This design comes from an exercise in tuning for small area, a short achievable clock period and few clock cycles on the open sky130 flow, not from production work. At most, simulation tests tie the RTL to the original design; equivalence was not proved. The series may have gaps, and a smaller design here may also do less where the tests do not look. The RTL of runs 4, 5 and 12 was laid out without a check of its function. Power is estimated from default activity; no workload was simulated.

File: design/flow/config.mk
export PLATFORM = sky130hd
export DESIGN_NAME = projeto
export DESIGN_NICKNAME = projeto
export VERILOG_FILES = /design/flow/design.v
export SDC_FILE = /design/flow/constraint.sdc
export NUM_CORES = 4
export LEC_CHECK = 0
export CAP_MARGIN = 20
export CORE_MARGIN = 2
export CORE_UTILIZATION = 40
export SLEW_MARGIN = 20
File: design/flow/constraint.sdc
create_clock -name core_clock -period 9.5 [get_ports {ck}]
set_input_delay 1.9000 -clock core_clock [delete_from_list [all_inputs] [get_ports {ck}]]
set_output_delay 1.9000 -clock core_clock [all_outputs]
set_load 0.01 [all_outputs]
File: design/flow/design.v
module mac(
    input [15:0] m,
    input [15:0] x,
    input [15:0] k,
    output [15:0] ra,
    output [15:0] rb,
    output hi,
    output po,
    output [3:0] pl
);
    wire pp_0_0 = m[0] & x[0];
    wire pp_0_1 = m[0] & x[1];
    wire pp_0_2 = m[0] & x[2];
    wire pp_0_3 = m[0] & x[3];
    wire pp_0_4 = m[0] & x[4];
    wire pp_0_5 = m[0] & x[5];
    wire pp_0_6 = m[0] & x[6];
    wire pp_0_7 = m[0] & x[7];
    wire pp_0_8 = m[0] & x[8];
    wire pp_0_9 = m[0] & x[9];
    wire pp_0_10 = m[0] & x[10];
    wire pp_0_11 = m[0] & x[11];
    wire pp_0_12 = m[0] & x[12];
    wire pp_0_13 = m[0] & x[13];
    wire pp_0_14 = m[0] & x[14];
    wire pp_0_15 = m[0] & x[15];
    wire pp_1_0 = m[1] & x[0];
    wire pp_1_1 = m[1] & x[1];
    wire pp_1_2 = m[1] & x[2];
    wire pp_1_3 = m[1] & x[3];
    wire pp_1_4 = m[1] & x[4];
    wire pp_1_5 = m[1] & x[5];
    wire pp_1_6 = m[1] & x[6];
    wire pp_1_7 = m[1] & x[7];
    wire pp_1_8 = m[1] & x[8];
    wire pp_1_9 = m[1] & x[9];
    wire pp_1_10 = m[1] & x[10];
    wire pp_1_11 = m[1] & x[11];
    wire pp_1_12 = m[1] & x[12];
    wire pp_1_13 = m[1] & x[13];
    wire pp_1_14 = m[1] & x[14];
    wire pp_2_0 = m[2] & x[0];
    wire pp_2_1 = m[2] & x[1];
    wire pp_2_2 = m[2] & x[2];
    wire pp_2_3 = m[2] & x[3];
    wire pp_2_4 = m[2] & x[4];
    wire pp_2_5 = m[2] & x[5];
    wire pp_2_6 = m[2] & x[6];
    wire pp_2_7 = m[2] & x[7];
    wire pp_2_8 = m[2] & x[8];
    wire pp_2_9 = m[2] & x[9];
    wire pp_2_10 = m[2] & x[10];
    wire pp_2_11 = m[2] & x[11];
    wire pp_2_12 = m[2] & x[12];
    wire pp_2_13 = m[2] & x[13];
    wire pp_3_0 = m[3] & x[0];
    wire pp_3_1 = m[3] & x[1];
    wire pp_3_2 = m[3] & x[2];
    wire pp_3_3 = m[3] & x[3];
    wire pp_3_4 = m[3] & x[4];
    wire pp_3_5 = m[3] & x[5];
    wire pp_3_6 = m[3] & x[6];
    wire pp_3_7 = m[3] & x[7];
    wire pp_3_8 = m[3] & x[8];
    wire pp_3_9 = m[3] & x[9];
    wire pp_3_10 = m[3] & x[10];
    wire pp_3_11 = m[3] & x[11];
    wire pp_3_12 = m[3] & x[12];
    wire pp_4_0 = m[4] & x[0];
    wire pp_4_1 = m[4] & x[1];
    wire pp_4_2 = m[4] & x[2];
    wire pp_4_3 = m[4] & x[3];
    wire pp_4_4 = m[4] & x[4];
    wire pp_4_5 = m[4] & x[5];
    wire pp_4_6 = m[4] & x[6];
    wire pp_4_7 = m[4] & x[7];
    wire pp_4_8 = m[4] & x[8];
    wire pp_4_9 = m[4] & x[9];
    wire pp_4_10 = m[4] & x[10];
    wire pp_4_11 = m[4] & x[11];
    wire pp_5_0 = m[5] & x[0];
    wire pp_5_1 = m[5] & x[1];
    wire pp_5_2 = m[5] & x[2];
    wire pp_5_3 = m[5] & x[3];
    wire pp_5_4 = m[5] & x[4];
    wire pp_5_5 = m[5] & x[5];
    wire pp_5_6 = m[5] & x[6];
    wire pp_5_7 = m[5] & x[7];
    wire pp_5_8 = m[5] & x[8];
    wire pp_5_9 = m[5] & x[9];
    wire pp_5_10 = m[5] & x[10];
    wire pp_6_0 = m[6] & x[0];
    wire pp_6_1 = m[6] & x[1];
    wire pp_6_2 = m[6] & x[2];
    wire pp_6_3 = m[6] & x[3];
    wire pp_6_4 = m[6] & x[4];
    wire pp_6_5 = m[6] & x[5];
    wire pp_6_6 = m[6] & x[6];
    wire pp_6_7 = m[6] & x[7];
    wire pp_6_8 = m[6] & x[8];
    wire pp_6_9 = m[6] & x[9];
    wire pp_7_0 = m[7] & x[0];
    wire pp_7_1 = m[7] & x[1];
    wire pp_7_2 = m[7] & x[2];
    wire pp_7_3 = m[7] & x[3];
    wire pp_7_4 = m[7] & x[4];
    wire pp_7_5 = m[7] & x[5];
    wire pp_7_6 = m[7] & x[6];
    wire pp_7_7 = m[7] & x[7];
    wire pp_7_8 = m[7] & x[8];
    wire pp_8_0 = m[8] & x[0];
    wire pp_8_1 = m[8] & x[1];
    wire pp_8_2 = m[8] & x[2];
    wire pp_8_3 = m[8] & x[3];
    wire pp_8_4 = m[8] & x[4];
    wire pp_8_5 = m[8] & x[5];
    wire pp_8_6 = m[8] & x[6];
    wire pp_8_7 = m[8] & x[7];
    wire pp_9_0 = m[9] & x[0];
    wire pp_9_1 = m[9] & x[1];
    wire pp_9_2 = m[9] & x[2];
    wire pp_9_3 = m[9] & x[3];
    wire pp_9_4 = m[9] & x[4];
    wire pp_9_5 = m[9] & x[5];
    wire pp_9_6 = m[9] & x[6];
    wire pp_10_0 = m[10] & x[0];
    wire pp_10_1 = m[10] & x[1];
    wire pp_10_2 = m[10] & x[2];
    wire pp_10_3 = m[10] & x[3];
    wire pp_10_4 = m[10] & x[4];
    wire pp_10_5 = m[10] & x[5];
    wire pp_11_0 = m[11] & x[0];
    wire pp_11_1 = m[11] & x[1];
    wire pp_11_2 = m[11] & x[2];
    wire pp_11_3 = m[11] & x[3];
    wire pp_11_4 = m[11] & x[4];
    wire pp_12_0 = m[12] & x[0];
    wire pp_12_1 = m[12] & x[1];
    wire pp_12_2 = m[12] & x[2];
    wire pp_12_3 = m[12] & x[3];
    wire pp_13_0 = m[13] & x[0];
    wire pp_13_1 = m[13] & x[1];
    wire pp_13_2 = m[13] & x[2];
    wire pp_14_0 = m[14] & x[0];
    wire pp_14_1 = m[14] & x[1];
    wire pp_15_0 = m[15] & x[0];
    wire s1 = k[1] ^ pp_0_1 ^ pp_1_0;
    wire c2 = (k[1] & pp_0_1) | (k[1] & pp_1_0) | (pp_0_1 & pp_1_0);
    wire s3 = k[2] ^ pp_0_2 ^ pp_1_1;
    wire c4 = (k[2] & pp_0_2) | (k[2] & pp_1_1) | (pp_0_2 & pp_1_1);
    wire s5 = pp_2_0 ^ c2 ^ s3;
    wire c6 = (pp_2_0 & c2) | (pp_2_0 & s3) | (c2 & s3);
    wire s7 = k[3] ^ pp_0_3 ^ pp_1_2;
    wire c8 = (k[3] & pp_0_3) | (k[3] & pp_1_2) | (pp_0_3 & pp_1_2);
    wire s9 = pp_2_1 ^ pp_3_0 ^ c4;
    wire c10 = (pp_2_1 & pp_3_0) | (pp_2_1 & c4) | (pp_3_0 & c4);
    wire s11 = s7 ^ c6 ^ s9;
    wire c12 = (s7 & c6) | (s7 & s9) | (c6 & s9);
    wire s13 = k[4] ^ pp_0_4 ^ pp_1_3;
    wire c14 = (k[4] & pp_0_4) | (k[4] & pp_1_3) | (pp_0_4 & pp_1_3);
    wire s15 = pp_2_2 ^ pp_3_1 ^ pp_4_0;
    wire c16 = (pp_2_2 & pp_3_1) | (pp_2_2 & pp_4_0) | (pp_3_1 & pp_4_0);
    wire s17 = c8 ^ s13 ^ s15;
    wire c18 = (c8 & s13) | (c8 & s15) | (s13 & s15);
    wire s19 = c10 ^ s17 ^ c12;
    wire c20 = (c10 & s17) | (c10 & c12) | (s17 & c12);
    wire s21 = k[5] ^ pp_0_5 ^ pp_1_4;
    wire c22 = (k[5] & pp_0_5) | (k[5] & pp_1_4) | (pp_0_5 & pp_1_4);
    wire s23 = pp_2_3 ^ pp_3_2 ^ pp_4_1;
    wire c24 = (pp_2_3 & pp_3_2) | (pp_2_3 & pp_4_1) | (pp_3_2 & pp_4_1);
    wire s25 = pp_5_0 ^ c14 ^ c16;
    wire c26 = (pp_5_0 & c14) | (pp_5_0 & c16) | (c14 & c16);
    wire s27 = s21 ^ s23 ^ c18;
    wire c28 = (s21 & s23) | (s21 & c18) | (s23 & c18);
    wire s29 = s25 ^ s27 ^ c20;
    wire c30 = (s25 & s27) | (s25 & c20) | (s27 & c20);
    wire s31 = k[6] ^ pp_0_6 ^ pp_1_5;
    wire c32 = (k[6] & pp_0_6) | (k[6] & pp_1_5) | (pp_0_6 & pp_1_5);
    wire s33 = pp_2_4 ^ pp_3_3 ^ pp_4_2;
    wire c34 = (pp_2_4 & pp_3_3) | (pp_2_4 & pp_4_2) | (pp_3_3 & pp_4_2);
    wire s35 = pp_5_1 ^ pp_6_0 ^ c22;
    wire c36 = (pp_5_1 & pp_6_0) | (pp_5_1 & c22) | (pp_6_0 & c22);
    wire s37 = c24 ^ s31 ^ s33;
    wire c38 = (c24 & s31) | (c24 & s33) | (s31 & s33);
    wire s39 = c26 ^ s35 ^ s37;
    wire c40 = (c26 & s35) | (c26 & s37) | (s35 & s37);
    wire s41 = c28 ^ s39;
    wire c42 = c28 & s39;
    wire s43 = k[7] ^ pp_0_7 ^ pp_1_6;
    wire c44 = (k[7] & pp_0_7) | (k[7] & pp_1_6) | (pp_0_7 & pp_1_6);
    wire s45 = pp_2_5 ^ pp_3_4 ^ pp_4_3;
    wire c46 = (pp_2_5 & pp_3_4) | (pp_2_5 & pp_4_3) | (pp_3_4 & pp_4_3);
    wire s47 = pp_5_2 ^ pp_6_1 ^ pp_7_0;
    wire c48 = (pp_5_2 & pp_6_1) | (pp_5_2 & pp_7_0) | (pp_6_1 & pp_7_0);
    wire s49 = c32 ^ c34 ^ s43;
    wire c50 = (c32 & c34) | (c32 & s43) | (c34 & s43);
    wire s51 = s45 ^ s47 ^ c36;
    wire c52 = (s45 & s47) | (s45 & c36) | (s47 & c36);
    wire s53 = c38 ^ s49 ^ s51;
    wire c54 = (c38 & s49) | (c38 & s51) | (s49 & s51);
    wire s55 = c40 ^ c42 ^ s53;
    wire c56 = (c40 & c42) | (c40 & s53) | (c42 & s53);
    wire s57 = k[8] ^ pp_0_8 ^ pp_1_7;
    wire c58 = (k[8] & pp_0_8) | (k[8] & pp_1_7) | (pp_0_8 & pp_1_7);
    wire s59 = pp_2_6 ^ pp_3_5 ^ pp_4_4;
    wire c60 = (pp_2_6 & pp_3_5) | (pp_2_6 & pp_4_4) | (pp_3_5 & pp_4_4);
    wire s61 = pp_5_3 ^ pp_6_2 ^ pp_7_1;
    wire c62 = (pp_5_3 & pp_6_2) | (pp_5_3 & pp_7_1) | (pp_6_2 & pp_7_1);
    wire s63 = pp_8_0 ^ c44 ^ c46;
    wire c64 = (pp_8_0 & c44) | (pp_8_0 & c46) | (c44 & c46);
    wire s65 = c48 ^ s57 ^ s59;
    wire c66 = (c48 & s57) | (c48 & s59) | (s57 & s59);
    wire s67 = s61 ^ c50 ^ s63;
    wire c68 = (s61 & c50) | (s61 & s63) | (c50 & s63);
    wire s69 = s65 ^ c52 ^ s67;
    wire c70 = (s65 & c52) | (s65 & s67) | (c52 & s67);
    wire s71 = c54 ^ s69 ^ c56;
    wire c72 = (c54 & s69) | (c54 & c56) | (s69 & c56);
    wire s73 = k[9] ^ pp_0_9 ^ pp_1_8;
    wire c74 = (k[9] & pp_0_9) | (k[9] & pp_1_8) | (pp_0_9 & pp_1_8);
    wire s75 = pp_2_7 ^ pp_3_6 ^ pp_4_5;
    wire c76 = (pp_2_7 & pp_3_6) | (pp_2_7 & pp_4_5) | (pp_3_6 & pp_4_5);
    wire s77 = pp_5_4 ^ pp_6_3 ^ pp_7_2;
    wire c78 = (pp_5_4 & pp_6_3) | (pp_5_4 & pp_7_2) | (pp_6_3 & pp_7_2);
    wire s79 = pp_8_1 ^ pp_9_0 ^ c58;
    wire c80 = (pp_8_1 & pp_9_0) | (pp_8_1 & c58) | (pp_9_0 & c58);
    wire s81 = c60 ^ c62 ^ s73;
    wire c82 = (c60 & c62) | (c60 & s73) | (c62 & s73);
    wire s83 = s75 ^ s77 ^ c64;
    wire c84 = (s75 & s77) | (s75 & c64) | (s77 & c64);
    wire s85 = c66 ^ s79 ^ s81;
    wire c86 = (c66 & s79) | (c66 & s81) | (s79 & s81);
    wire s87 = c68 ^ s83 ^ s85;
    wire c88 = (c68 & s83) | (c68 & s85) | (s83 & s85);
    wire s89 = c70 ^ s87;
    wire c90 = c70 & s87;
    wire s91 = k[10] ^ pp_0_10 ^ pp_10_0;
    wire c92 = (k[10] & pp_0_10) | (k[10] & pp_10_0) | (pp_0_10 & pp_10_0);
    wire s93 = pp_1_9 ^ pp_2_8 ^ pp_3_7;
    wire c94 = (pp_1_9 & pp_2_8) | (pp_1_9 & pp_3_7) | (pp_2_8 & pp_3_7);
    wire s95 = pp_4_6 ^ pp_5_5 ^ pp_6_4;
    wire c96 = (pp_4_6 & pp_5_5) | (pp_4_6 & pp_6_4) | (pp_5_5 & pp_6_4);
    wire s97 = pp_7_3 ^ pp_8_2 ^ pp_9_1;
    wire c98 = (pp_7_3 & pp_8_2) | (pp_7_3 & pp_9_1) | (pp_8_2 & pp_9_1);
    wire s99 = c74 ^ c76 ^ c78;
    wire c100 = (c74 & c76) | (c74 & c78) | (c76 & c78);
    wire s101 = s91 ^ s93 ^ s95;
    wire c102 = (s91 & s93) | (s91 & s95) | (s93 & s95);
    wire s103 = s97 ^ c80 ^ c82;
    wire c104 = (s97 & c80) | (s97 & c82) | (c80 & c82);
    wire s105 = s99 ^ s101 ^ c84;
    wire c106 = (s99 & s101) | (s99 & c84) | (s101 & c84);
    wire s107 = c86 ^ s103 ^ s105;
    wire c108 = (c86 & s103) | (c86 & s105) | (s103 & s105);
    wire s109 = c88 ^ c90 ^ s107;
    wire c110 = (c88 & c90) | (c88 & s107) | (c90 & s107);
    wire s111 = k[11] ^ pp_0_11 ^ pp_10_1;
    wire c112 = (k[11] & pp_0_11) | (k[11] & pp_10_1) | (pp_0_11 & pp_10_1);
    wire s113 = pp_11_0 ^ pp_1_10 ^ pp_2_9;
    wire c114 = (pp_11_0 & pp_1_10) | (pp_11_0 & pp_2_9) | (pp_1_10 & pp_2_9);
    wire s115 = pp_3_8 ^ pp_4_7 ^ pp_5_6;
    wire c116 = (pp_3_8 & pp_4_7) | (pp_3_8 & pp_5_6) | (pp_4_7 & pp_5_6);
    wire s117 = pp_6_5 ^ pp_7_4 ^ pp_8_3;
    wire c118 = (pp_6_5 & pp_7_4) | (pp_6_5 & pp_8_3) | (pp_7_4 & pp_8_3);
    wire s119 = pp_9_2 ^ c92 ^ c94;
    wire c120 = (pp_9_2 & c92) | (pp_9_2 & c94) | (c92 & c94);
    wire s121 = c96 ^ c98 ^ s111;
    wire c122 = (c96 & c98) | (c96 & s111) | (c98 & s111);
    wire s123 = s113 ^ s115 ^ s117;
    wire c124 = (s113 & s115) | (s113 & s117) | (s115 & s117);
    wire s125 = c100 ^ c102 ^ s119;
    wire c126 = (c100 & c102) | (c100 & s119) | (c102 & s119);
    wire s127 = s121 ^ s123 ^ c104;
    wire c128 = (s121 & s123) | (s121 & c104) | (s123 & c104);
    wire s129 = s125 ^ c106 ^ s127;
    wire c130 = (s125 & c106) | (s125 & s127) | (c106 & s127);
    wire s131 = c108 ^ s129 ^ c110;
    wire c132 = (c108 & s129) | (c108 & c110) | (s129 & c110);
    wire s133 = k[12] ^ pp_0_12 ^ pp_10_2;
    wire c134 = (k[12] & pp_0_12) | (k[12] & pp_10_2) | (pp_0_12 & pp_10_2);
    wire s135 = pp_11_1 ^ pp_12_0 ^ pp_1_11;
    wire c136 = (pp_11_1 & pp_12_0) | (pp_11_1 & pp_1_11) | (pp_12_0 & pp_1_11);
    wire s137 = pp_2_10 ^ pp_3_9 ^ pp_4_8;
    wire c138 = (pp_2_10 & pp_3_9) | (pp_2_10 & pp_4_8) | (pp_3_9 & pp_4_8);
    wire s139 = pp_5_7 ^ pp_6_6 ^ pp_7_5;
    wire c140 = (pp_5_7 & pp_6_6) | (pp_5_7 & pp_7_5) | (pp_6_6 & pp_7_5);
    wire s141 = pp_8_4 ^ pp_9_3 ^ c112;
    wire c142 = (pp_8_4 & pp_9_3) | (pp_8_4 & c112) | (pp_9_3 & c112);
    wire s143 = c114 ^ c116 ^ c118;
    wire c144 = (c114 & c116) | (c114 & c118) | (c116 & c118);
    wire s145 = s133 ^ s135 ^ s137;
    wire c146 = (s133 & s135) | (s133 & s137) | (s135 & s137);
    wire s147 = s139 ^ c120 ^ c122;
    wire c148 = (s139 & c120) | (s139 & c122) | (c120 & c122);
    wire s149 = c124 ^ s141 ^ s143;
    wire c150 = (c124 & s141) | (c124 & s143) | (s141 & s143);
    wire s151 = s145 ^ c126 ^ s147;
    wire c152 = (s145 & c126) | (s145 & s147) | (c126 & s147);
    wire s153 = s149 ^ c128 ^ s151;
    wire c154 = (s149 & c128) | (s149 & s151) | (c128 & s151);
    wire s155 = c130 ^ s153;
    wire c156 = c130 & s153;
    wire s157 = k[13] ^ pp_0_13 ^ pp_10_3;
    wire c158 = (k[13] & pp_0_13) | (k[13] & pp_10_3) | (pp_0_13 & pp_10_3);
    wire s159 = pp_11_2 ^ pp_12_1 ^ pp_13_0;
    wire c160 = (pp_11_2 & pp_12_1) | (pp_11_2 & pp_13_0) | (pp_12_1 & pp_13_0);
    wire s161 = pp_1_12 ^ pp_2_11 ^ pp_3_10;
    wire c162 = (pp_1_12 & pp_2_11) | (pp_1_12 & pp_3_10) | (pp_2_11 & pp_3_10);
    wire s163 = pp_4_9 ^ pp_5_8 ^ pp_6_7;
    wire c164 = (pp_4_9 & pp_5_8) | (pp_4_9 & pp_6_7) | (pp_5_8 & pp_6_7);
    wire s165 = pp_7_6 ^ pp_8_5 ^ pp_9_4;
    wire c166 = (pp_7_6 & pp_8_5) | (pp_7_6 & pp_9_4) | (pp_8_5 & pp_9_4);
    wire s167 = c134 ^ c136 ^ c138;
    wire c168 = (c134 & c136) | (c134 & c138) | (c136 & c138);
    wire s169 = c140 ^ s157 ^ s159;
    wire c170 = (c140 & s157) | (c140 & s159) | (s157 & s159);
    wire s171 = s161 ^ s163 ^ s165;
    wire c172 = (s161 & s163) | (s161 & s165) | (s163 & s165);
    wire s173 = c142 ^ c144 ^ c146;
    wire c174 = (c142 & c144) | (c142 & c146) | (c144 & c146);
    wire s175 = s167 ^ s169 ^ s171;
    wire c176 = (s167 & s169) | (s167 & s171) | (s169 & s171);
    wire s177 = c148 ^ c150 ^ s173;
    wire c178 = (c148 & c150) | (c148 & s173) | (c150 & s173);
    wire s179 = s175 ^ c152 ^ s177;
    wire c180 = (s175 & c152) | (s175 & s177) | (c152 & s177);
    wire s181 = c154 ^ s179 ^ c156;
    wire c182 = (c154 & s179) | (c154 & c156) | (s179 & c156);
    wire s183 = k[14] ^ pp_0_14 ^ pp_10_4;
    wire c184 = (k[14] & pp_0_14) | (k[14] & pp_10_4) | (pp_0_14 & pp_10_4);
    wire s185 = pp_11_3 ^ pp_12_2 ^ pp_13_1;
    wire c186 = (pp_11_3 & pp_12_2) | (pp_11_3 & pp_13_1) | (pp_12_2 & pp_13_1);
    wire s187 = pp_14_0 ^ pp_1_13 ^ pp_2_12;
    wire c188 = (pp_14_0 & pp_1_13) | (pp_14_0 & pp_2_12) | (pp_1_13 & pp_2_12);
    wire s189 = pp_3_11 ^ pp_4_10 ^ pp_5_9;
    wire c190 = (pp_3_11 & pp_4_10) | (pp_3_11 & pp_5_9) | (pp_4_10 & pp_5_9);
    wire s191 = pp_6_8 ^ pp_7_7 ^ pp_8_6;
    wire c192 = (pp_6_8 & pp_7_7) | (pp_6_8 & pp_8_6) | (pp_7_7 & pp_8_6);
    wire s193 = pp_9_5 ^ c158 ^ c160;
    wire c194 = (pp_9_5 & c158) | (pp_9_5 & c160) | (c158 & c160);
    wire s195 = c162 ^ c164 ^ c166;
    wire c196 = (c162 & c164) | (c162 & c166) | (c164 & c166);
    wire s197 = s183 ^ s185 ^ s187;
    wire c198 = (s183 & s185) | (s183 & s187) | (s185 & s187);
    wire s199 = s189 ^ s191 ^ c168;
    wire c200 = (s189 & s191) | (s189 & c168) | (s191 & c168);
    wire s201 = c170 ^ c172 ^ s193;
    wire c202 = (c170 & c172) | (c170 & s193) | (c172 & s193);
    wire s203 = s195 ^ s197 ^ c174;
    wire c204 = (s195 & s197) | (s195 & c174) | (s197 & c174);
    wire s205 = s199 ^ c176 ^ s201;
    wire c206 = (s199 & c176) | (s199 & s201) | (c176 & s201);
    wire s207 = c178 ^ s203 ^ s205;
    wire c208 = (c178 & s203) | (c178 & s205) | (s203 & s205);
    wire s209 = c180 ^ s207;
    wire c210 = c180 & s207;
    wire s211 = k[15] ^ pp_0_15 ^ pp_10_5;
    wire c212 = (k[15] & pp_0_15) | (k[15] & pp_10_5) | (pp_0_15 & pp_10_5);
    wire s213 = pp_11_4 ^ pp_12_3 ^ pp_13_2;
    wire c214 = (pp_11_4 & pp_12_3) | (pp_11_4 & pp_13_2) | (pp_12_3 & pp_13_2);
    wire s215 = pp_14_1 ^ pp_15_0 ^ pp_1_14;
    wire c216 = (pp_14_1 & pp_15_0) | (pp_14_1 & pp_1_14) | (pp_15_0 & pp_1_14);
    wire s217 = pp_2_13 ^ pp_3_12 ^ pp_4_11;
    wire c218 = (pp_2_13 & pp_3_12) | (pp_2_13 & pp_4_11) | (pp_3_12 & pp_4_11);
    wire s219 = pp_5_10 ^ pp_6_9 ^ pp_7_8;
    wire c220 = (pp_5_10 & pp_6_9) | (pp_5_10 & pp_7_8) | (pp_6_9 & pp_7_8);
    wire s221 = pp_8_7 ^ pp_9_6 ^ c184;
    wire c222 = (pp_8_7 & pp_9_6) | (pp_8_7 & c184) | (pp_9_6 & c184);
    wire s223 = c186 ^ c188 ^ c190;
    wire c224 = (c186 & c188) | (c186 & c190) | (c188 & c190);
    wire s225 = c192 ^ s211 ^ s213;
    wire c226 = (c192 & s211) | (c192 & s213) | (s211 & s213);
    wire s227 = s215 ^ s217 ^ s219;
    wire c228 = (s215 & s217) | (s215 & s219) | (s217 & s219);
    wire s229 = c194 ^ c196 ^ c198;
    wire c230 = (c194 & c196) | (c194 & c198) | (c196 & c198);
    wire s231 = s221 ^ s223 ^ s225;
    wire c232 = (s221 & s223) | (s221 & s225) | (s223 & s225);
    wire s233 = s227 ^ c200 ^ c202;
    wire c234 = (s227 & c200) | (s227 & c202) | (c200 & c202);
    wire s235 = s229 ^ s231 ^ c204;
    wire c236 = (s229 & s231) | (s229 & c204) | (s231 & c204);
    wire s237 = c206 ^ s233 ^ s235;
    wire c238 = (c206 & s233) | (c206 & s235) | (s233 & s235);
    wire s239 = c208 ^ c210 ^ s237;
    wire c240 = (c208 & c210) | (c208 & s237) | (c210 & s237);
    assign ra = {s239, s209, s181, s155, s131, s109, s89, s71, s55, s41, s29, s19, s11, s5, s1, k[0]};
    assign rb = {1'b0, c182, 1'b0, c132, 1'b0, 1'b0, c72, 1'b0, 1'b0, c30, 1'b0, 1'b0, 1'b0, 1'b0, 1'b0, pp_0_0};
    assign hi = (m[1] & (|x[15:15])) | (m[2] & (|x[15:14])) | (m[3] & (|x[15:13])) | (m[4] & (|x[15:12])) | (m[5] & (|x[15:11])) | (m[6] & (|x[15:10])) | (m[7] & (|x[15:9])) | (m[8] & (|x[15:8])) | (m[9] & (|x[15:7])) | (m[10] & (|x[15:6])) | (m[11] & (|x[15:5])) | (m[12] & (|x[15:4])) | (m[13] & (|x[15:3])) | (m[14] & (|x[15:2])) | (m[15] & (|x[15:1]));
    assign po = c212 | c214 | c216 | c218 | c220 | c222 | c224 | c226 | c228;
    assign pl = {c230 | c232, c234 | c236, c238, c240};
endmodule
module projeto(
    input ck,
    input inicio,
    input rst,
    input [15:0] X,
    input [15:0] A,
    input [15:0] B,
    input [15:0] C,
    output pronto,
    output overflow,
    output [15:0] resultado
);
    reg busy, pr, ov, qh;
    reg [15:0] qa, qb;
    reg [3:0] ql;
    wire [16:0] v = qa + qb;
    wire vo = ov | qh | (|ql) | v[16];
    wire [15:0] m = busy ? v[15:0] : A;
    wire [15:0] k = busy ? C : B;
    wire [15:0] ra, rb;
    wire [3:0] pl;
    wire hi, po;
    mac u(.m(m), .x(X), .k(k), .ra(ra), .rb(rb), .hi(hi), .po(po), .pl(pl));
    always @(posedge ck) begin
        qa <= ra;
        qb <= rb;
        qh <= hi;
        ql <= pl;
        ov <= po | (busy & vo);
        if (rst) begin
            busy <= 1'b0;
            pr   <= 1'b0;
        end else begin
            busy <= ~busy & inicio;
            pr   <= busy;
        end
    end
    assign pronto = pr;
    assign resultado = v[15:0];
    assign overflow = vo;
endmodule
File: design/flow/flow/run.sh
#!/bin/bash
# The standard layout (standard.sh) with three changes:
#  - synthesis skips Yosys's early "abc -fast" (SYNTH_ARGS=-noabc), so the
#    explicit full-adder tree of the RTL maps straight onto full-adder cells;
#  - extract_fa looks for full adders only (flow/synth_fa.tcl), so the
#    carry-propagate adder is left to abc instead of chains of half adders;
#  - port buffers use the smallest buffer.
# Registers and their names are the same as in the standard synthesis.
set -euo pipefail
export SYNTH_ARGS="-noabc"
export BUFFER_PORTS_ARGS="-buffer_cell sky130_fd_sc_hd__buf_1"
sed "s#SYNTH_SCRIPT=[^ ]*#SYNTH_SCRIPT=$PWD/flow/synth_fa.tcl#" standard.sh > standard_fa.sh
grep -q "SYNTH_SCRIPT=$PWD/flow/synth_fa.tcl" standard_fa.sh
bash standard_fa.sh > standard.log 2>&1
File: design/flow/flow/synth_fa.tcl
proc synth {args} { yosys synth -nofsm -noshare {*}$args }
proc extract_fa {args} { yosys extract_fa -fa }
source $::env(SCRIPTS_DIR)/synth.tcl
# left out here: clear keep_hierarchy, flatten, clean up, hide names made inside functions, write 1_2_yosys.v
File: design/flow/standard.sh
#!/bin/bash
# synth_recipe.tcl (not shown) runs the flow's synth.tcl, then flattens the netlist and writes it again
# the make line also repeats each setting of config.mk as NAME=value (left out here)
make -C /OpenROAD-flow-scripts/flow DESIGN_CONFIG=/design/flow/config.mk WORK_HOME=/design/flow/orfs CLKGATE_MAP_FILE= SYNTH_SCRIPT=/design/flow/synth_recipe.tcl "${@:-finish}"
==> run_1/registers.png <==
Scale bar: 20 um.
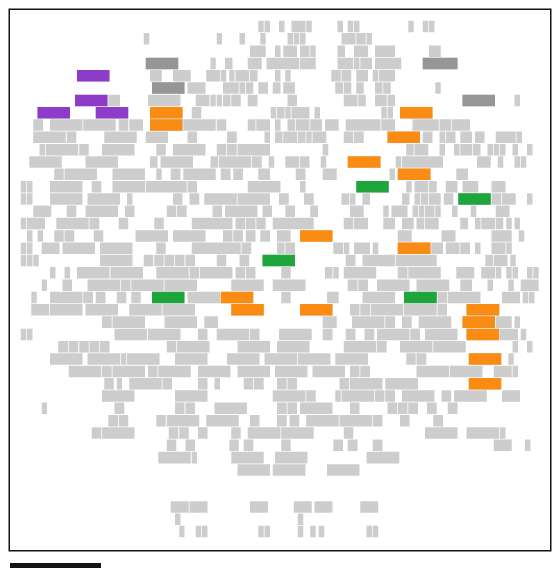
ql -> purple  # placed flops 4, where upper left
qa -> orange  # placed flops 16
qb -> green  # placed flops 5
not colored = 4

==> run_1/met2.png <==
Scale bar: 20 um.
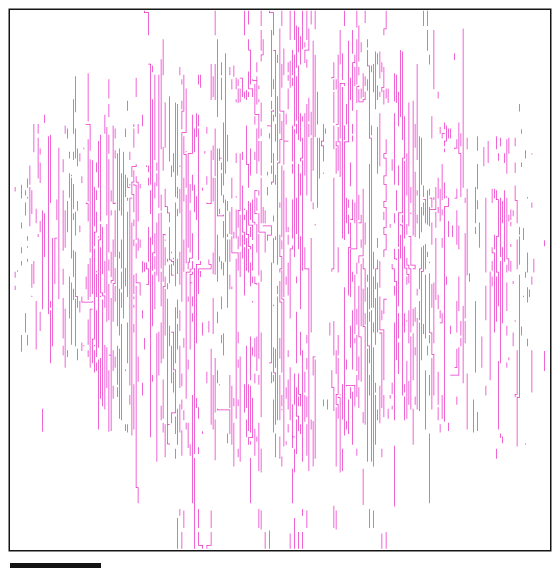
share of all routed wire = 48%
longest straight run = 47.4 um

==> run_1/cell_classes.png <==
Scale bar: 20 um. Fill, decap, tap and diode cells in gray.
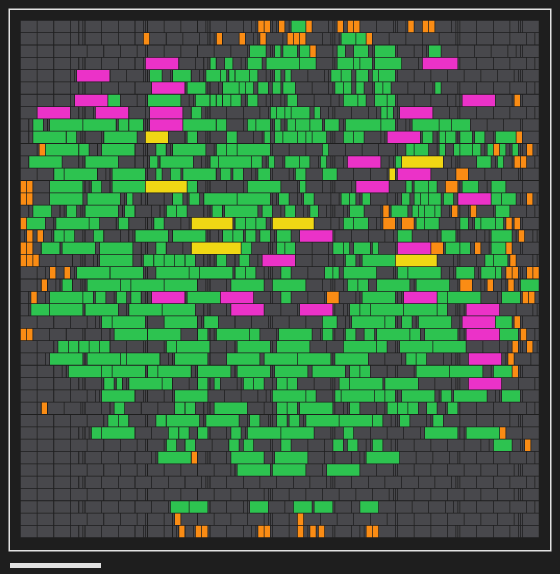
other buffers and delay cells -> orange  # cells 91
all other logic -> green  # cells 446
clock drivers and dummy loads -> yellow  # cells 8
flops -> magenta  # cells 29

==> impl_metrics.tcl, run 1 <==
set metrics [dict create \
    areaGrowthSynthToFinish_pct 10.7 \
    p_leak_nw 2.23 \
    synth_top_family_by_area "adder cells" \
    rrSetupSlack_ns 3.84 \
    die_area_um2 14200 \
    row_count 42 \
    met1_usage_pct 30.3 \
    chipWidth_um 119 \
    critPathBufInv 1 \
    grt_pass1_vias 4529 \
    peakVddDrop_mv 0.331 \
    cts_buffers 5 \
    min_to "ov$_DFF_P_" \
    seq_power_share_pct 14.4 \
    vias_per_cell 5.42 \
    gp_congestion 0.886 \
    crit_end "qa[15]$_DFF_P_" \
    synth_nets 694 \
    period_minus_slack_ns 6.17 \
    hp-start "ov$_DFF_P_" \
    comb-power_mw 1.46 \
    utilization_pct 44.9 \
    ys_dominant_reg_cell "dfxtp_1" \
    yosysSeqAreaShare_pct 10.9 \
    largest_register "qa" \
    top_regs "qa x16, qb x5, ql x4" \
    async_flop_share_pct 0 \
    place_area_um2 5710 \
    stdcell_count 750 \
    synth_compound_area_share_pct 7.16 \
    critical_path.startpoint "A[2]" \
    finalPower_mw 1.93 \
    clk_latency_ns 0.28 \
    nWellTaps 176 \
    final_max_slew_viol_count 0 \
    slowest_delay_ns 0.66 \
    start_util_pct 40.6 \
    track_usage_pct 23.1 \
    setup_viol 0 \
    synth_most_common_cell "fa_1" \
    nets 756 \
    multi_input_area_um2 4510 \
    clockBufferDepth 2 \
    cpMostUsedCell "fa_1" \
    yosysWarnings 1 \
    synthSimpleGateAreaFrac_pct 25.8 \
    finalSetupTns_ns 0 \
    grt_max_degree 30 \
    core_um2 13100 \
    worst_slack_ns 3.33 \
    num_io_pins 85 \
    finalClockSkew_ns 0.00466 \
    top_usage_layer "met2" \
    muxShareOfSynthArea_pct 4.73 \
    worstPathRequired_ns 9.66 \
    p_per_area_nw_per_um2 328 \
    drt-total-wl_mm 15.5 \
    power.group.top "combinational cells" \
    ant_nets 0 \
    cts_root_buf "clkbuf_16" \
    ctsResizeCount 0 \
    cp_slowest_cell "nor2_1" \
    buffers 91 \
    post-place-ws_ns 3.10 \
    criticalPathCategory "input port to register" \
    cp-end-kind "register" \
    drt_pass1_iterations 6 \
    run_status "no timing/DRC/antenna violations" \
    dp_cells 742 \
    dp_hpwl_mm 12.0 \
    diodes 0 \
    grt_pass1_wl_mm 24.8 \
    min_path_cells 2 \
    clock_sinks 29 \
    overflow 0 \
    ys_top_cells_by_count "116 x fa_1, 82 x nor2b_1, 59 x and2_1" \
    antenna_found_initial 0 \
    cts_setup_buffers 0 \
    regArea_um2 582 \
    synth_top_area_cell "fa_1" \
    crit_fanout 13 \
    fin_area_um2 5880 \
    fillers 1286 \
    met3_usage_pct 5.22 \
    ys_seq_elements 29 \
    r2r_end "qa[15]$_DFF_P_" \
    cts_tree "yes" \
    use_met2_pct 38.5 \
    final-nonclk-buf-share_pct 6.26 \
    die_h_um 119 \
    seq_cell_count 29 \
    nClkBuffers 7 \
    fin_crit_sh_pct 65.0 \
    power_frac_comb_pct 75.7 \
    largest_reg_flops 16 \
    route.detailed.drc 0 \
    htree_levels 2 \
    cp.depth 11 \
    max-cap-violations 0 \
    io_buffers 84 \
    ys_top_cells_by_area "fa_1 44%, dfxtp_1 11%, nor2b_1 9.7%" \
    reg2reg_from "busy$_SDFF_PP0_" \
    fmax_mhz 162 \
    clk_pin_slew_ns 0.05 \
    crit_chain "buf_1, nor2_1, nor2_1, and2_1, fa_1, fa_1, fa_1, fa_1, fa_1, fa_1, fa_1" \
    postSynthCellCount 511 \
    synth_xor_area_share_pct 3.30 \
]
Testbench counts for the RTL of run 1, summed over its fixed seeds: cycles 4,800.
[run 1: cells by family (layout without fill, tap and decap cells)]
kind of cell | after synthesis | after routing
XOR/XNOR | 20 | 20
multiplexers | 23 | 23
buffers and inverters | 43 | 106
flip-flops | 29 | 29
adder cells (fa/ha/maj) | 117 | 117
AO/OA/AOI/OAI | 46 | 46
AND/OR/NAND/NOR | 233 | 233
[run 1: cells in the final DEF (no fill, tap or decap), types with 4 or more instances in the layout]
cell	Yosys	final
fa_1	116	116
buf_1	2	84
nor2b_1	82	82
and2_1	59	59
nor2_1	29	29
dfxtp_1	29	28
mux2_2	17	17
xnor2_1	13	13
nand2_1	13	13
nor3_1	12	12
a21oi_1	9	9
xor2_1	7	7
nand3_1	7	7
inv_1	7	7
buf_4	16	7
mux2i_1	6	6
o21ai_0	6	6
clkbuf_16	0	5
a211oi_1	4	4
nor4_1	4	4
[run 1: metal layers]
| layer | share of wire (%) | wire length (um) | vias up |
|---|---|---|---|
| li1 | - | - | 1792 |
| met5 | 0 | 0 | - |
| met3 | 7.3 | 1140 | 34 |
| met4 | 2.7 | 426 | 0 |
| met1 | 42 | 6540 | 2064 |
| met2 | 48 | 7430 | 175 |
## Run 2: large edit since run 1, in outline
design/flow/design.v: 433 -> 437 lines; modules unchanged: 0
  mac: edited, 392 -> 388 lines
  projeto: edited, 41 -> 49 lines
==> module projeto as of run 2 <==
module projeto(
    input ck,
    input inicio,
    input rst,
    input [15:0] X,
    input [15:0] A,
    input [15:0] B,
    input [15:0] C,
    output pronto,
    output overflow,
    output [15:0] resultado
);
    reg busy, pr, ov, qh;
    reg [15:0] qa, qb;
    reg [3:0] ql;
    wire [16:0] v = ~(qa + qb + 17'd1);
    wire vo = ov | qh | (|ql) | v[16];
    wire [15:0] m = busy ? v[15:0] : A;
    wire [15:0] kn = ~(busy ? C : B);
    wire [15:0] ra, rb;
    wire [14:0] cn;
    mac u(.m(m), .x(X), .kn(kn), .ra(ra), .rb(rb), .cn(cn));
    reg hi;
    integer i;
    always @(*) begin
        hi = 1'b0;
        for (i = 1; i < 16; i = i + 1)
            hi = hi | (m[i] & (|(X >> (16 - i))));
    end
    wire po = ~&cn[8:0];
    wire [3:0] pl = {~(cn[9] & cn[10]), ~(cn[11] & cn[12]), ~cn[13], ~cn[14]};
    always @(posedge ck) begin
        qa <= ra;
        qb <= rb;
        qh <= hi;
        ql <= pl;
        ov <= po | (busy & vo);
        if (rst) begin
            busy <= 1'b0;
            pr   <= 1'b0;
        end else begin
            busy <= ~busy & inicio;
            pr   <= busy;
        end
    end
    assign pronto = pr;
    assign resultado = v[15:0];
    assign overflow = vo;
endmodule
changed, not shown: design/flow/flow/run.sh
new, not shown: design/flow/flow/mac_cells.v
removed: design/flow/flow/synth_fa.tcl
--- a/design/flow/config.mk
+++ b/design/flow/config.mk
@@ -8,4 +8,5 @@
 export CAP_MARGIN = 20
 export CORE_MARGIN = 2
-export CORE_UTILIZATION = 40
+export CORE_UTILIZATION = 60
+export CTS_BUF_LIST = sky130_fd_sc_hd__clkbuf_4
 export SLEW_MARGIN = 20
==> run_2/layout.png <==
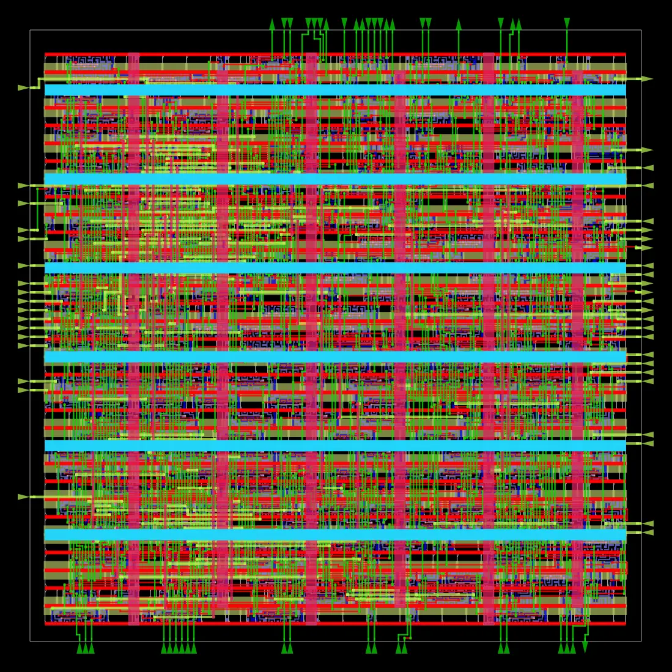
Post-Route WL: 13.3 mm
final std cells w/o fill: 642
row cnt: 32
die area: 8740 um2
Finished Cell Area: 5170 um2

==> run_2/registers.png <==
Scale bar: 20 um.
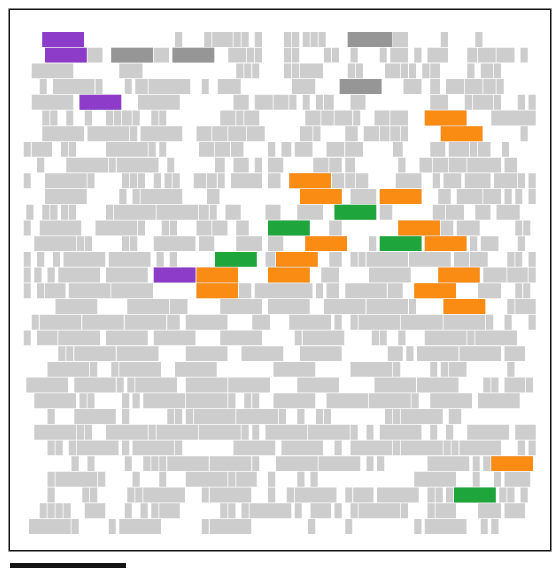
qb -> green  # placed flops 5
ql -> purple  # placed flops 4, where upper left
qa -> orange  # placed flops 16
not colored = 4
Reg area: 582 um2
Seq/total area: 11.3%
fin util: 66.9%
Power Sequential: 0.252 mW

==> run 2 against run 1 <==
  * Critical endpoint unchanged
  * Worst setup slack improved by 0.32 ns
  * Largest cell class unchanged
  * Critical path type unchanged
  * Utilization rose by 22 points
  * Highest routed layer unchanged
  * First-iteration DRC count fell by 16%
==> impl_metrics.tcl, run 2 <==
set metrics [dict create \
    run_status "no timing/DRC/antenna violations" \
    synthSimpleGateAreaFrac_pct 18.9 \
    clockBufferDepth 2 \
    finalSetupTns_ns 0 \
    overflow 0 \
    cp-end-kind "register" \
    num_io_pins 85 \
    synth_xor_area_share_pct 2.19 \
    met1_usage_pct 41.6 \
    ys_seq_elements 29 \
    start_util_pct 62.2 \
    areaGrowthSynthToFinish_pct 7.52 \
    chipWidth_um 93.5 \
    cts_tree "yes" \
    grt_pass1_wl_mm 21.1 \
    p_leak_nw 1.75 \
    top_regs "qa x16, qb x5, ql x4" \
    crit_chain "buf_1, nor2b_1, a311oi_1, o211ai_1, buf_4, nand2_1, fa_1, fa_1, fa_1, fa_1, fa_1, or2_1, fa_1" \
    muxShareOfSynthArea_pct 5.21 \
    nets 728 \
    rrSetupSlack_ns 3.66 \
    dp_cells 633 \
    cts_setup_buffers 0 \
    r2r_end "qa[15]$_DFF_P_" \
    largest_register "qa" \
    wl_met1_mm 4.96 \
    fillers 645 \
    place_area_um2 5100 \
    fmax_mhz 171 \
    hp-start "ov$_DFF_P_" \
    drt_pass1_iterations 5 \
    worst_slack_ns 3.65 \
    seq_power_share_pct 12.8 \
    cts_buffers 5 \
    dp_hpwl_mm 10.1 \
    use_met2_pct 54.3 \
    synth_compound_area_share_pct 7.65 \
    worstPathRequired_ns 9.70 \
    ant_nets 0 \
    comb-power_mw 1.64 \
    finalPower_mw 1.97 \
    io_buffers 84 \
    layout_commonest_cell "nand2_1" \
    clk_pin_slew_ns 0.10 \
    async_flop_share_pct 0 \
    finalClockSkew_ns 0.0180 \
    synth_most_common_cell "nand2_1" \
    grt_max_degree 45 \
    postSynthCellCount 470 \
    setup_viol 0 \
    diodes 0 \
    power_frac_comb_pct 83.2 \
    clock_sinks 29 \
    critPathBufInv 2 \
    yosysWarnings 1 \
    post-place-ws_ns 3.21 \
    power.group.top "combinational cells" \
    criticalPathCategory "input port to register" \
    ys_top_cells_by_area "fa_1 48%, dfxtp_1 12%, nand2_1 12%" \
    max-cap-violations 0 \
    synth_top_area_cell "fa_1" \
    mostFrequentLayoutCells "152 x nand2_1, 116 x fa_1, 84 x buf_1, 28 x dfxtp_1, 16 x mux2i_1" \
    route.detailed.drc 0 \
    ctsResizeCount 0 \
]
Testbench counts for the RTL of run 2, summed over its fixed seeds: cycles 4,800.
run 2: cell types whose count changed in the layout (fill, tap and decap cells not counted), moves of 9 or more:
cell / previous run / this run
and2_1: 59 / 3
mux2_2: 17 / 8
mux2i_1: 6 / 16
nand2_1: 13 / 152
nor2_1: 29 / 10
nor2b_1: 82 / 5
nor3_1: 12 / 3
run 2: worst max path at each step:
stage / slack, ns / endpoint / cells past startpoint
6_report: 3.65 / qa[15]$_DFF_P_ / 13
3_5_place_dp: 3.21 / qa[15]$_DFF_P_ / 12
3_3_place_gp: 3.37 / qa[15]$_DFF_P_ / 12
5_1_grt: 3.40 / qa[15]$_DFF_P_ / 13
4_1_cts: 3.44 / qa[15]$_DFF_P_ / 12
2_1_floorplan: 3.82 / qa[15]$_DFF_P_ / 11
run 2: area by class of cell:
cell class                 count  area share, %
clock inverter                 2          0.194
inverter                      10          0.726
sequential                    29           11.3
timing repair buffer          87           6.54
tap                          102           2.47
multi-input combinational    406           77.9
clock buffer                   6          0.872
--- run 3 (diff from run 2) ---
--- a/design/flow/config.mk
+++ b/design/flow/config.mk
@@ -10,3 +10,4 @@
 export CORE_UTILIZATION = 60
 export CTS_BUF_LIST = sky130_fd_sc_hd__clkbuf_4
+export SETUP_SLACK_MARGIN = 3.8
 export SLEW_MARGIN = 20
==> run_3/registers.png <==
Scale bar: 20 um.
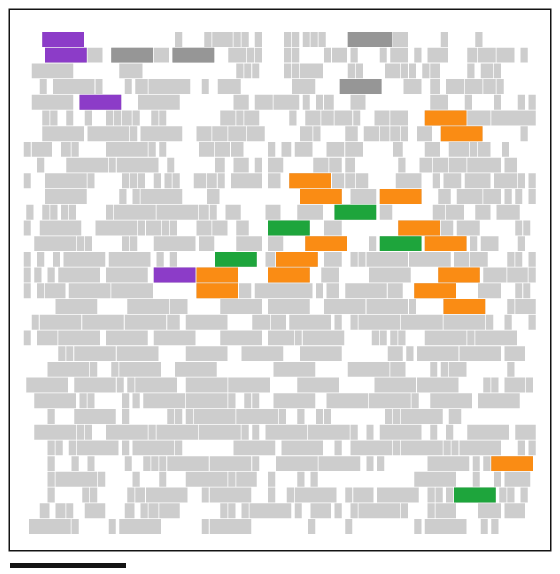
ql -> purple  # placed flops 4, where upper left
qa -> orange  # placed flops 16
qb -> green  # placed flops 5
not colored = 4

==> run_3/layout.png <==
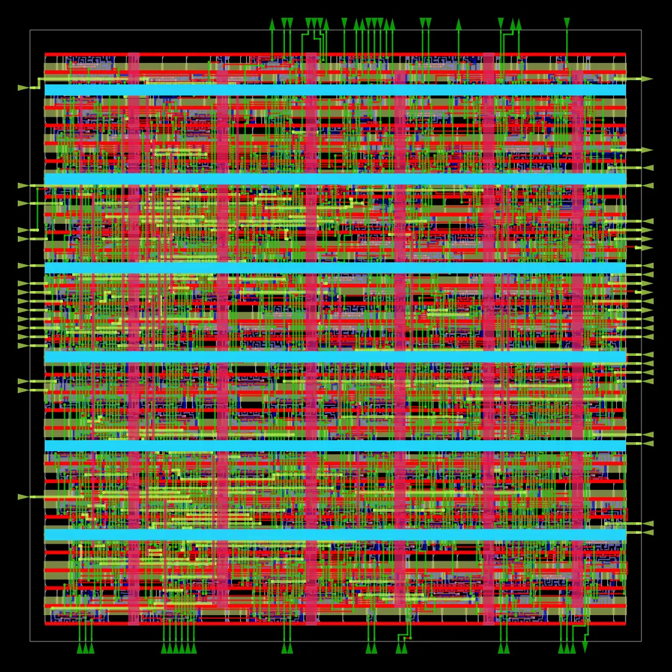
# IOs: 85
Post-Route WL: 13.7 mm
die height: 93.5 um
Finished Cell Area: 5230 um2
DIE WIDTH: 93.5 um

==> run 3 against run 2 <==
  * Still clean on timing, DRC and antenna
  * Synthesized cell count unchanged
  * Sequential share of layout area decreased by 0.14 points
  * Wire length is 3.2% higher
  * Synthesized area unchanged
  * Utilization grew 0.84 points
  * Clock power about the same
  * Power grew 1.1%
==> impl_metrics.tcl, run 3 <==
set metrics [dict create \
    setup_viol 0 \
    finalClockSkew_ns 0.0207 \
    ant_nets 0 \
    grt_max_degree 45 \
    critPathBufInv 1 \
    yosysWarnings 1 \
    crit_chain "buf_1, nand2_1, fa_1, fa_1, fa_1, fa_1, fa_1, fa_1, fa_1" \
    reg2reg_depth 14 \
    grt_pass1_wl_mm 21.1 \
    drt_pass1_iterations 4 \
    cp_slowest_cell "buf_1" \
    dp_hpwl_mm 10.1 \
    cts_setup_buffers 2 \
    r2r_end "qa[15]$_DFF_P_" \
    cpMostUsedCell "fa_1" \
    io_buffers 84 \
    synth_top_family_by_area "adder cells" \
    clockBufferDepth 2 \
    finalPower_mw 2.00 \
    synthSimpleGateAreaFrac_pct 18.9 \
    crit_fanout 14 \
    comb-power_mw 1.66 \
    layout_commonest_cell "nand2_1" \
    post-place-ws_ns 3.21 \
    worstPathRequired_ns 9.70 \
    power.group.top "combinational cells" \
    use_met2_pct 54.4 \
    vias_per_cell 6.15 \
    p_leak_nw 1.79 \
    fillers 638 \
    largest_reg_flops 16 \
    start_util_pct 62.2 \
    run_status "no timing/DRC/antenna violations" \
    finalSetupTns_ns 0 \
    areaGrowthSynthToFinish_pct 8.88 \
    track_usage_pct 32.6 \
    cts_tree "yes" \
    gp_congestion 0.928 \
    clk_pin_slew_ns 0.10 \
    row_count 32 \
    rrSetupSlack_ns 4.04 \
    synth_most_common_cell "nand2_1" \
    timing.hold.ws_ns 0.567 \
    antenna_found_initial 0 \
    wl_met1_mm 5.09 \
    critPathTopFamily "adder cells" \
    hp-start "ov$_DFF_P_" \
    power_frac_comb_pct 83.4 \
    worst_slack_ns 3.94 \
    stdcell_count 647 \
    vias 3979 \
    route.detailed.drc 0 \
    wl_per_cell_um 21.2 \
    syn_area_um2 4810 \
    synth_compound_area_share_pct 7.65 \
    cp-end-kind "register" \
    nets 733 \
    postSynthCellCount 470 \
    hold_viol_final 0 \
    dp_cells 633 \
    clock_sinks 29 \
    synth_edf_count 0 \
    top_usage_layer "met2" \
    largest_register "qa" \
    criticalPathCategory "input port to register" \
    min_to "ov$_DFF_P_" \
    fmax_mhz 180 \
    mostFrequentLayoutCells "152 x nand2_1, 116 x fa_1, 78 x buf_1, 28 x dfxtp_1, 16 x mux2i_1" \
    diodes 0 \
    p_int_mw 0.989 \
    utilization_pct 67.7 \
    p_per_area_nw_per_um2 381 \
    sequentialPower_mw 0.253 \
    ys_seq_elements 29 \
    async_flop_share_pct 0 \
    cts_buffers 5 \
    overflow 0 \
    clock_power_mw 0.0786 \
    top_regs "qa x16, qb x5, ql x4" \
    drtIter0Drc 262 \
    ys_top_cells_by_area "fa_1 48%, dfxtp_1 12%, nand2_1 12%" \
    muxShareOfSynthArea_pct 5.21 \
    seq_power_share_pct 12.7 \
    core_um2 7730 \
    synth_xor_area_share_pct 2.19 \
    ctsResizeCount 0 \
    max-cap-violations 0 \
    met1_usage_pct 41.6 \
    place_area_um2 5100 \
    synth_top_area_cell "fa_1" \
    die_area_um2 8740 \
]
-- run 3: tightest hold or removal path: stages (launching register included) --
cell	delay, ns
dfxtp_1	0.31
or4_1	0.11
a2111o_1	0.12
-- run 3: worst max path at each step --
| stage | startpoint | endpoint | slack, ns | cells after the start |
|---|---|---|---|---|
| 2_1_floorplan | A[7] | qa[15]$_DFF_P_ | 3.82 | 11 |
| 3_3_place_gp | A[7] | qa[15]$_DFF_P_ | 3.37 | 12 |
| 3_5_place_dp | A[7] | qa[15]$_DFF_P_ | 3.21 | 12 |
| 4_1_cts | A[5] | qa[15]$_DFF_P_ | 3.80 | 11 |
| 5_1_grt | A[5] | qa[15]$_DFF_P_ | 3.81 | 11 |
| 6_report | X[4] | qa[15]$_DFF_P_ | 3.94 | 9 |
-- run 3: area by class of cell --
class | count | area (um2) | area share (%)
Timing Repair Buffer | 91 | 375 | 7.17
Clock inverter | 2 | 10.0 | 0.191
Tap cell | 102 | 128 | 2.44
Clock buffer | 6 | 45.0 | 0.861
Sequential cell | 29 | 582 | 11.1
Multi-Input combinational cell | 407 | 4050 | 77.4
Inverter | 10 | 41.3 | 0.789
--- run 4 (diff from run 3) ---
--- a/design/flow/design.v
+++ b/design/flow/design.v
@@ -1,4 +1,7 @@
 module mac(
-    input [15:0] m,
+    input [15:0] a,
+    input [15:0] v,
+    input sel,
+    output [15:0] m,
     input [15:0] x,
     input [15:0] kn,
@@ -7,4 +10,5 @@
     output [14:0] cn
 );
+    assign m = sel ? v : a;
     wire pp_0_0 = ~(m[0] & x[0]);
     wire pp_0_1 = ~(m[0] & x[1]);
@@ -404,9 +408,9 @@
     wire [16:0] v = ~(qa + qb + 17'd1);
     wire vo = ov | qh | (|ql) | v[16];
-    wire [15:0] m = busy ? v[15:0] : A;
+    wire [15:0] m;       
     wire [15:0] kn = ~(busy ? C : B);
     wire [15:0] ra, rb;
     wire [14:0] cn;
-    mac u(.m(m), .x(X), .kn(kn), .ra(ra), .rb(rb), .cn(cn));
+    mac u(.a(A), .v(v[15:0]), .sel(busy), .m(m), .x(X), .kn(kn), .ra(ra), .rb(rb), .cn(cn));
     reg hi;
     integer i;
--- a/design/flow/flow/mac_cells.v
+++ b/design/flow/flow/mac_cells.v
@@ -2,5 +2,8 @@
 // rtl/ula.v (generated by mkhand.py), built from sky130_fd_sc_hd cells.
 module mac(
-    input [15:0] m,
+    input [15:0] a,
+    input [15:0] v,
+    input sel,
+    output [15:0] m,
     input [15:0] x,
     input [15:0] kn,
@@ -9,4 +12,20 @@
     output [14:0] cn
 );
+    sky130_fd_sc_hd__mux2_1 g_m0 (.A0(a[0]), .A1(v[0]), .S(sel), .X(m[0]));
+    sky130_fd_sc_hd__mux2_1 g_m1 (.A0(a[1]), .A1(v[1]), .S(sel), .X(m[1]));
+    sky130_fd_sc_hd__mux2_1 g_m2 (.A0(a[2]), .A1(v[2]), .S(sel), .X(m[2]));
+    sky130_fd_sc_hd__mux2_1 g_m3 (.A0(a[3]), .A1(v[3]), .S(sel), .X(m[3]));
+    sky130_fd_sc_hd__mux2_1 g_m4 (.A0(a[4]), .A1(v[4]), .S(sel), .X(m[4]));
+    sky130_fd_sc_hd__mux2_1 g_m5 (.A0(a[5]), .A1(v[5]), .S(sel), .X(m[5]));
+    sky130_fd_sc_hd__mux2_1 g_m6 (.A0(a[6]), .A1(v[6]), .S(sel), .X(m[6]));
+    sky130_fd_sc_hd__mux2_1 g_m7 (.A0(a[7]), .A1(v[7]), .S(sel), .X(m[7]));
+    sky130_fd_sc_hd__mux2_1 g_m8 (.A0(a[8]), .A1(v[8]), .S(sel), .X(m[8]));
+    sky130_fd_sc_hd__mux2_1 g_m9 (.A0(a[9]), .A1(v[9]), .S(sel), .X(m[9]));
+    sky130_fd_sc_hd__mux2_1 g_m10 (.A0(a[10]), .A1(v[10]), .S(sel), .X(m[10]));
+    sky130_fd_sc_hd__mux2_1 g_m11 (.A0(a[11]), .A1(v[11]), .S(sel), .X(m[11]));
+    sky130_fd_sc_hd__mux2_1 g_m12 (.A0(a[12]), .A1(v[12]), .S(sel), .X(m[12]));
+    sky130_fd_sc_hd__mux2_1 g_m13 (.A0(a[13]), .A1(v[13]), .S(sel), .X(m[13]));
+    sky130_fd_sc_hd__mux2_1 g_m14 (.A0(a[14]), .A1(v[14]), .S(sel), .X(m[14]));
+    sky130_fd_sc_hd__mux2_1 g_m15 (.A0(a[15]), .A1(v[15]), .S(sel), .X(m[15]));
     wire pp_0_0;
     sky130_fd_sc_hd__nand2_1 g_pp_0_0 (.A(m[0]), .B(x[0]), .Y(pp_0_0));
--- a/design/flow/config.mk
+++ b/design/flow/config.mk
@@ -9,5 +9,5 @@
 export CORE_MARGIN = 2
 export CORE_UTILIZATION = 60
-export CTS_BUF_LIST = sky130_fd_sc_hd__clkbuf_4
+export CTS_BUF_LIST = sky130_fd_sc_hd__clkbuf_4 sky130_fd_sc_hd__clkbuf_8
 export SETUP_SLACK_MARGIN = 3.8
 export SLEW_MARGIN = 20
==> run_4/cell_classes.png <==
Scale bar: 20 um. Fill, decap, tap and diode cells in gray.
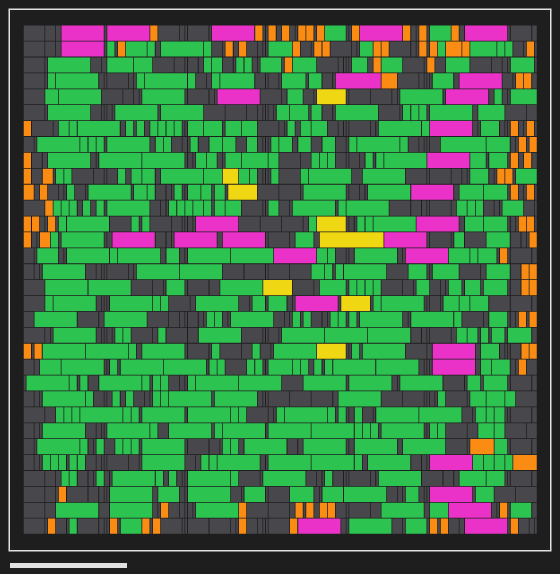
all other logic -> green  # cells 404
other buffers and delay cells -> orange  # cells 86
clock drivers and dummy loads -> yellow  # cells 8
flops -> magenta  # cells 29
fin util: 67.4%
Seq/total area: 11.3%
Finished Cell Area: 5150 um2
placeable core region: 7650 um2

==> run_4/met2.png <==
Scale bar: 20 um.
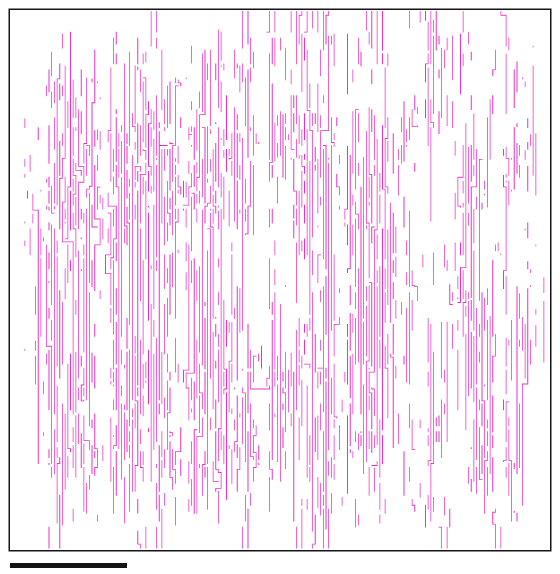
share of all routed wire = 50%
wire length on this layer = 6420 um
Post-Route WL: 12.9 mm
met2 GRT Util: 54.7%

==> run 4 against run 3 <==
  * Sequential cell count is the same
  * Synthesized area shrank 2.5%
  * Power grew 9.1%
  * Cell area shrank 1.6%
  * Clock skew shrank 0.0080 ns
  * Utilization shrank 0.35 points
  * Hold slack gained 0.071 ns
  * Fmax shrank 1.7%
  * Critical path type unchanged
  * Sequential power grew 5%
  * Clock-buffer cell count grew 1
==> impl_metrics.tcl, run 4 <==
set metrics [dict create \
    track_usage_pct 32.5 \
    num_io_pins 85 \
    synthAdderAreaFrac_pct 51.2 \
    antenna_found_initial 0 \
    ys_top_cells_by_area "fa_1 50%, dfxtp_1 12%, nand2_1 12%" \
    seq_power_share_pct 12.2 \
    finalClockSkew_ns 0.0127 \
    synth_compound_area_share_pct 4.70 \
    row_count 32 \
    postSynthCellCount 452 \
    hold_class "register to register" \
    synth_xor_area_share_pct 2.43 \
    ys_seq_elements 29 \
    mostFrequentLayoutCells "146 x nand2_1, 116 x fa_1, 79 x buf_1, 28 x dfxtp_1, 16 x mux2i_1" \
    post-place-ws_ns 3.42 \
    clock_sinks 29 \
    synthSimpleGateAreaFrac_pct 18.8 \
    cp.depth 9 \
    clk_pin_slew_ns 0.07 \
    die_h_um 92.4 \
    synth_most_common_cell "nand2_1" \
    largest_register "qa" \
    dp_cells 621 \
    power_frac_comb_pct 81.5 \
    grt_max_degree 37 \
    cp.arrival_ns 5.82 \
    crit_end "qa[15]$_DFF_P_" \
    slowest_delay_ns 0.57 \
    start_kind "input port" \
    min_path_cells 4 \
    yosysWarnings 1 \
    p_per_area_nw_per_um2 423 \
    finalPower_mw 2.18 \
    clk_latency_ns 0.29 \
    drtIter0Drc 256 \
    fmax_mhz 177 \
    setup_viol 0 \
    cts_setup_buffers 0 \
    power.group.top "combinational cells" \
    drt_pass1_iterations 5 \
    critPathTopFamily "adder cells" \
    criticalPathCategory "input port to register" \
    synth_top_area_cell "fa_1" \
    worstPathRequired_ns 9.66 \
    crit_fanout 12 \
    p_sw_share_pct 49.3 \
    ant_nets 0 \
    route.detailed.drc 0 \
    gp_congestion 0.938 \
    start_util_pct 61.3 \
    final_max_slew_viol_count 0 \
    grt_pass1_wl_mm 20.4 \
    die_area_um2 8530 \
    cts_tree "yes" \
    max-cap-violations 0 \
    vias 3824 \
    htree_levels 2 \
    critical_path.startpoint "X[7]" \
    place_area_um2 5010 \
    cts_root_buf "clkbuf_8" \
    syn_area_um2 4680 \
    multi_input_area_um2 3950 \
    yosysTopAreaCellShare_pct 49.6 \
    overflow 0 \
    async_flop_share_pct 0 \
    vias_per_cell 6.08 \
    ys_dominant_reg_cell "dfxtp_1" \
    chipWidth_um 92.4 \
    clockBufferDepth 2 \
    r2r_end "qa[15]$_DFF_P_" \
    synth_nets 641 \
    largest_reg_flops 16 \
    dp_hpwl_mm 10.1 \
    clock_power_mw 0.138 \
    wl_per_cell_um 20.6 \
    worst_slack_ns 3.84 \
    diodes 0 \
    muxShareOfSynthArea_pct 7.26 \
    min_to "ov$_DFF_P_" \
    critPathBufInv 1 \
    cp-end-kind "register" \
    fillers 641 \
    p_int_mw 1.10 \
    regArea_um2 582 \
    cp_slowest_cell "fa_1" \
    crit_chain "buf_1, nand2_1, fa_1, fa_1, fa_1, fa_1, fa_1, or2_1, fa_1" \
    reg2reg_from "qa[9]$_DFF_P_" \
    sequentialPower_mw 0.265 \
    synth_top_family_by_area "adder cells" \
    timing.hold.ws_ns 0.638 \
    stdcell_count 629 \
    top_regs "qa x16, qb x5, ql x4" \
    cts_buffers 5 \
    hold_viol_final 0 \
    hp-start "ov$_DFF_P_" \
    rrSetupSlack_ns 4.01 \
    areaGrowthSynthToFinish_pct 9.96 \
    comb-power_mw 1.77 \
    nets 715 \
    io_buffers 84 \
    reg2reg_depth 14 \
    run_status "no timing/DRC/antenna violations" \
    cpMostUsedCell "fa_1" \
    synth_edf_count 0 \
    finalSetupTns_ns 0 \
    p_leak_nw 1.76 \
    layout_commonest_cell "nand2_1" \
]
==> run 4: cell types whose count changed in the layout (fill, tap and decap cells not counted), sizes merged, moves of 4 or more <==
cell | previous run | this run
buf | 85 | 81
or4 | 5 | 1
a211oi | 8 | 1
o21ai | 3 | 12
nand2 | 152 | 146
mux2 | 8 | 16
nor3 | 3 | 9
==> run 4: layout make-up <==
class	count	share of cell area [%]
Timing Repair Buffer	86	6.78
Clock buffer	7	1.75
Clock inverter	1	0.583
Inverter	6	0.437
Sequential cell	29	11.3
Tap cell	102	2.48
Multi-Input combinational cell	398	76.7
==> run 4: worst reg2reg max path: cells and delay by family, from the launching register on <==
kind                       cells  cell delay, ns
adders and majority gates      7            3.06
AOI/OAI and AO/OA              2            0.81
and+or+nand+nor                3            0.63
muxes                          1            0.41
DFF                            1            0.30
xor gates and xnor gates       1            0.14
==> run 4: repair_timing <==
action,4_1_cts,5_1_grt
hold endpoints to repair,0,0
gates resized for setup,5,10
setup endpoints to repair,2,5
==> run 4: layer usage <==
layer / vias up / GRT usage (%) / share of wire (%)
met2: 252 / 54.7 / 50
met5: - / 0 / 0
li1: 1621 / - / -
met4: 0 / 12.1 / 3.3
met1: 1914 / 40.5 / 37
met3: 37 / 8.71 / 11
--- run 5: outline of the changes from run 4 ---
changed, not shown: design/flow/flow/mac_cells.v
==> run_5/layout.png <==
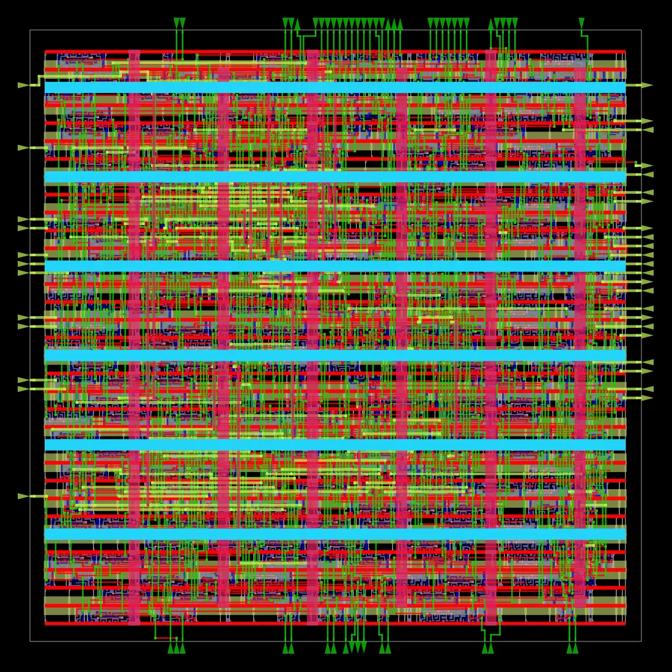
fin util: 66.2%
die height: 93.1 um
Finished Cell Area: 5090 um2
final std cells w/o fill: 627
DIE WIDTH: 93.1 um

==> run_5/met2.png <==
Scale bar: 20 um.
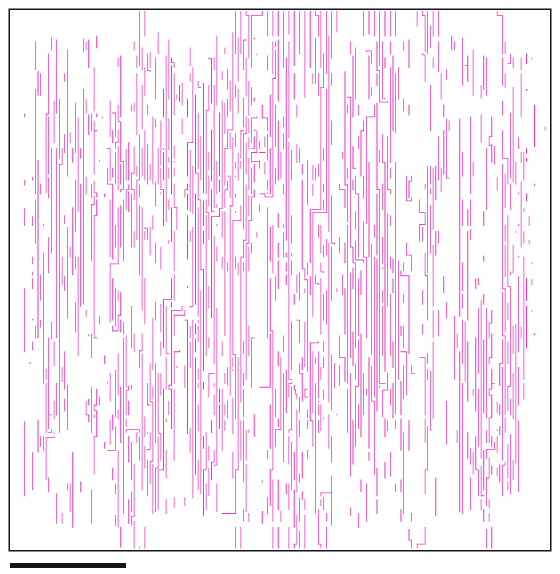
main direction = vertical
share of all routed wire = 48%

==> run 5 against run 4 <==
  * Still clean on timing, DRC and antenna
  * Synthesized area increased by 1.6%
  * Power decreased by 2.4%
  * Clock skew decreased by 0.0047 ns
  * Sequential share of layout area increased by 0.14 points
  * Combinational power about the same
  * Sequential power about the same
  * Register-to-register slack improved by 0.16 ns
  * Hold slack got worse by 0.0082 ns
  * Utilization decreased by 1.1 points
  * Global-route usage decreased by 1.2 points
==> impl_metrics.tcl, run 5 <==
set metrics [dict create \
    use_met2_pct 50.9 \
    min_path_cells 3 \
    nClkBuffers 6 \
    rrSetupSlack_ns 4.17 \
    start_kind "input port" \
    gp_congestion 0.914 \
    finalSetupTns_ns 0 \
    clk_latency_ns 0.29 \
    drt_pass1_iterations 5 \
    largest_reg_flops 16 \
    yosysWarnings 1 \
    max-cap-violations 0 \
    nets 713 \
    place_area_um2 5000 \
    multi_input_cells 398 \
    dp_hpwl_mm 9.92 \
    min_to "ov$_DFF_P_" \
    largest_class "multi-input combinational cells" \
    drtIter0Drc 224 \
    seq_cell_count 29 \
    routed-wl-met2_mm 6.08 \
    cp.arrival_ns 5.73 \
    clock_area_share_pct 1.70 \
    grt_pass1_wl_mm 20.0 \
    layout_commonest_cell "nand2_1" \
    start_util_pct 61.9 \
    vias_per_cell 5.86 \
    crit_fanout 13 \
    p_sw_share_pct 50.2 \
    core_um2 7690 \
    final_max_slew_viol_count 0 \
    finalPower_mw 2.12 \
    clk_pin_slew_ns 0.08 \
    finalClockSkew_ns 0.00795 \
    overflow 0 \
    num_io_pins 85 \
    cp-end-kind "register" \
    hold_viol_final 0 \
    seq_power_share_pct 12.6 \
    vias 3673 \
    cts_buffers 5 \
    inv_count 6 \
    run_status "no timing/DRC/antenna violations" \
    ant_nets 0 \
]
run 5: cell types whose count changed in the layout (fill, tap and decap cells not counted), sizes merged:
cell	before	now
bufinv	1	0
buf	81	79
clkbuf	10	11
clkdlybuf4s15	2	0
clkinv	0	2
run 5: timing repair:
| action | 4_1_cts | 5_1_grt |
|---|---|---|
| setup endpoints to repair | 0 | 5 |
| gates resized for setup | 0 | 6 |
| setup buffers | 0 | 0 |
run 5: metrics by stage:
step           utilization, %  worst slack, ns
4_1_cts                  66.1             3.85
3_5_place_dp             65.0             3.52
3_3_place_gp             65.0             3.58
5_1_grt                  66.2             3.82
6_report                 66.2             3.93
2_1_floorplan               -             4.03
run 5: critical path, cell delays in order:
cell and delay [ns]:
buf_1 0.59, nand2_1 0.19, fa_1 0.44, fa_1 0.40, fa_1 0.40, fa_1 0.52
fa_1 0.44, fa_1 0.39, fa_1 0.45
run 5: cells by family after synthesis:
logic type | count (synthesis) | share of synthesized area, %
AO/OA/AOI/OAI | 32 | 4.63
XOR/XNOR | 13 | 2.39
adder cells (fa/ha/maj) | 122 | 50.4
buffers and inverters | 35 | 4.81
flip-flops | 29 | 12.2
multiplexers | 32 | 7.15
AND/OR/NAND/NOR | 199 | 18.5
--- run 6 (diff from run 5) ---
--- a/design/flow/design.v
+++ b/design/flow/design.v
@@ -403,9 +403,9 @@
     output [15:0] resultado
 );
-    reg busy, pr, ov, qh;
+    reg busy, pr, ov;
     reg [15:0] qa, qb;
-    reg [3:0] ql;
+    reg [1:0] ql;
     wire [16:0] v = ~(qa + qb + 17'd1);
-    wire vo = ov | qh | (|ql) | v[16];
+    wire vo = ov | (|ql) | v[16];
     wire [15:0] m;       
     wire [15:0] kn = ~(busy ? C : B);
@@ -420,10 +420,9 @@
             hi = hi | (m[i] & (|(X >> (16 - i))));
     end
-    wire po = ~&cn[8:0];
-    wire [3:0] pl = {~(cn[9] & cn[10]), ~(cn[11] & cn[12]), ~cn[13], ~cn[14]};
+    wire po = hi | ~&cn[11:0];
+    wire [1:0] pl = {~(cn[12] & cn[13]), ~cn[14]};
     always @(posedge ck) begin
         qa <= ra;
         qb <= rb;
-        qh <= hi;
         ql <= pl;
         ov <= po | (busy & vo);
==> run_6/registers.png <==
Scale bar: 20 um.
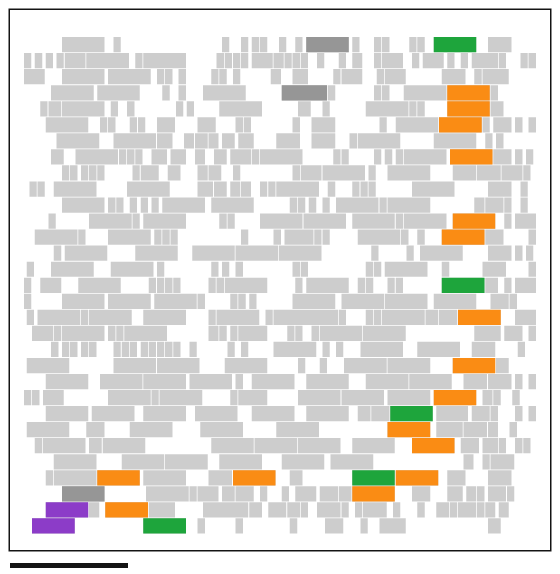
ql -> purple  # placed flops 2
qa -> orange  # placed flops 16
qb -> green  # placed flops 5
not colored = 3
Seq/total area: 10.6%
Reg area: 522 um2
fin util: 67.0%
Power Sequential: 0.234 mW

==> run_6/density.png <==
The die is cut into 9 by 9 equal tiles; white is low, dark blue is high, 0 to 100% covered.
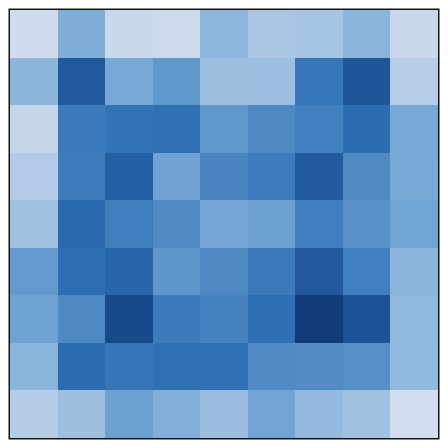
mean over tiles = 57%
fullest tile = 95%
tiles over 75% full = 16%

==> run 6 against run 5 <==
  * Still clean on timing, DRC and antenna
  * Worst setup slack got worse by 0.049 ns
  * Hold slack about the same
  * Clock skew decreased by 0.0061 ns
  * Power decreased by 4.0%
  * Non-clock buffer count unchanged
  * Combinational power decreased by 2%
  * Clock power decreased by 12%
  * Clock-buffer cell count decreased by 3
  * Critical path depth decreased by 1
  * Fmax decreased by 0.87%
  * Synthesized area decreased by 3.4%
  * Sequential power decreased by 12%
==> impl_metrics.tcl, run 6 <==
set metrics [dict create \
    p_sw_share_pct 49.7 \
    hold_viol_final 0 \
    fin_crit_sh_pct 59.1 \
    grt_pass1_vias 3587 \
    yosysWarnings 1 \
    stdcell_count 596 \
    ys_top_cells_by_area "fa_1 50%, nand2_1 12%, dfxtp_1 11%" \
    p_sw_mw 1.01 \
    cts_hold_buf 0 \
    clk_latency_ns 0.27 \
    overflow 0 \
    postSynthCellCount 438 \
    reg2reg_depth 14 \
    gp_congestion 0.916 \
    min_to "ov$_DFF_P_" \
    start_kind "input port" \
    layout-drive-gt1-share_pct 5.84 \
    timing.hold.ws_ns 0.630 \
    drt_pass1_iterations 4 \
    nets 687 \
    finalPower_mw 2.04 \
    crit_fanout 13 \
    largest_register "qa" \
    drt-total-wl_mm 12.0 \
    route.detailed.drc 0 \
    dp_cells 592 \
    final_max_slew_viol_count 0 \
    die_area_um2 8380 \
    ys_dominant_reg_cell "dfxtp_1" \
    cts_setup_buffers 0 \
    dp_hpwl_mm 9.42 \
    cts_root_buf "clkbuf_8" \
    areaGrowthSynthToFinish_pct 6.77 \
    post-place-ws_ns 3.53 \
    cts_buffers 3 \
    ys_top_cells_by_count "143 x nand2_1, 116 x fa_1, 27 x buf_4" \
    mostFrequentLayoutCells "143 x nand2_1, 116 x fa_1, 81 x buf_1, 25 x dfxtp_1, 17 x mux2i_1" \
    p_int_mw 1.03 \
    cp-end-kind "register" \
    core_um2 7330 \
    grt_max_degree 36 \
    crit_end "qa[15]$_DFF_P_" \
    hold_class "register to register" \
    critical_path.startpoint "X[4]" \
    p_leak_nw 1.67 \
    min_path_cells 3 \
    ctsResizeCount 0 \
    fmax_mhz 178 \
    vias_per_cell 5.95 \
    clock_power_mw 0.0946 \
    rrSetupSlack_ns 4.09 \
    clk_pin_slew_ns 0.10 \
    grt_pass1_wl_mm 18.6 \
    max-cap-violations 0 \
    vias 3548 \
    finalClockSkew_ns 0.00185 \
    async_flop_share_pct 0 \
    diodes 0 \
    track_usage_pct 29.6 \
    run_status "no timing/DRC/antenna violations" \
    worst_slack_ns 3.88 \
    place_area_um2 4830 \
    wl_per_cell_um 20.2 \
    synth_cell_types 39 \
    multi_input_area_um2 3850 \
    seq_power_share_pct 11.5 \
    synth_edf_count 0 \
    setup_viol 0 \
    drtIter0Drc 255 \
    p_clk_share_pct 4.6 \
    r2r_end "qa[15]$_DFF_P_" \
    yosysSeqAreaShare_pct 11.3 \
    power.group.top "combinational cells" \
    start_util_pct 62.7 \
    hp-start "ql[1]$_DFF_P_" \
    peakVddDrop_mv 0.680 \
    comb-power_mw 1.71 \
    layout_commonest_cell "nand2_1" \
    fin_area_um2 4910 \
    avgSynthCellArea_um2 10.5 \
    num_io_pins 85 \
    largest_reg_flops 16 \
    top_regs "qa x16, qb x5, ql x2" \
    io_buffers 84 \
    syn_area_um2 4600 \
    die_h_um 91.6 \
    reg2reg_from "qa[3]$_DFF_P_" \
    ant_nets 0 \
    fillers 608 \
    cp.arrival_ns 5.78 \
    clock_sinks 26 \
    finalSetupTns_ns 0 \
    chipWidth_um 91.6 \
]
Testbench counts for the RTL of run 6, summed over its fixed seeds: cycles 4,800.
run 6: per-layer routing:
metal  vias up  part of all wire [%]  GRT usage (%)
met5         -                     0              0
met4         0                   4.7           14.1
met3        36                   8.1           3.98
met2       212                    49           47.6
met1      1771                    38           39.9
li1       1529                     -              -
run 6: worst max-delay path: stages:
cell	delay [ns]
buf_1	0.60
nand2_1	0.22
fa_1	0.63
fa_1	0.45
fa_1	0.61
fa_1	0.46
fa_1	0.51
fa_1	0.40
run 6: cell families (layout without fill, tap and decap cells):
| kind of cell | after synthesis | in the layout | share of synthesized area [%] |
|---|---|---|---|
| compound gates | 24 | 24 | 4.00 |
| xor+xnor | 16 | 16 | 3.05 |
| fa+ha+maj | 122 | 122 | 52.1 |
| buf+inv | 35 | 94 | 5.09 |
| flops | 26 | 26 | 11.3 |
| mux | 33 | 33 | 7.62 |
| simple gates | 182 | 182 | 16.8 |
run 6: area by class of cell:
class | count | share of cell area, %
Clock buffer | 3 | 0.841
Timing Repair Buffer | 84 | 6.50
Inverter | 6 | 0.459
Multi-Input combinational cell | 377 | 78.4
Clock inverter | 1 | 0.611
Tap cell | 99 | 2.52
Sequential cell | 26 | 10.6
--- run 7 (diff from run 6) ---
--- a/design/flow/config.mk
+++ b/design/flow/config.mk
@@ -10,4 +10,4 @@
 export CORE_UTILIZATION = 60
 export CTS_BUF_LIST = sky130_fd_sc_hd__clkbuf_4 sky130_fd_sc_hd__clkbuf_8
-export SETUP_SLACK_MARGIN = 3.8
+export SETUP_SLACK_MARGIN = 4.3
 export SLEW_MARGIN = 20
==> run_7/met2.png <==
Scale bar: 20 um.
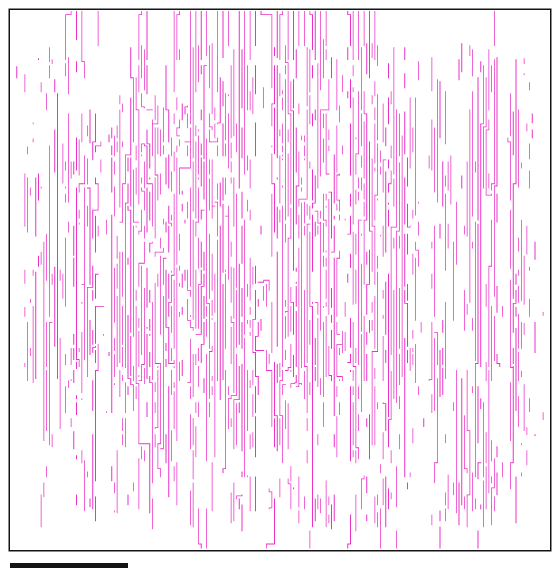
share of all routed wire = 48%
nets with wire on the layer = 647

==> run_7/density.png <==
The die is cut into 9 by 9 equal tiles; white is low, dark blue is high, 0 to 100% covered.
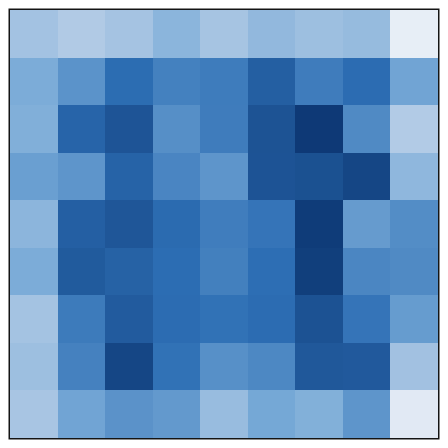
mean over tiles = 63%
fullest tile = 96%
tiles over 75% full = 32%

==> run 7 against run 6 <==
  * Still clean on timing, DRC and antenna
  * Non-clock buffer count rose by 30
  * Sequential share of layout area fell by 0.88 points
  * Final cell count rose by 5.7%
  * Clock power fell by 18%
  * Power rose by 15%
  * Clock skew rose by 0.0023 ns
  * Sequential cell count did not move
  * Utilization rose by 6.6 points
  * Sequential power rose by 2%
  * Worst setup slack improved by 0.34 ns
  * Highest routed layer unchanged
==> impl_metrics.tcl, run 7 <==
set metrics [dict create \
    run_status "no timing/DRC/antenna violations" \
    cts_buffers 3 \
    crit_fanout 6 \
    place_area_um2 4910 \
    mostFrequentLayoutCells "130 x nand2_1, 97 x fa_1, 68 x buf_1, 29 x buf_4, 24 x dfxtp_1" \
    rrSetupSlack_ns 4.31 \
    layout-drive-gt1-share_pct 22.0 \
    finalClockSkew_ns 0.00416 \
    fin_area_um2 5390 \
    p_leak_nw 1.93 \
    gp_congestion 0.959 \
    postSynthCellCount 438 \
    p_int_mw 1.23 \
    reg2reg_from "qa[3]$_DFF_P_" \
    grt_pass1_wl_mm 20.3 \
    use_met2_pct 50.7 \
    dp_cells 592 \
    overflow 0 \
    crit_end "qa[15]$_DFF_P_" \
    route.detailed.drc 0 \
    synth_compound_area_share_pct 4.00 \
    yosysSeqAreaShare_pct 11.3 \
    drt_pass1_iterations 5 \
    ys_top_cells_by_area "fa_1 50%, nand2_1 12%, dfxtp_1 11%" \
    reg2reg_depth 14 \
    start_util_pct 62.7 \
    seq_power_share_pct 10.1 \
    areaGrowthSynthToFinish_pct 17.2 \
    finalPower_mw 2.35 \
    diodes 0 \
    post-place-ws_ns 3.53 \
    wl_per_cell_um 21.1 \
    clock_sinks 26 \
    fillers 567 \
    max-cap-violations 0 \
    stdcell_count 630 \
    grt_max_degree 38 \
    top_regs "qa x16, qb x5, ql x2" \
    num_io_pins 85 \
    synth_xor_area_share_pct 3.05 \
    sequentialPower_mw 0.238 \
    drtIter0Drc 322 \
    slowest_delay_ns 0.56 \
    ant_nets 0 \
    top_usage_layer "met2" \
    clk_pin_slew_ns 0.10 \
    cts_root_buf "clkbuf_8" \
    largest_register "qa" \
    met1_usage_pct 43.6 \
    met3_usage_pct 7.97 \
    final_max_slew_viol_count 0 \
    core_um2 7330 \
    ys_top_cells_by_count "143 x nand2_1, 116 x fa_1, 27 x buf_4" \
    track_usage_pct 32.4 \
    fmax_mhz 190 \
    async_flop_share_pct 0 \
    cp-end-kind "register" \
    chipWidth_um 91.6 \
    grt_pass1_vias 3873 \
    cp_slowest_cell "fa_1" \
    synthSimpleGateAreaFrac_pct 16.8 \
    die_area_um2 8380 \
    worst_slack_ns 4.22 \
    timing.hold.ws_ns 0.653 \
    synth_cell_types 39 \
    finalSetupTns_ns 0 \
    crit_chain "clkbuf_2, mux2_4, nand2_2, fa_1, fa_2, fa_2, fa_1, fa_1, or2_1, fa_2" \
    p_sw_mw 1.13 \
    die_h_um 91.6 \
    largest_reg_flops 16 \
    clk_latency_ns 0.28 \
    layout_commonest_cell "nand2_1" \
    cp.depth 10 \
    vias 3790 \
    nets 721 \
]
run 7: area by class of cell:
type,count,area share (%)
Sequential cell,26,9.74
Clock buffer,4,1.02
Multi-Input combinational cell,381,75.7
Tap cell,99,2.30
Inverter,6,0.418
Timing Repair Buffer,114,10.8
run 7: worst min path at each step:
stage / startpoint / endpoint / slack, ns / cells past startpoint
2_1_floorplan: ql[1]$_DFF_P_ / ov$_DFF_P_ / 0.56 / 3
3_3_place_gp: ql[0]$_DFF_P_ / ov$_DFF_P_ / 0.62 / 3
3_5_place_dp: ql[1]$_DFF_P_ / ov$_DFF_P_ / 0.62 / 3
4_1_cts: ql[1]$_DFF_P_ / ov$_DFF_P_ / 0.65 / 3
5_1_grt: ql[1]$_DFF_P_ / ov$_DFF_P_ / 0.67 / 3
6_report: ql[1]$_DFF_P_ / ov$_DFF_P_ / 0.65 / 3
run 7: metal layers:
| metal | vias to the layer above | part of all wire (%) |
|---|---|---|
| met3 | 48 | 11 |
| li1 | 1599 | - |
| met5 | - | 0 |
| met1 | 1866 | 37 |
| met4 | 0 | 4.4 |
| met2 | 277 | 48 |
--- run 8 (diff from run 7) ---
--- a/design/flow/config.mk
+++ b/design/flow/config.mk
@@ -10,4 +10,4 @@
 export CORE_UTILIZATION = 60
 export CTS_BUF_LIST = sky130_fd_sc_hd__clkbuf_4 sky130_fd_sc_hd__clkbuf_8
-export SETUP_SLACK_MARGIN = 4.3
+export SETUP_SLACK_MARGIN = 4.0
 export SLEW_MARGIN = 20
==> run_8/met2.png <==
Scale bar: 20 um.
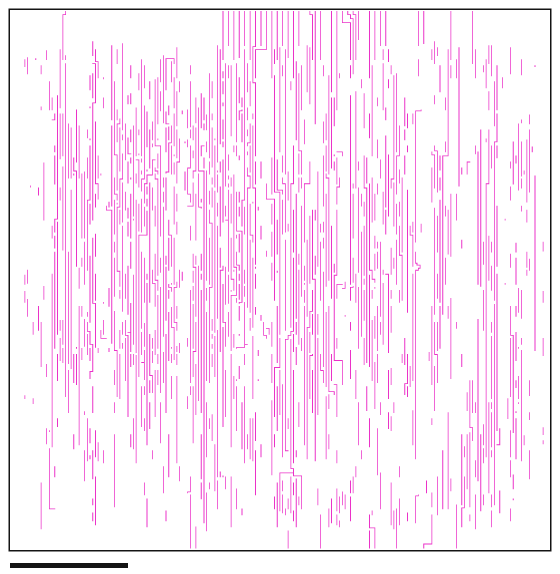
met2 GRT Util: 47.4%
Post-Route WL: 12.1 mm

==> run_8/layout.png <==
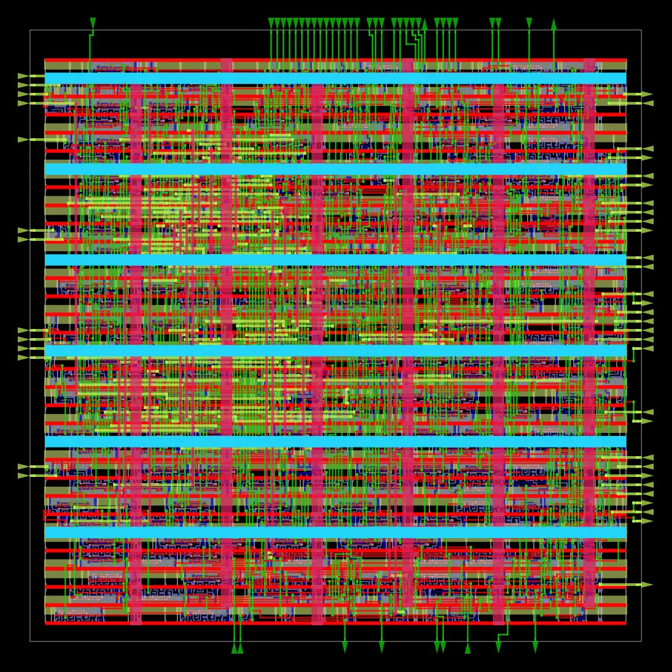
Finished Cell Area: 5020 um2
die area: 8380 um2

==> run 8 against run 7 <==
  * Still clean on timing, DRC and antenna
  * Clock skew decreased by 0.0018 ns
  * Synthesized cell count unchanged
  * Hold slack got worse by 0.023 ns
  * Critical path depth decreased by 1
  * Synthesized area unchanged
  * Sequential power about the same
  * Critical path type unchanged
  * Largest cell class unchanged
  * Highest routed layer unchanged
==> impl_metrics.tcl, run 8 <==
set metrics [dict create \
    crit_chain "buf_1, nand2_1, fa_1, fa_1, fa_1, fa_1, fa_1, or2_1, fa_1" \
    cts_tree "yes" \
    dr.max_layer_used "met4" \
    dp_cells 592 \
    synth_most_common_cell "nand2_1" \
    seq_power_share_pct 11.5 \
    criticalPathCategory "input port to register" \
    route.detailed.drc 0 \
    synth_cell_types 39 \
    wl_met1_mm 4.52 \
    cpMostUsedCell "fa_1" \
    grt_max_degree 36 \
    areaGrowthSynthToFinish_pct 9.11 \
    finalClockSkew_ns 0.00233 \
    start_util_pct 62.7 \
    crit_fanout 9 \
    largest_reg_flops 16 \
    rrSetupSlack_ns 4.18 \
    ys_top_cells_by_count "143 x nand2_1, 116 x fa_1, 27 x buf_4" \
    synth_xor_area_share_pct 3.05 \
    met1_usage_pct 40.1 \
    clk_pin_slew_ns 0.10 \
    layout_commonest_cell "nand2_1" \
    synthSimpleGateAreaFrac_pct 16.8 \
    cp-end-kind "register" \
    fmax_mhz 185 \
    die_h_um 91.6 \
    drt_pass1_iterations 5 \
    reg2reg_depth 12 \
    synth_nets 627 \
    p_sw_mw 1.01 \
    max-cap-violations 0 \
    relSlewSlack_pct 29.3 \
    postSynthCellCount 438 \
    layout-drive-gt1-share_pct 9.11 \
    synth_compound_area_share_pct 4.00 \
    cts_root_buf "clkbuf_8" \
    gp_congestion 0.916 \
    p_int_mw 1.04 \
    clk_latency_ns 0.27 \
    async_flop_share_pct 0 \
    dp_hpwl_mm 9.42 \
    grt_pass1_vias 3595 \
    slowest_delay_ns 0.55 \
    cp.depth 9 \
    ys_top_cells_by_area "fa_1 50%, nand2_1 12%, dfxtp_1 11%" \
    mostFrequentLayoutCells "143 x nand2_1, 116 x fa_1, 74 x buf_1, 25 x dfxtp_1, 17 x mux2i_1" \
    wl_per_cell_um 20.0 \
    cp_slowest_cell "fa_1" \
    top_usage_layer "met2" \
    yosysSeqAreaShare_pct 11.3 \
    final_max_slew_viol_count 0 \
    grt_pass1_wl_mm 18.7 \
    met3WireLength_mm 1.05 \
    ant_nets 0 \
    cts_buffers 3 \
    chipWidth_um 91.6 \
    nets 695 \
    drtIter0Drc 254 \
    stdcell_count 604 \
    overflow 0 \
    routed-wl-met2_mm 5.88 \
    finalSetupTns_ns 0 \
    muxShareOfSynthArea_pct 7.62 \
    diodes 0 \
    met3_usage_pct 3.98 \
    run_status "no timing/DRC/antenna violations" \
    top_regs "qa x16, qb x5, ql x2" \
    num_io_pins 85 \
    crit_end "qa[15]$_DFF_P_" \
    largest_register "qa" \
    track_usage_pct 29.6 \
]
-- run 8: cell counts after synthesis --
Identical to the previous run, type by type.
-- run 8: layout make-up --
class,instances,area (um2)
clock buffer,3,41.3
timing repair buffer,92,388
multi-input combinational,377,3890
tap,99,124
sequential,26,522
clock inverter,1,30.0
fill,601,2310
inverter,6,22.5
-- run 8: metrics by stage --
step	util, %	setup WS, ns	instance area [um2]	hold slack, ns	power (mW)
global route	68.5	3.99	5020	0.673	2.32
global placement	65.9	3.60	4830	0.610	1.91
CTS	67.0	4.02	4910	0.625	2.06
finish	68.5	4.09	5020	0.631	2.05
detailed placement	65.9	3.53	4830	0.597	1.95
floorplan	-	4.03	4600	0.556	1.60
-- run 8: worst min path at each step --
stage | from | endpoint | cells after the start
after floorplan | ql[1]$_DFF_P_ | ov$_DFF_P_ | 3
after global placement | ql[1]$_DFF_P_ | ov$_DFF_P_ | 3
after detailed placement | ql[1]$_DFF_P_ | ov$_DFF_P_ | 3
after CTS | ql[1]$_DFF_P_ | ov$_DFF_P_ | 3
after global routing | ql[0]$_DFF_P_ | ov$_DFF_P_ | 3
final | ql[1]$_DFF_P_ | ov$_DFF_P_ | 3
--- run 9 (diff from run 8) ---
--- a/design/flow/flow/run.sh
+++ b/design/flow/flow/run.sh
@@ -6,9 +6,11 @@
 #    NAND gates feeding full-adder cells of inverted polarity;
 #  - synthesis skips Yosys's early "abc -fast" (SYNTH_ARGS=-noabc);
-#  - port buffers use the smallest buffer.
+#  - port buffers use the smallest buffer, but for the X ports (buf_4).
 # Registers and their names are those of the standard synthesis.
 set -euo pipefail
 export SYNTH_ARGS="-noabc"
 export BUFFER_PORTS_ARGS="-buffer_cell sky130_fd_sc_hd__buf_1"
+# ... except the X ports, whose buffers drive many gates (flow/xbuf.tcl)
+export POST_GLOBAL_PLACE_TCL="$PWD/flow/xbuf.tcl"
 # design.v with module mac replaced by the cell-level one
 awk '/^module mac\(/ {skip = 1} !skip {print} skip && /^endmodule/ {skip = 0}' design.v > design_cells.v
==> design/flow/flow/xbuf.tcl (new file) <==
set db [ord::get_db]
set block [ord::get_db_block]
set big [$db findMaster sky130_fd_sc_hd__buf_4]
foreach bterm [$block getBTerms] {
  if { ![string match {X\[*} [$bterm getName]] } { continue }
  set net [$bterm getNet]
  foreach iterm [$net getITerms] {
    set inst [$iterm getInst]
    if { [string match sky130_fd_sc_hd__buf_* [[$inst getMaster] getName]] } {
      $inst swapMaster $big
      puts "xbuf: [$inst getName] of [$bterm getName] -> sky130_fd_sc_hd__buf_4"
    }
  }
}
==> run_9/layout.png <==
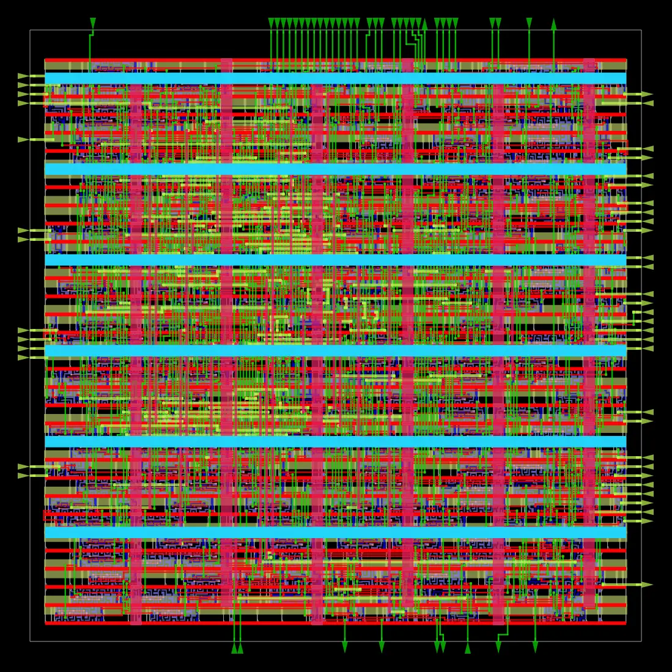
Finished Cell Area: 5050 um2
die height: 91.6 um
fin util: 68.9%

==> run_9/density.png <==
The die is cut into 9 by 9 equal tiles; white is low, dark blue is high, 0 to 100% covered.
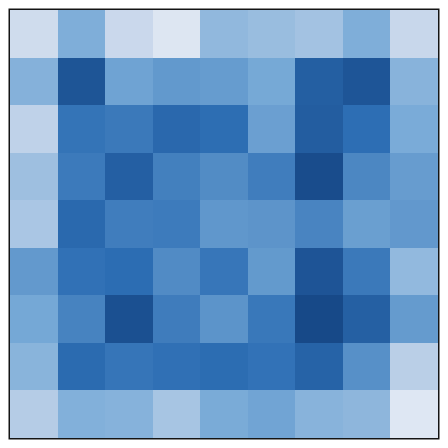
mean over tiles = 59%
tiles over 75% full = 21%
fullest tile = 90%

==> run 9 against run 8 <==
  * Worst setup slack improved by 0.031 ns
  * Critical path depth increased by 1
  * Combinational power about the same
  * Synthesized cell count unchanged
  * Die area unchanged
  * Largest power group unchanged
  * Register-to-register slack improved by 0.04 ns
==> impl_metrics.tcl, run 9 <==
set metrics [dict create \
    run_status "no timing/DRC/antenna violations" \
    clock_power_mw 0.0943 \
    fmax_mhz 186 \
    p_int_mw 1.04 \
    drt_pass1_iterations 5 \
    final_max_slew_viol_count 0 \
    cp.arrival_ns 5.55 \
    layout_commonest_cell "nand2_1" \
    synth_most_common_cell "nand2_1" \
    route.detailed.drc 0 \
    crit_fanout 15 \
    top_usage_layer "met2" \
    power.group.top "combinational cells" \
    nets 693 \
    clock_sinks 26 \
    vias_per_cell 5.90 \
    async_flop_share_pct 0 \
    track_usage_pct 29.7 \
    met1_usage_pct 39.9 \
    worst_slack_ns 4.12 \
    mostFrequentLayoutCells "143 x nand2_1, 116 x fa_1, 68 x buf_1, 25 x dfxtp_1, 22 x buf_4" \
    grt_pass1_vias 3592 \
    overflow 0 \
    grt_pass1_wl_mm 18.8 \
    power_frac_comb_pct 84.0 \
    cts_buffers 3 \
    place_area_um2 4890 \
    cts_root_buf "clkbuf_8" \
    met3_usage_pct 5.15 \
    finalSetupTns_ns 0 \
    synth_nets 627 \
    post-place-ws_ns 3.68 \
    dr.max_layer_used "met4" \
    crit_end "qa[15]$_DFF_P_" \
    drt-total-wl_mm 12.0 \
    multi_input_area_um2 3890 \
    chipWidth_um 91.6 \
    yosysTopAreaCellShare_pct 50.5 \
    ant_nets 0 \
    met3WireLength_mm 1.04 \
    fillers 613 \
    reg2reg_depth 12 \
    peakVddDrop_mv 0.684 \
    cts_tree "yes" \
    p_clk_share_pct 4.6 \
    diodes 0 \
    use_met2_pct 47.9 \
    drtIter0Drc 277 \
    finalClockSkew_ns 0.00604 \
    largest_register "qa" \
    grt_max_degree 36 \
    rrSetupSlack_ns 4.22 \
    ys_top_cells_by_area "fa_1 50%, nand2_1 12%, dfxtp_1 11%" \
    start_util_pct 62.7 \
    num_io_pins 85 \
    synth_edf_count 0 \
    areaGrowthSynthToFinish_pct 9.82 \
    max-cap-violations 0 \
    seq_power_share_pct 11.4 \
    largest_reg_flops 16 \
    clockBufferDepth 2 \
    synth_cell_types 39 \
    cp-end-kind "register" \
    antenna_found_initial 0 \
    layout-drive-gt1-share_pct 9.94 \
    sequentialPower_mw 0.235 \
    r2r_end "qa[15]$_DFF_P_" \
    p_sw_mw 1.01 \
    syn_area_um2 4600 \
    wl_per_cell_um 20.0 \
    clk_latency_ns 0.27 \
    ys_top_cells_by_count "143 x nand2_1, 116 x fa_1, 27 x buf_4" \
    hold_class "register to register" \
    yosysSeqAreaShare_pct 11.3 \
    critical_path.startpoint "A[2]" \
    reg2reg_from "qa[3]$_DFF_P_" \
    cts_hold_buf 0 \
    dp_hpwl_mm 9.52 \
    dp_cells 592 \
    hp-start "ql[1]$_DFF_P_" \
    finalPower_mw 2.06 \
    fin_crit_sh_pct 56.7 \
    criticalPathCategory "input port to register" \
    avgSynthCellArea_um2 10.5 \
    routed-wl-met2_mm 5.90 \
    top_regs "qa x16, qb x5, ql x2" \
    wl_met1_mm 4.50 \
    clk_pin_slew_ns 0.10 \
    ys_seq_elements 26 \
    die_area_um2 8380 \
    relSlewSlack_pct 29.5 \
    postSynthCellCount 438 \
    ctsResizeCount 2 \
    p_leak_nw 1.78 \
    stdcell_count 602 \
    regArea_um2 522 \
    worst_pin_slew_ns 1.06 \
    timing.hold.ws_ns 0.636 \
]
## run 9: worst min path at each step
stage | end | cells past startpoint
after detailed placement | ov$_DFF_P_ | 3
after CTS | ov$_DFF_P_ | 3
after floorplan | ov$_DFF_P_ | 3
after global routing | ov$_DFF_P_ | 3
final | ov$_DFF_P_ | 3
after global placement | ov$_DFF_P_ | 3
## run 9: critical path: stages
cell     delay, ns
buf_1         0.07
mux2_4        0.37
nand2_1       0.13
fa_1          0.45
fa_1          0.46
fa_1          0.49
fa_1          0.54
fa_1          0.45
or2_1         0.25
fa_1          0.44
## run 9: area by class of cell
cell class | instances | area share [%]
multi-input combinational | 377 | 77.0
sequential | 26 | 10.3
timing repair buffer | 90 | 8.32
tap | 99 | 2.45
clock buffer | 3 | 0.817
clock inverter | 1 | 0.595
inverter | 6 | 0.446
## run 9: logic make-up after synthesis
logic type,Yosys count,synth area share (%)
flip-flops,26,11.3
XOR/XNOR,16,3.05
AND/OR/NAND/NOR,182,16.8
AO/OA/AOI/OAI,24,4.00
buffers and inverters,35,5.09
adder cells (fa/ha/maj),122,52.1
multiplexers,33,7.62
--- run 10 (diff from run 9) ---
--- a/design/flow/config.mk
+++ b/design/flow/config.mk
@@ -8,5 +8,5 @@
 export CAP_MARGIN = 20
 export CORE_MARGIN = 2
-export CORE_UTILIZATION = 60
+export CORE_UTILIZATION = 75
 export CTS_BUF_LIST = sky130_fd_sc_hd__clkbuf_4 sky130_fd_sc_hd__clkbuf_8
 export SETUP_SLACK_MARGIN = 4.0
==> run_10/layout.png <==
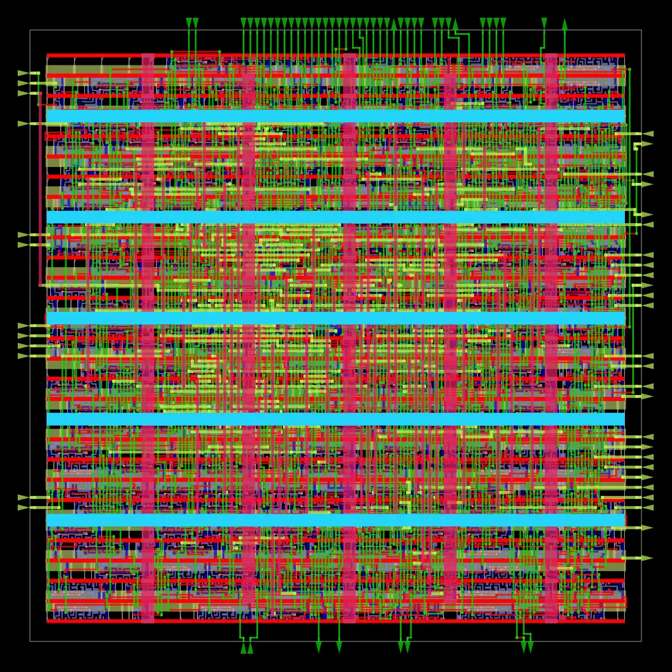
row cnt: 28
fin util: 84.3%
Post-Route WL: 12.8 mm
die height: 82.3 um

==> run_10/met2.png <==
Scale bar: 20 um.
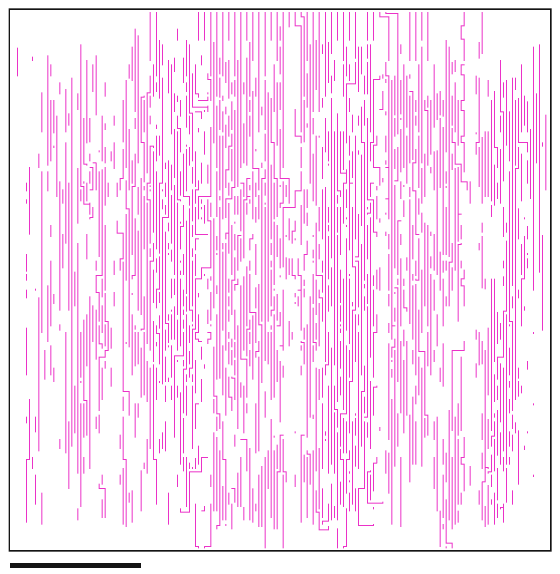
share of all routed wire = 49%
wire length on this layer = 6340 um
met2 GRT Util: 63.9%
vias: 3761

==> run 10 against run 9 <==
  * Register-to-register slack worse by 0.14 ns
  * Sequential share of layout area is 0.12 points higher
  * Global-route usage is 9.5 points higher
  * Critical path type unchanged
==> impl_metrics.tcl, run 10 <==
set metrics [dict create \
    cts_hold_buf 0 \
    stdcell_count 574 \
    final_max_slew_viol_count 0 \
    num_io_pins 85 \
    nClkBuffers 3 \
    dr.max_layer_used "met4" \
    fmax_mhz 184 \
    multi_input_cells 377 \
    synth_top_area_cell "fa_1" \
    cp_slowest_cell "fa_1" \
    multi_input_area_um2 3890 \
    max-cap-violations 0 \
    clk_pin_slew_ns 0.10 \
    wl_met1_mm 4.18 \
    fillers 331 \
    met3_usage_pct 7.28 \
    layout-drive-gt1-share_pct 9.22 \
    overflow 0 \
    synth_edf_count 0 \
    finalPower_mw 2.14 \
    slowest_delay_ns 0.57 \
    syn_area_um2 4600 \
    avgSynthCellArea_um2 10.5 \
    regArea_um2 522 \
    seq_cell_count 26 \
    die_area_um2 6770 \
    grt_pass1_wl_mm 18.7 \
    cts_tree "yes" \
    cts_root_buf "clkbuf_8" \
    largest_register "qa" \
    hold_viol_final 0 \
    antenna_found_initial 0 \
    vias_per_cell 6.55 \
    nets 689 \
    layout_commonest_cell "nand2_1" \
    top_regs "qa x16, qb x5, ql x2" \
    cp.arrival_ns 5.60 \
    dp_hpwl_mm 9.68 \
    clk_latency_ns 0.28 \
    multi_input_area_share_pct 78.0 \
    grt_max_degree 36 \
    critPathTopFamily "adder cells" \
    worst_slack_ns 4.07 \
    synth_cell_types 39 \
    top_usage_layer "met2" \
    cpMostUsedCell "fa_1" \
    routed-wl-met2_mm 6.34 \
    crit_fanout 12 \
    wl_per_cell_um 22.3 \
    async_flop_share_pct 0 \
    clock_sinks 26 \
    fin_area_um2 4990 \
    yosysWarnings 1 \
    clock_area_share_pct 1.43 \
    chipWidth_um 82.3 \
    areaGrowthSynthToFinish_pct 8.51 \
    drt_pass1_iterations 5 \
    crit_chain "buf_1, mux2_2, nand2_1, fa_1, fa_1, fa_1, fa_1, fa_1, or2_1, fa_1" \
    yosysTopAreaCellShare_pct 50.5 \
    track_usage_pct 39.2 \
    final-nonclk-buf-share_pct 7.82 \
    buffers 86 \
    ant_nets 0 \
    timing.hold.ws_ns 0.641 \
    finalClockSkew_ns 0.00382 \
    cp-end-kind "register" \
    met3WireLength_mm 1.28 \
    relSlewSlack_pct 30.1 \
    inv_count 6 \
    diodes 0 \
    run_status "no timing/DRC/antenna violations" \
    post-place-ws_ns 3.72 \
    drtIter0Drc 461 \
    start_util_pct 77.7 \
    ys_top_cells_by_area "fa_1 50%, nand2_1 12%, dfxtp_1 11%" \
    postSynthCellCount 438 \
    grt_pass1_vias 3845 \
    dp_cells 568 \
    ys_top_cells_by_count "143 x nand2_1, 116 x fa_1, 27 x buf_4" \
    ys_seq_elements 26 \
    synth_most_common_cell "nand2_1" \
    cts_buffers 3 \
    route.detailed.drc 0 \
    criticalPathCategory "input port to register" \
    met1_usage_pct 46.9 \
    worst_pin_slew_ns 1.05 \
    fin_crit_sh_pct 57.2 \
    peakVddDrop_mv 0.948 \
    place_area_um2 4860 \
    hold_class "register to register" \
    mostFrequentLayoutCells "143 x nand2_1, 116 x fa_1, 68 x buf_1, 25 x dfxtp_1, 18 x buf_4" \
    critPathBufInv 1 \
    largest_class "multi-input combinational cells" \
    nWellTaps 75 \
    largest_reg_flops 16 \
    yosysSeqAreaShare_pct 11.3 \
    seq_share_pct 10.5 \
    synth_nets 627 \
    p_leak_nw 1.76 \
    worstPathRequired_ns 9.67 \
    clockBufferDepth 2 \
    finalSetupTns_ns 0 \
]
[run 10: cell counts after synthesis]
Identical to the previous run, type by type.
[run 10: path summary, 6_finish.rpt]
check | from | endpoint | slack (ns) | cells after the start
max | A[6] | qa[15]$_DFF_P_ | 4.07 | 10
min reg2reg | ql[1]$_DFF_P_ | ov$_DFF_P_ | 0.64 | 3
min | ql[1]$_DFF_P_ | ov$_DFF_P_ | 0.64 | 3
max reg2reg | qa[3]$_DFF_P_ | qa[15]$_DFF_P_ | 4.08 | 14
[run 10: cells by family (layout without fill, tap and decap cells)]
logic type	after synthesis	in the layout	share of synthesized area, %
muxes	33	33	7.62
AOI/OAI and AO/OA	24	24	4.00
DFF	26	26	11.3
adders and majority gates	122	122	52.1
and+or+nand+nor	182	182	16.8
buffers and inverters	35	96	5.09
xor gates and xnor gates	16	16	3.05
[run 10: timing repair]
action                     in CTS  in global routing
gates resized for setup         3                 10
pin swaps                       0                  1
setup endpoints to repair       2                  4
buffers inserted                0                  2
[run 10: power by group]
part	switching (mW)	internal, mW
Sequential	0.0354	0.202
Clock	0.0396	0.0565
Combinational	0.989	0.819
Total	1.06	1.08
--- run 11 (diff from run 10) ---
--- a/design/flow/config.mk
+++ b/design/flow/config.mk
@@ -8,6 +8,8 @@
 export CAP_MARGIN = 20
 export CORE_MARGIN = 2
-export CORE_UTILIZATION = 75
-export CTS_BUF_LIST = sky130_fd_sc_hd__clkbuf_4 sky130_fd_sc_hd__clkbuf_8
+export CORE_UTILIZATION = 60
+export CTS_BUF_LIST = sky130_fd_sc_hd__clkbuf_8
+export CTS_CLUSTER_DIAMETER = 60
+export CTS_CLUSTER_SIZE = 30
 export SETUP_SLACK_MARGIN = 4.0
 export SLEW_MARGIN = 20
==> run_11/registers.png <==
Scale bar: 20 um.
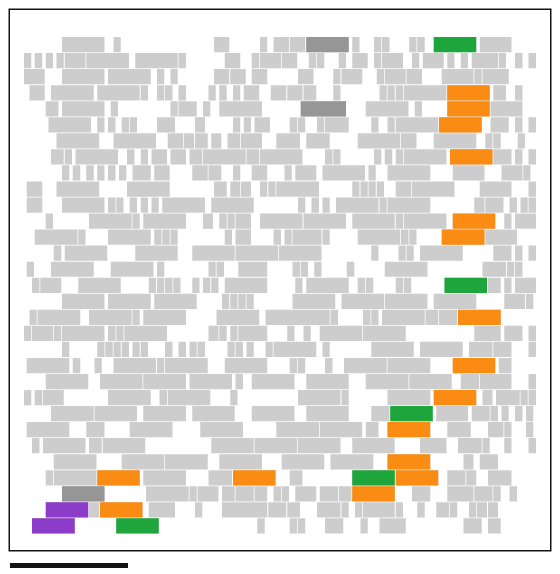
qb -> green  # placed flops 5
ql -> purple  # placed flops 2
qa -> orange  # placed flops 16
not colored = 3

==> run_11/cell_classes.png <==
Scale bar: 20 um. Fill, decap, tap and diode cells in gray.
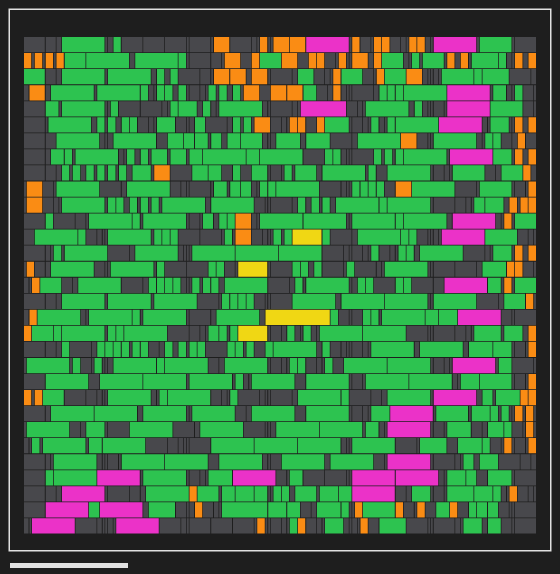
all other logic -> green  # cells 383
clock drivers and dummy loads -> yellow  # cells 4
other buffers and delay cells -> orange  # cells 90
flops -> magenta  # cells 26

==> run 11 against run 10 <==
  * Die area grew 24%
  * Critical path depth is the same
  * Register-to-register slack gained 0.14 ns
  * Clock-buffer cell count is the same
  * Non-clock buffer count grew 4
  * Fmax grew 0.89%
  * Synthesized cell count is the same
  * Combinational power shrank 4%
  * First-iteration DRC count shrank 40%
==> impl_metrics.tcl, run 11 <==
set metrics [dict create \
    run_status "no timing/DRC/antenna violations" \
    grt_pass1_vias 3592 \
    antenna_found_initial 0 \
    post-place-ws_ns 3.68 \
    mostFrequentLayoutCells "143 x nand2_1, 116 x fa_1, 68 x buf_1, 25 x dfxtp_1, 22 x buf_4" \
    finalSetupTns_ns 0 \
    inv_count 6 \
    top_regs "qa x16, qb x5, ql x2" \
    multi_input_area_um2 3890 \
    use_met2_pct 47.9 \
    seq_cell_count 26 \
    peakVddDrop_mv 0.684 \
    r2r_end "qa[15]$_DFF_P_" \
    overflow 0 \
    track_usage_pct 29.7 \
    wl_met1_mm 4.50 \
    postSynthCellCount 438 \
    stdcell_count 602 \
    vias 3553 \
    num_io_pins 85 \
    clock_power_mw 0.0943 \
    worstPathRequired_ns 9.67 \
    power_frac_comb_pct 84.0 \
    cp.depth 10 \
    seq_power_share_pct 11.4 \
    hold_viol_final 0 \
    chipWidth_um 91.6 \
    dr.max_layer_used "met4" \
    p_clk_share_pct 4.6 \
    cp_slowest_cell "fa_1" \
    nWellTaps 99 \
    critical_path.startpoint "A[2]" \
    ys_top_cells_by_count "143 x nand2_1, 116 x fa_1, 27 x buf_4" \
    routed-wl-met2_mm 5.90 \
    comb-power_mw 1.73 \
    fin_crit_sh_pct 56.7 \
    synth_top_area_cell "fa_1" \
    critPathBufInv 1 \
    cp.arrival_ns 5.55 \
    cts_tree "yes" \
    synth_nets 627 \
    yosysWarnings 1 \
    critPathTopFamily "adder cells" \
    syn_area_um2 4600 \
    diodes 0 \
    nClkBuffers 3 \
    min_to "ov$_DFF_P_" \
]
run 11: cell counts after synthesis:
No cell type changed its count.
run 11: stage by stage:
stage               utilization [%]  hold WS (ns)  instance area, um2  power [mW]
floorplan                         -         0.556                4600        1.60
global placement               65.9         0.610                4830        1.91
detailed placement             66.7         0.600                4890        1.96
CTS                            67.7         0.630                4960        2.06
global route                   68.9         0.686                5050        2.32
finish                         68.9         0.636                5050        2.06
run 11: kinds of logic (layout without fill, tap and decap cells):
| family | count (synthesis) | after routing | share of synthesized area, % |
|---|---|---|---|
| and+or+nand+nor | 182 | 182 | 16.8 |
| adders and majority gates | 122 | 122 | 52.1 |
| buffers and inverters | 35 | 100 | 5.09 |
| muxes | 33 | 33 | 7.62 |
| DFF | 26 | 26 | 11.3 |
| AOI/OAI and AO/OA | 24 | 24 | 4.00 |
| xor gates and xnor gates | 16 | 16 | 3.05 |
run 11: worst reg2reg max path: cells and delay by family (launching register included):
family | cells | cell delay [ns]
AND/OR/NAND/NOR | 3 | 0.96
flip-flops | 1 | 0.36
adder cells (fa/ha/maj) | 6 | 2.94
XOR/XNOR | 1 | 0.34
multiplexers | 1 | 0.28
AO/OA/AOI/OAI | 1 | 0.29
--- run 12: outline of the changes from run 11 ---
design/flow/design.v: 440 -> 440 lines; modules unchanged: 0
  mac: edited, 392 -> 391 lines
  projeto: edited, 48 -> 49 lines
==> module projeto as of run 12 <==
module projeto(
    input ck,
    input inicio,
    input rst,
    input [15:0] X,
    input [15:0] A,
    input [15:0] B,
    input [15:0] C,
    output pronto,
    output overflow,
    output [15:0] resultado
);
    reg busy, pr, ov;
    reg [15:0] qa, qb;
    reg [1:0] ql;
    wire [16:0] v = ~(qa + qb + 17'd1);
    wire vo = ov | (|ql) | v[16];
    wire [15:0] m;       
    wire xz = ~|X;       
    wire [15:0] kn = ~((busy | xz) ? C : B);
    wire [15:0] ra, rb;
    wire [6:0] cn;
    mac u(.a(A), .v(v[15:0]), .sel(busy), .m(m), .x(X), .kn(kn), .ra(ra), .rb(rb), .cn(cn));
    reg hi;
    integer i;
    always @(*) begin
        hi = 1'b0;
        for (i = 1; i < 16; i = i + 1)
            hi = hi | (m[i] & (|(X >> (16 - i))));
    end
    wire po = hi | ~&cn[4:0];
    wire [1:0] pl = {~cn[5], ~cn[6]};
    always @(posedge ck) begin
        qa <= ra;
        qb <= rb;
        ql <= pl;
        ov <= po | (busy & vo);
        if (rst) begin
            busy <= 1'b0;
            pr   <= 1'b0;
        end else begin
            busy <= ~busy & inicio & ~xz;
            pr   <= busy | (~busy & inicio & xz);
        end
    end
    assign pronto = pr;
    assign resultado = v[15:0];
    assign overflow = vo;
endmodule
changed, not shown: design/flow/flow/mac_cells.v
--- a/design/flow/config.mk
+++ b/design/flow/config.mk
@@ -9,7 +9,5 @@
 export CORE_MARGIN = 2
 export CORE_UTILIZATION = 60
-export CTS_BUF_LIST = sky130_fd_sc_hd__clkbuf_8
-export CTS_CLUSTER_DIAMETER = 60
-export CTS_CLUSTER_SIZE = 30
+export CTS_BUF_LIST = sky130_fd_sc_hd__clkbuf_4 sky130_fd_sc_hd__clkbuf_8
 export SETUP_SLACK_MARGIN = 4.0
 export SLEW_MARGIN = 20
==> run_12/density.png <==
The die is cut into 9 by 9 equal tiles; white is low, dark blue is high, 0 to 100% covered.
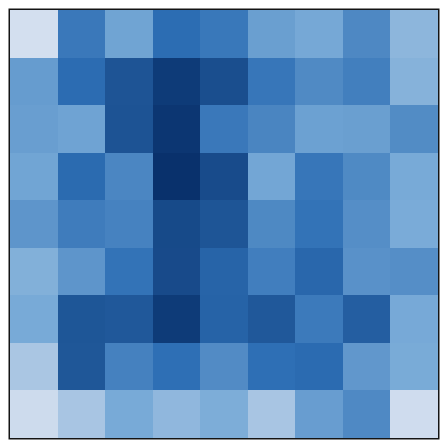
tiles over 75% full = 28%
fullest tile = 100%
mean over tiles = 65%

==> run_12/cell_classes.png <==
Scale bar: 20 um. Fill, decap, tap and diode cells in gray.
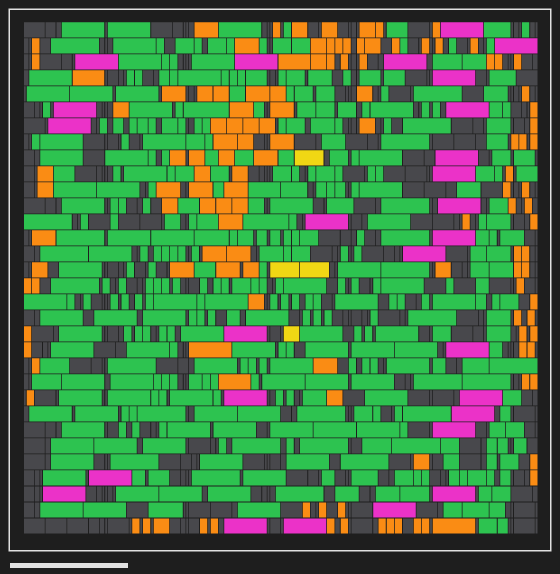
all other logic -> green  # cells 393
flops -> magenta  # cells 27
other buffers and delay cells -> orange  # cells 127
clock drivers and dummy loads -> yellow  # cells 4
Finished Cell Area: 5570 um2
row cnt: 32

==> run 12 against run 11 <==
  * Wire length grew 13%
  * Highest routed layer unchanged
  * Power grew 12%
  * Global-route usage grew 3.8 points
==> impl_metrics.tcl, run 12 <==
set metrics [dict create \
    vias 3814 \
    min_path_cells 4 \
    run_status "no timing/DRC/antenna violations" \
    cp.arrival_ns 6.27 \
    dr.max_layer_used "met4" \
    wl_met1_mm 4.84 \
    antenna_found_initial 0 \
    fmax_mhz 164 \
    comb-power_mw 1.98 \
    cts_root_buf "clkbuf_8" \
    core_um2 7610 \
    cts_tree "yes" \
    cp_slowest_cell "nor4_4" \
    utilization_pct 73.2 \
    place_area_um2 4950 \
    synth_nets 630 \
    seq_power_share_pct 10.6 \
    worst_pin_slew_ns 0.845 \
    power_frac_comb_pct 86.1 \
    drt-total-wl_mm 13.6 \
    ys_dominant_reg_cell "dfxtp_1" \
    use_met2_pct 55.5 \
    post-place-ws_ns 2.87 \
    hold_viol_final 0 \
    postSynthCellCount 448 \
    min_to "ov$_DFF_P_" \
    critPathTopFamily "buffers and inverters" \
    clock_power_mw 0.0744 \
    finalPower_mw 2.30 \
    die_h_um 91.8 \
    peakVddDrop_mv 0.551 \
    ys_top_cells_by_count "142 x nand2_1, 108 x fa_1, 27 x dfxtp_1" \
    synthSimpleGateAreaFrac_pct 16.6 \
    timing.hold.ws_ns 0.843 \
    drt_pass1_iterations 6 \
    overflow 0 \
    slowest_delay_ns 0.31 \
    routed-wl-met2_mm 6.84 \
    top_regs "qa x16, qb x6, ql x2" \
    critical_path.startpoint "X[12]" \
    r2r_end "qa[13]$_DFF_P_" \
    cp-end-kind "register" \
    synthAdderAreaFrac_pct 48.7 \
    p_sw_share_pct 49.2 \
    stdcell_count 653 \
    yosysWarnings 1 \
    p_per_area_nw_per_um2 412 \
    grt_pass1_vias 4053 \
    finalSetupTns_ns 0 \
    syn_area_um2 4620 \
    critPathBufInv 30 \
    synth_compound_area_share_pct 3.98 \
    synth_cell_types 39 \
    num_io_pins 85 \
    synth_top_family_by_area "adder cells" \
    met3WireLength_mm 1.27 \
    fin_crit_sh_pct 64.3 \
    hp-start "qa[14]$_DFF_P_" \
    cp.depth 35 \
    track_usage_pct 33.5 \
    p_clk_share_pct 3.2 \
    worstPathRequired_ns 9.66 \
    chipWidth_um 91.8 \
    diodes 0 \
    synth_xor_area_share_pct 6.25 \
    mostFrequentLayoutCells "142 x nand2_1, 87 x fa_1, 68 x buf_1, 35 x buf_4, 27 x dfxtp_1" \
    synth_top_area_cell "fa_1" \
    muxShareOfSynthArea_pct 7.36 \
]
[run 12: logic make-up (layout without fill, tap and decap cells)]
| kind of cell | count (synthesis) | in the layout |
|---|---|---|
| compound gates | 27 | 27 |
| buf+inv | 35 | 138 |
| simple gates | 179 | 179 |
| fa+ha+maj | 115 | 115 |
| mux | 32 | 32 |
| flops | 27 | 27 |
| xor+xnor | 33 | 33 |
[run 12: area by class of cell]
class | count | area, um2 | share of cell area, %
clock buffers | 3 | 41.3 | 0.741
well taps | 102 | 128 | 2.29
repair buffers | 127 | 817 | 14.7
inverters | 7 | 26.3 | 0.472
multi-input cells | 386 | 4010 | 72.0
flip-flops and latches | 27 | 541 | 9.70
clock inverters | 1 | 7.51 | 0.135
[run 12: tightest hold or removal path: cells and delay by family (launching register included)]
kind / cells / cell delay (ns)
flops: 1 / 0.33
compound gates: 2 / 0.26
fa+ha+maj: 1 / 0.16
simple gates: 1 / 0.04
[run 12: what timing repair did]
action | in CTS | in global routing
endpoints found under the setup margin | 16 | 17
gates resized for setup | 35 | 28
pin swaps | 27 | 12
buffers inserted | 37 | 3
hold buffers | 0 | 0

==> gallery <==
Placement density heat map.
picture 1
The die is cut into 9 by 9 equal tiles; white is low, dark blue is high, 0 to 100% covered.
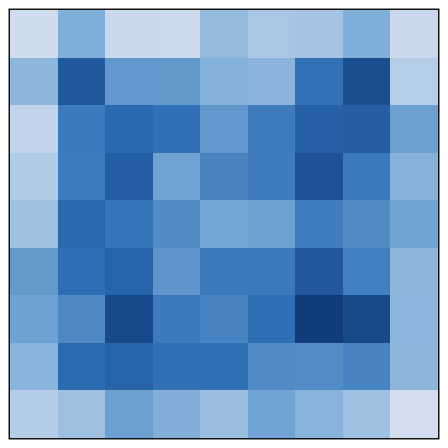
picture 2
The die is cut into 12 by 12 equal tiles; white is low, dark blue is high, 0 to 100% covered.
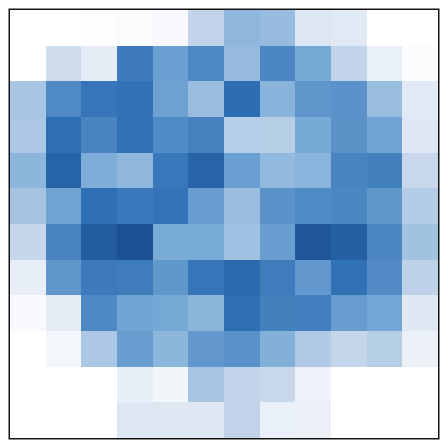
picture 3
The die is cut into 9 by 9 equal tiles; white is low, dark blue is high, 0 to 100% covered.
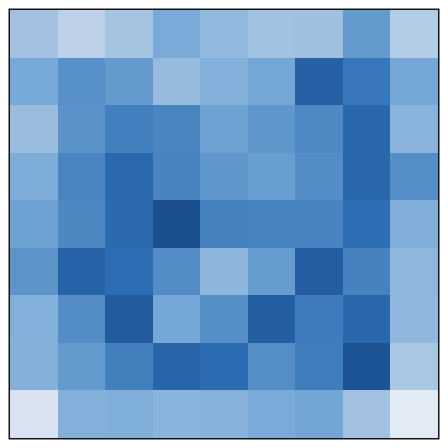
picture 4
The die is cut into 9 by 9 equal tiles; white is low, dark blue is high, 0 to 100% covered.
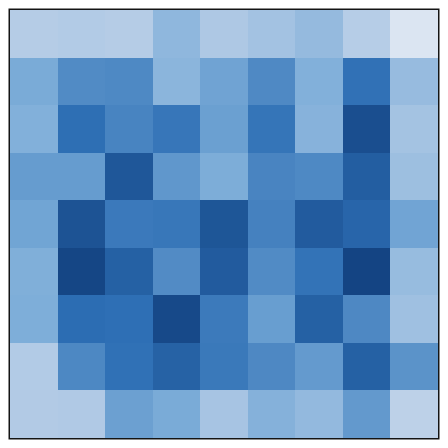
picture 5
The die is cut into 9 by 9 equal tiles; white is low, dark blue is high, 0 to 100% covered.
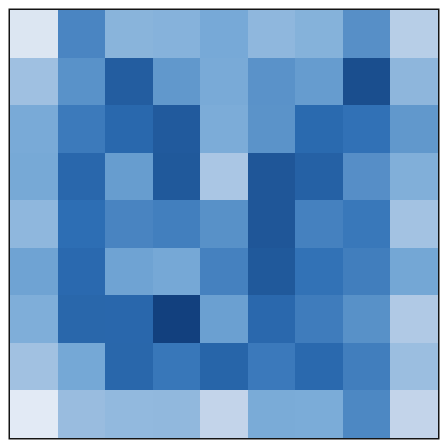
picture 6
The die is cut into 8 by 8 equal tiles; white is low, dark blue is high, 0 to 100% covered.
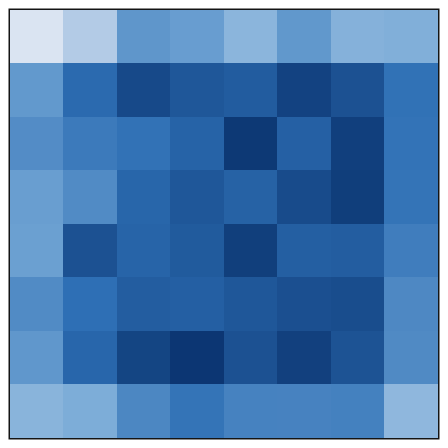
| picture | from |
|---|---|
| picture 4 | run 3 |
| picture 6 | run 10 |
| picture 1 | run 8 |
| picture 3 | run 5 |
| picture 2 | run 1 |
| picture 5 | run 4 |

Key to picture 2:
nearly empty tiles = 14%
fullest tile = 86%
emptiest ninth of the die = lower left
mean over tiles = 40%
tiles over 75% full = 5.6%


==> notes/layouts.md <==
Pictures saved along the way, in no particular order.

Cells colored by class.
Scale bar: 20 um. Fill, decap, tap and diode cells in gray.
panel A
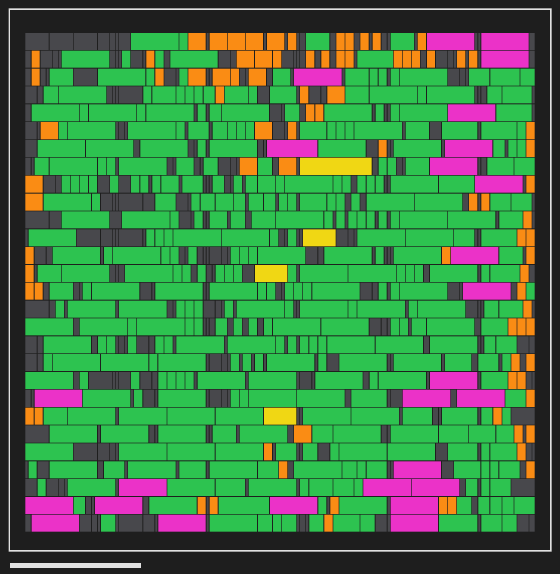
panel B
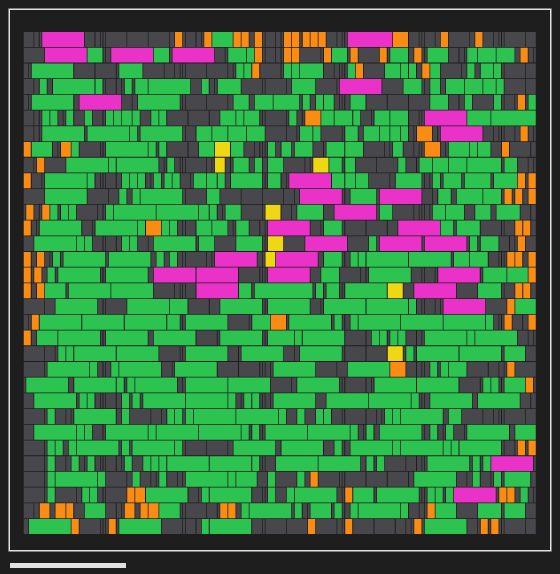
panel C
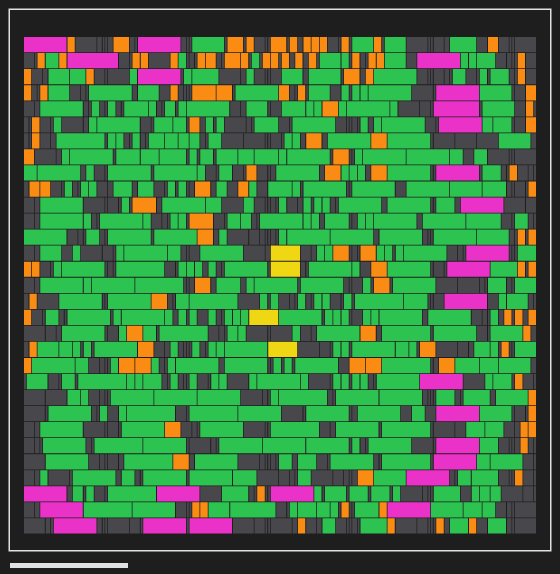
panel D
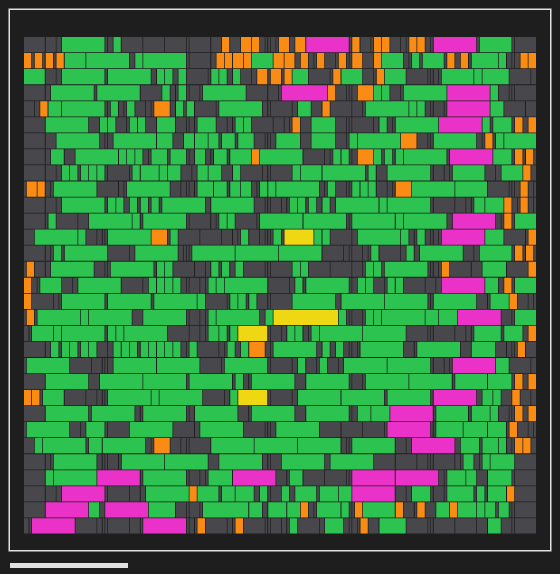
panel E
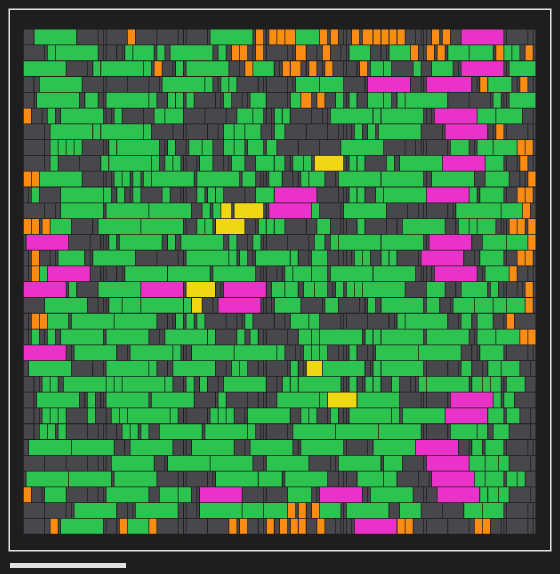
- panel A = run 10
- panel E = run 5
- panel B = run 3
- panel C = run 7
- panel D = run 8

==> what the ideal ports hide <==
Ports are ideal in the flow. The routed layouts listed here were re-timed in OpenROAD.
Step 1 sets driving cells, clkbuf_16 on the clock port and buf_2 on the other inputs (assumed; they add their load-dependent delay and slew).
Step 2 also shifts input and output timing later by t, the mid clock arrival at the registers, as if the neighbouring blocks saw the same clock.
Slacks: ideal ports / drivers / drivers and shift; pairs: ideal ports / drivers.
run | shift t [ns] | slack for setup (ns) | worst setup path at the end | latest minus earliest clock arrival (ns) | pins driven straight from the clock port
run 1 | 0.318 | 3.329 / 3.340 / 3.023 | input to register | 0.005 / 0.005 | 1
run 2 | 0.354 | 3.650 / 3.658 / 3.304 | input to register | 0.018 / 0.018 | 1
run 3 | 0.357 | 3.936 / 3.941 / 3.584 | input to register | 0.021 / 0.021 | 1
run 4 | 0.311 | 3.842 / 3.846 / 3.535 | input to register | 0.013 / 0.013 | 1
run 5 | 0.317 | 3.932 / 3.933 / 3.616 | input to register | 0.008 / 0.008 | 1
run 6 | 0.308 | 3.882 / 3.890 / 3.582 | input to register | 0.001 / 0.002 | 1
run 7 | 0.307 | 4.225 / 4.226 / 3.919 | input to register | 0.004 / 0.004 | 1
run 8 | 0.307 | 4.086 / 4.080 / 3.772 | input to register | 0.002 / 0.003 | 1
run 9 | 0.302 | 4.117 / 4.127 / 3.825 | input to register | 0.006 / 0.006 | 1
run 10 | 0.305 | 4.069 / 4.073 / 3.767 | input to register | 0.004 / 0.003 | 1
run 11 | 0.302 | 4.117 / 4.127 / 3.825 | input to register | 0.006 / 0.006 | 1
run 12 | 0.317 | 3.389 / 3.376 / 3.059 | input to register | 0.013 / 0.013 | 1
After both steps setup and hold are still met in every run listed. For run 3, which loses most, drivers alone change the setup slack by +0.005 ns; drivers and shift together by -0.352 ns.
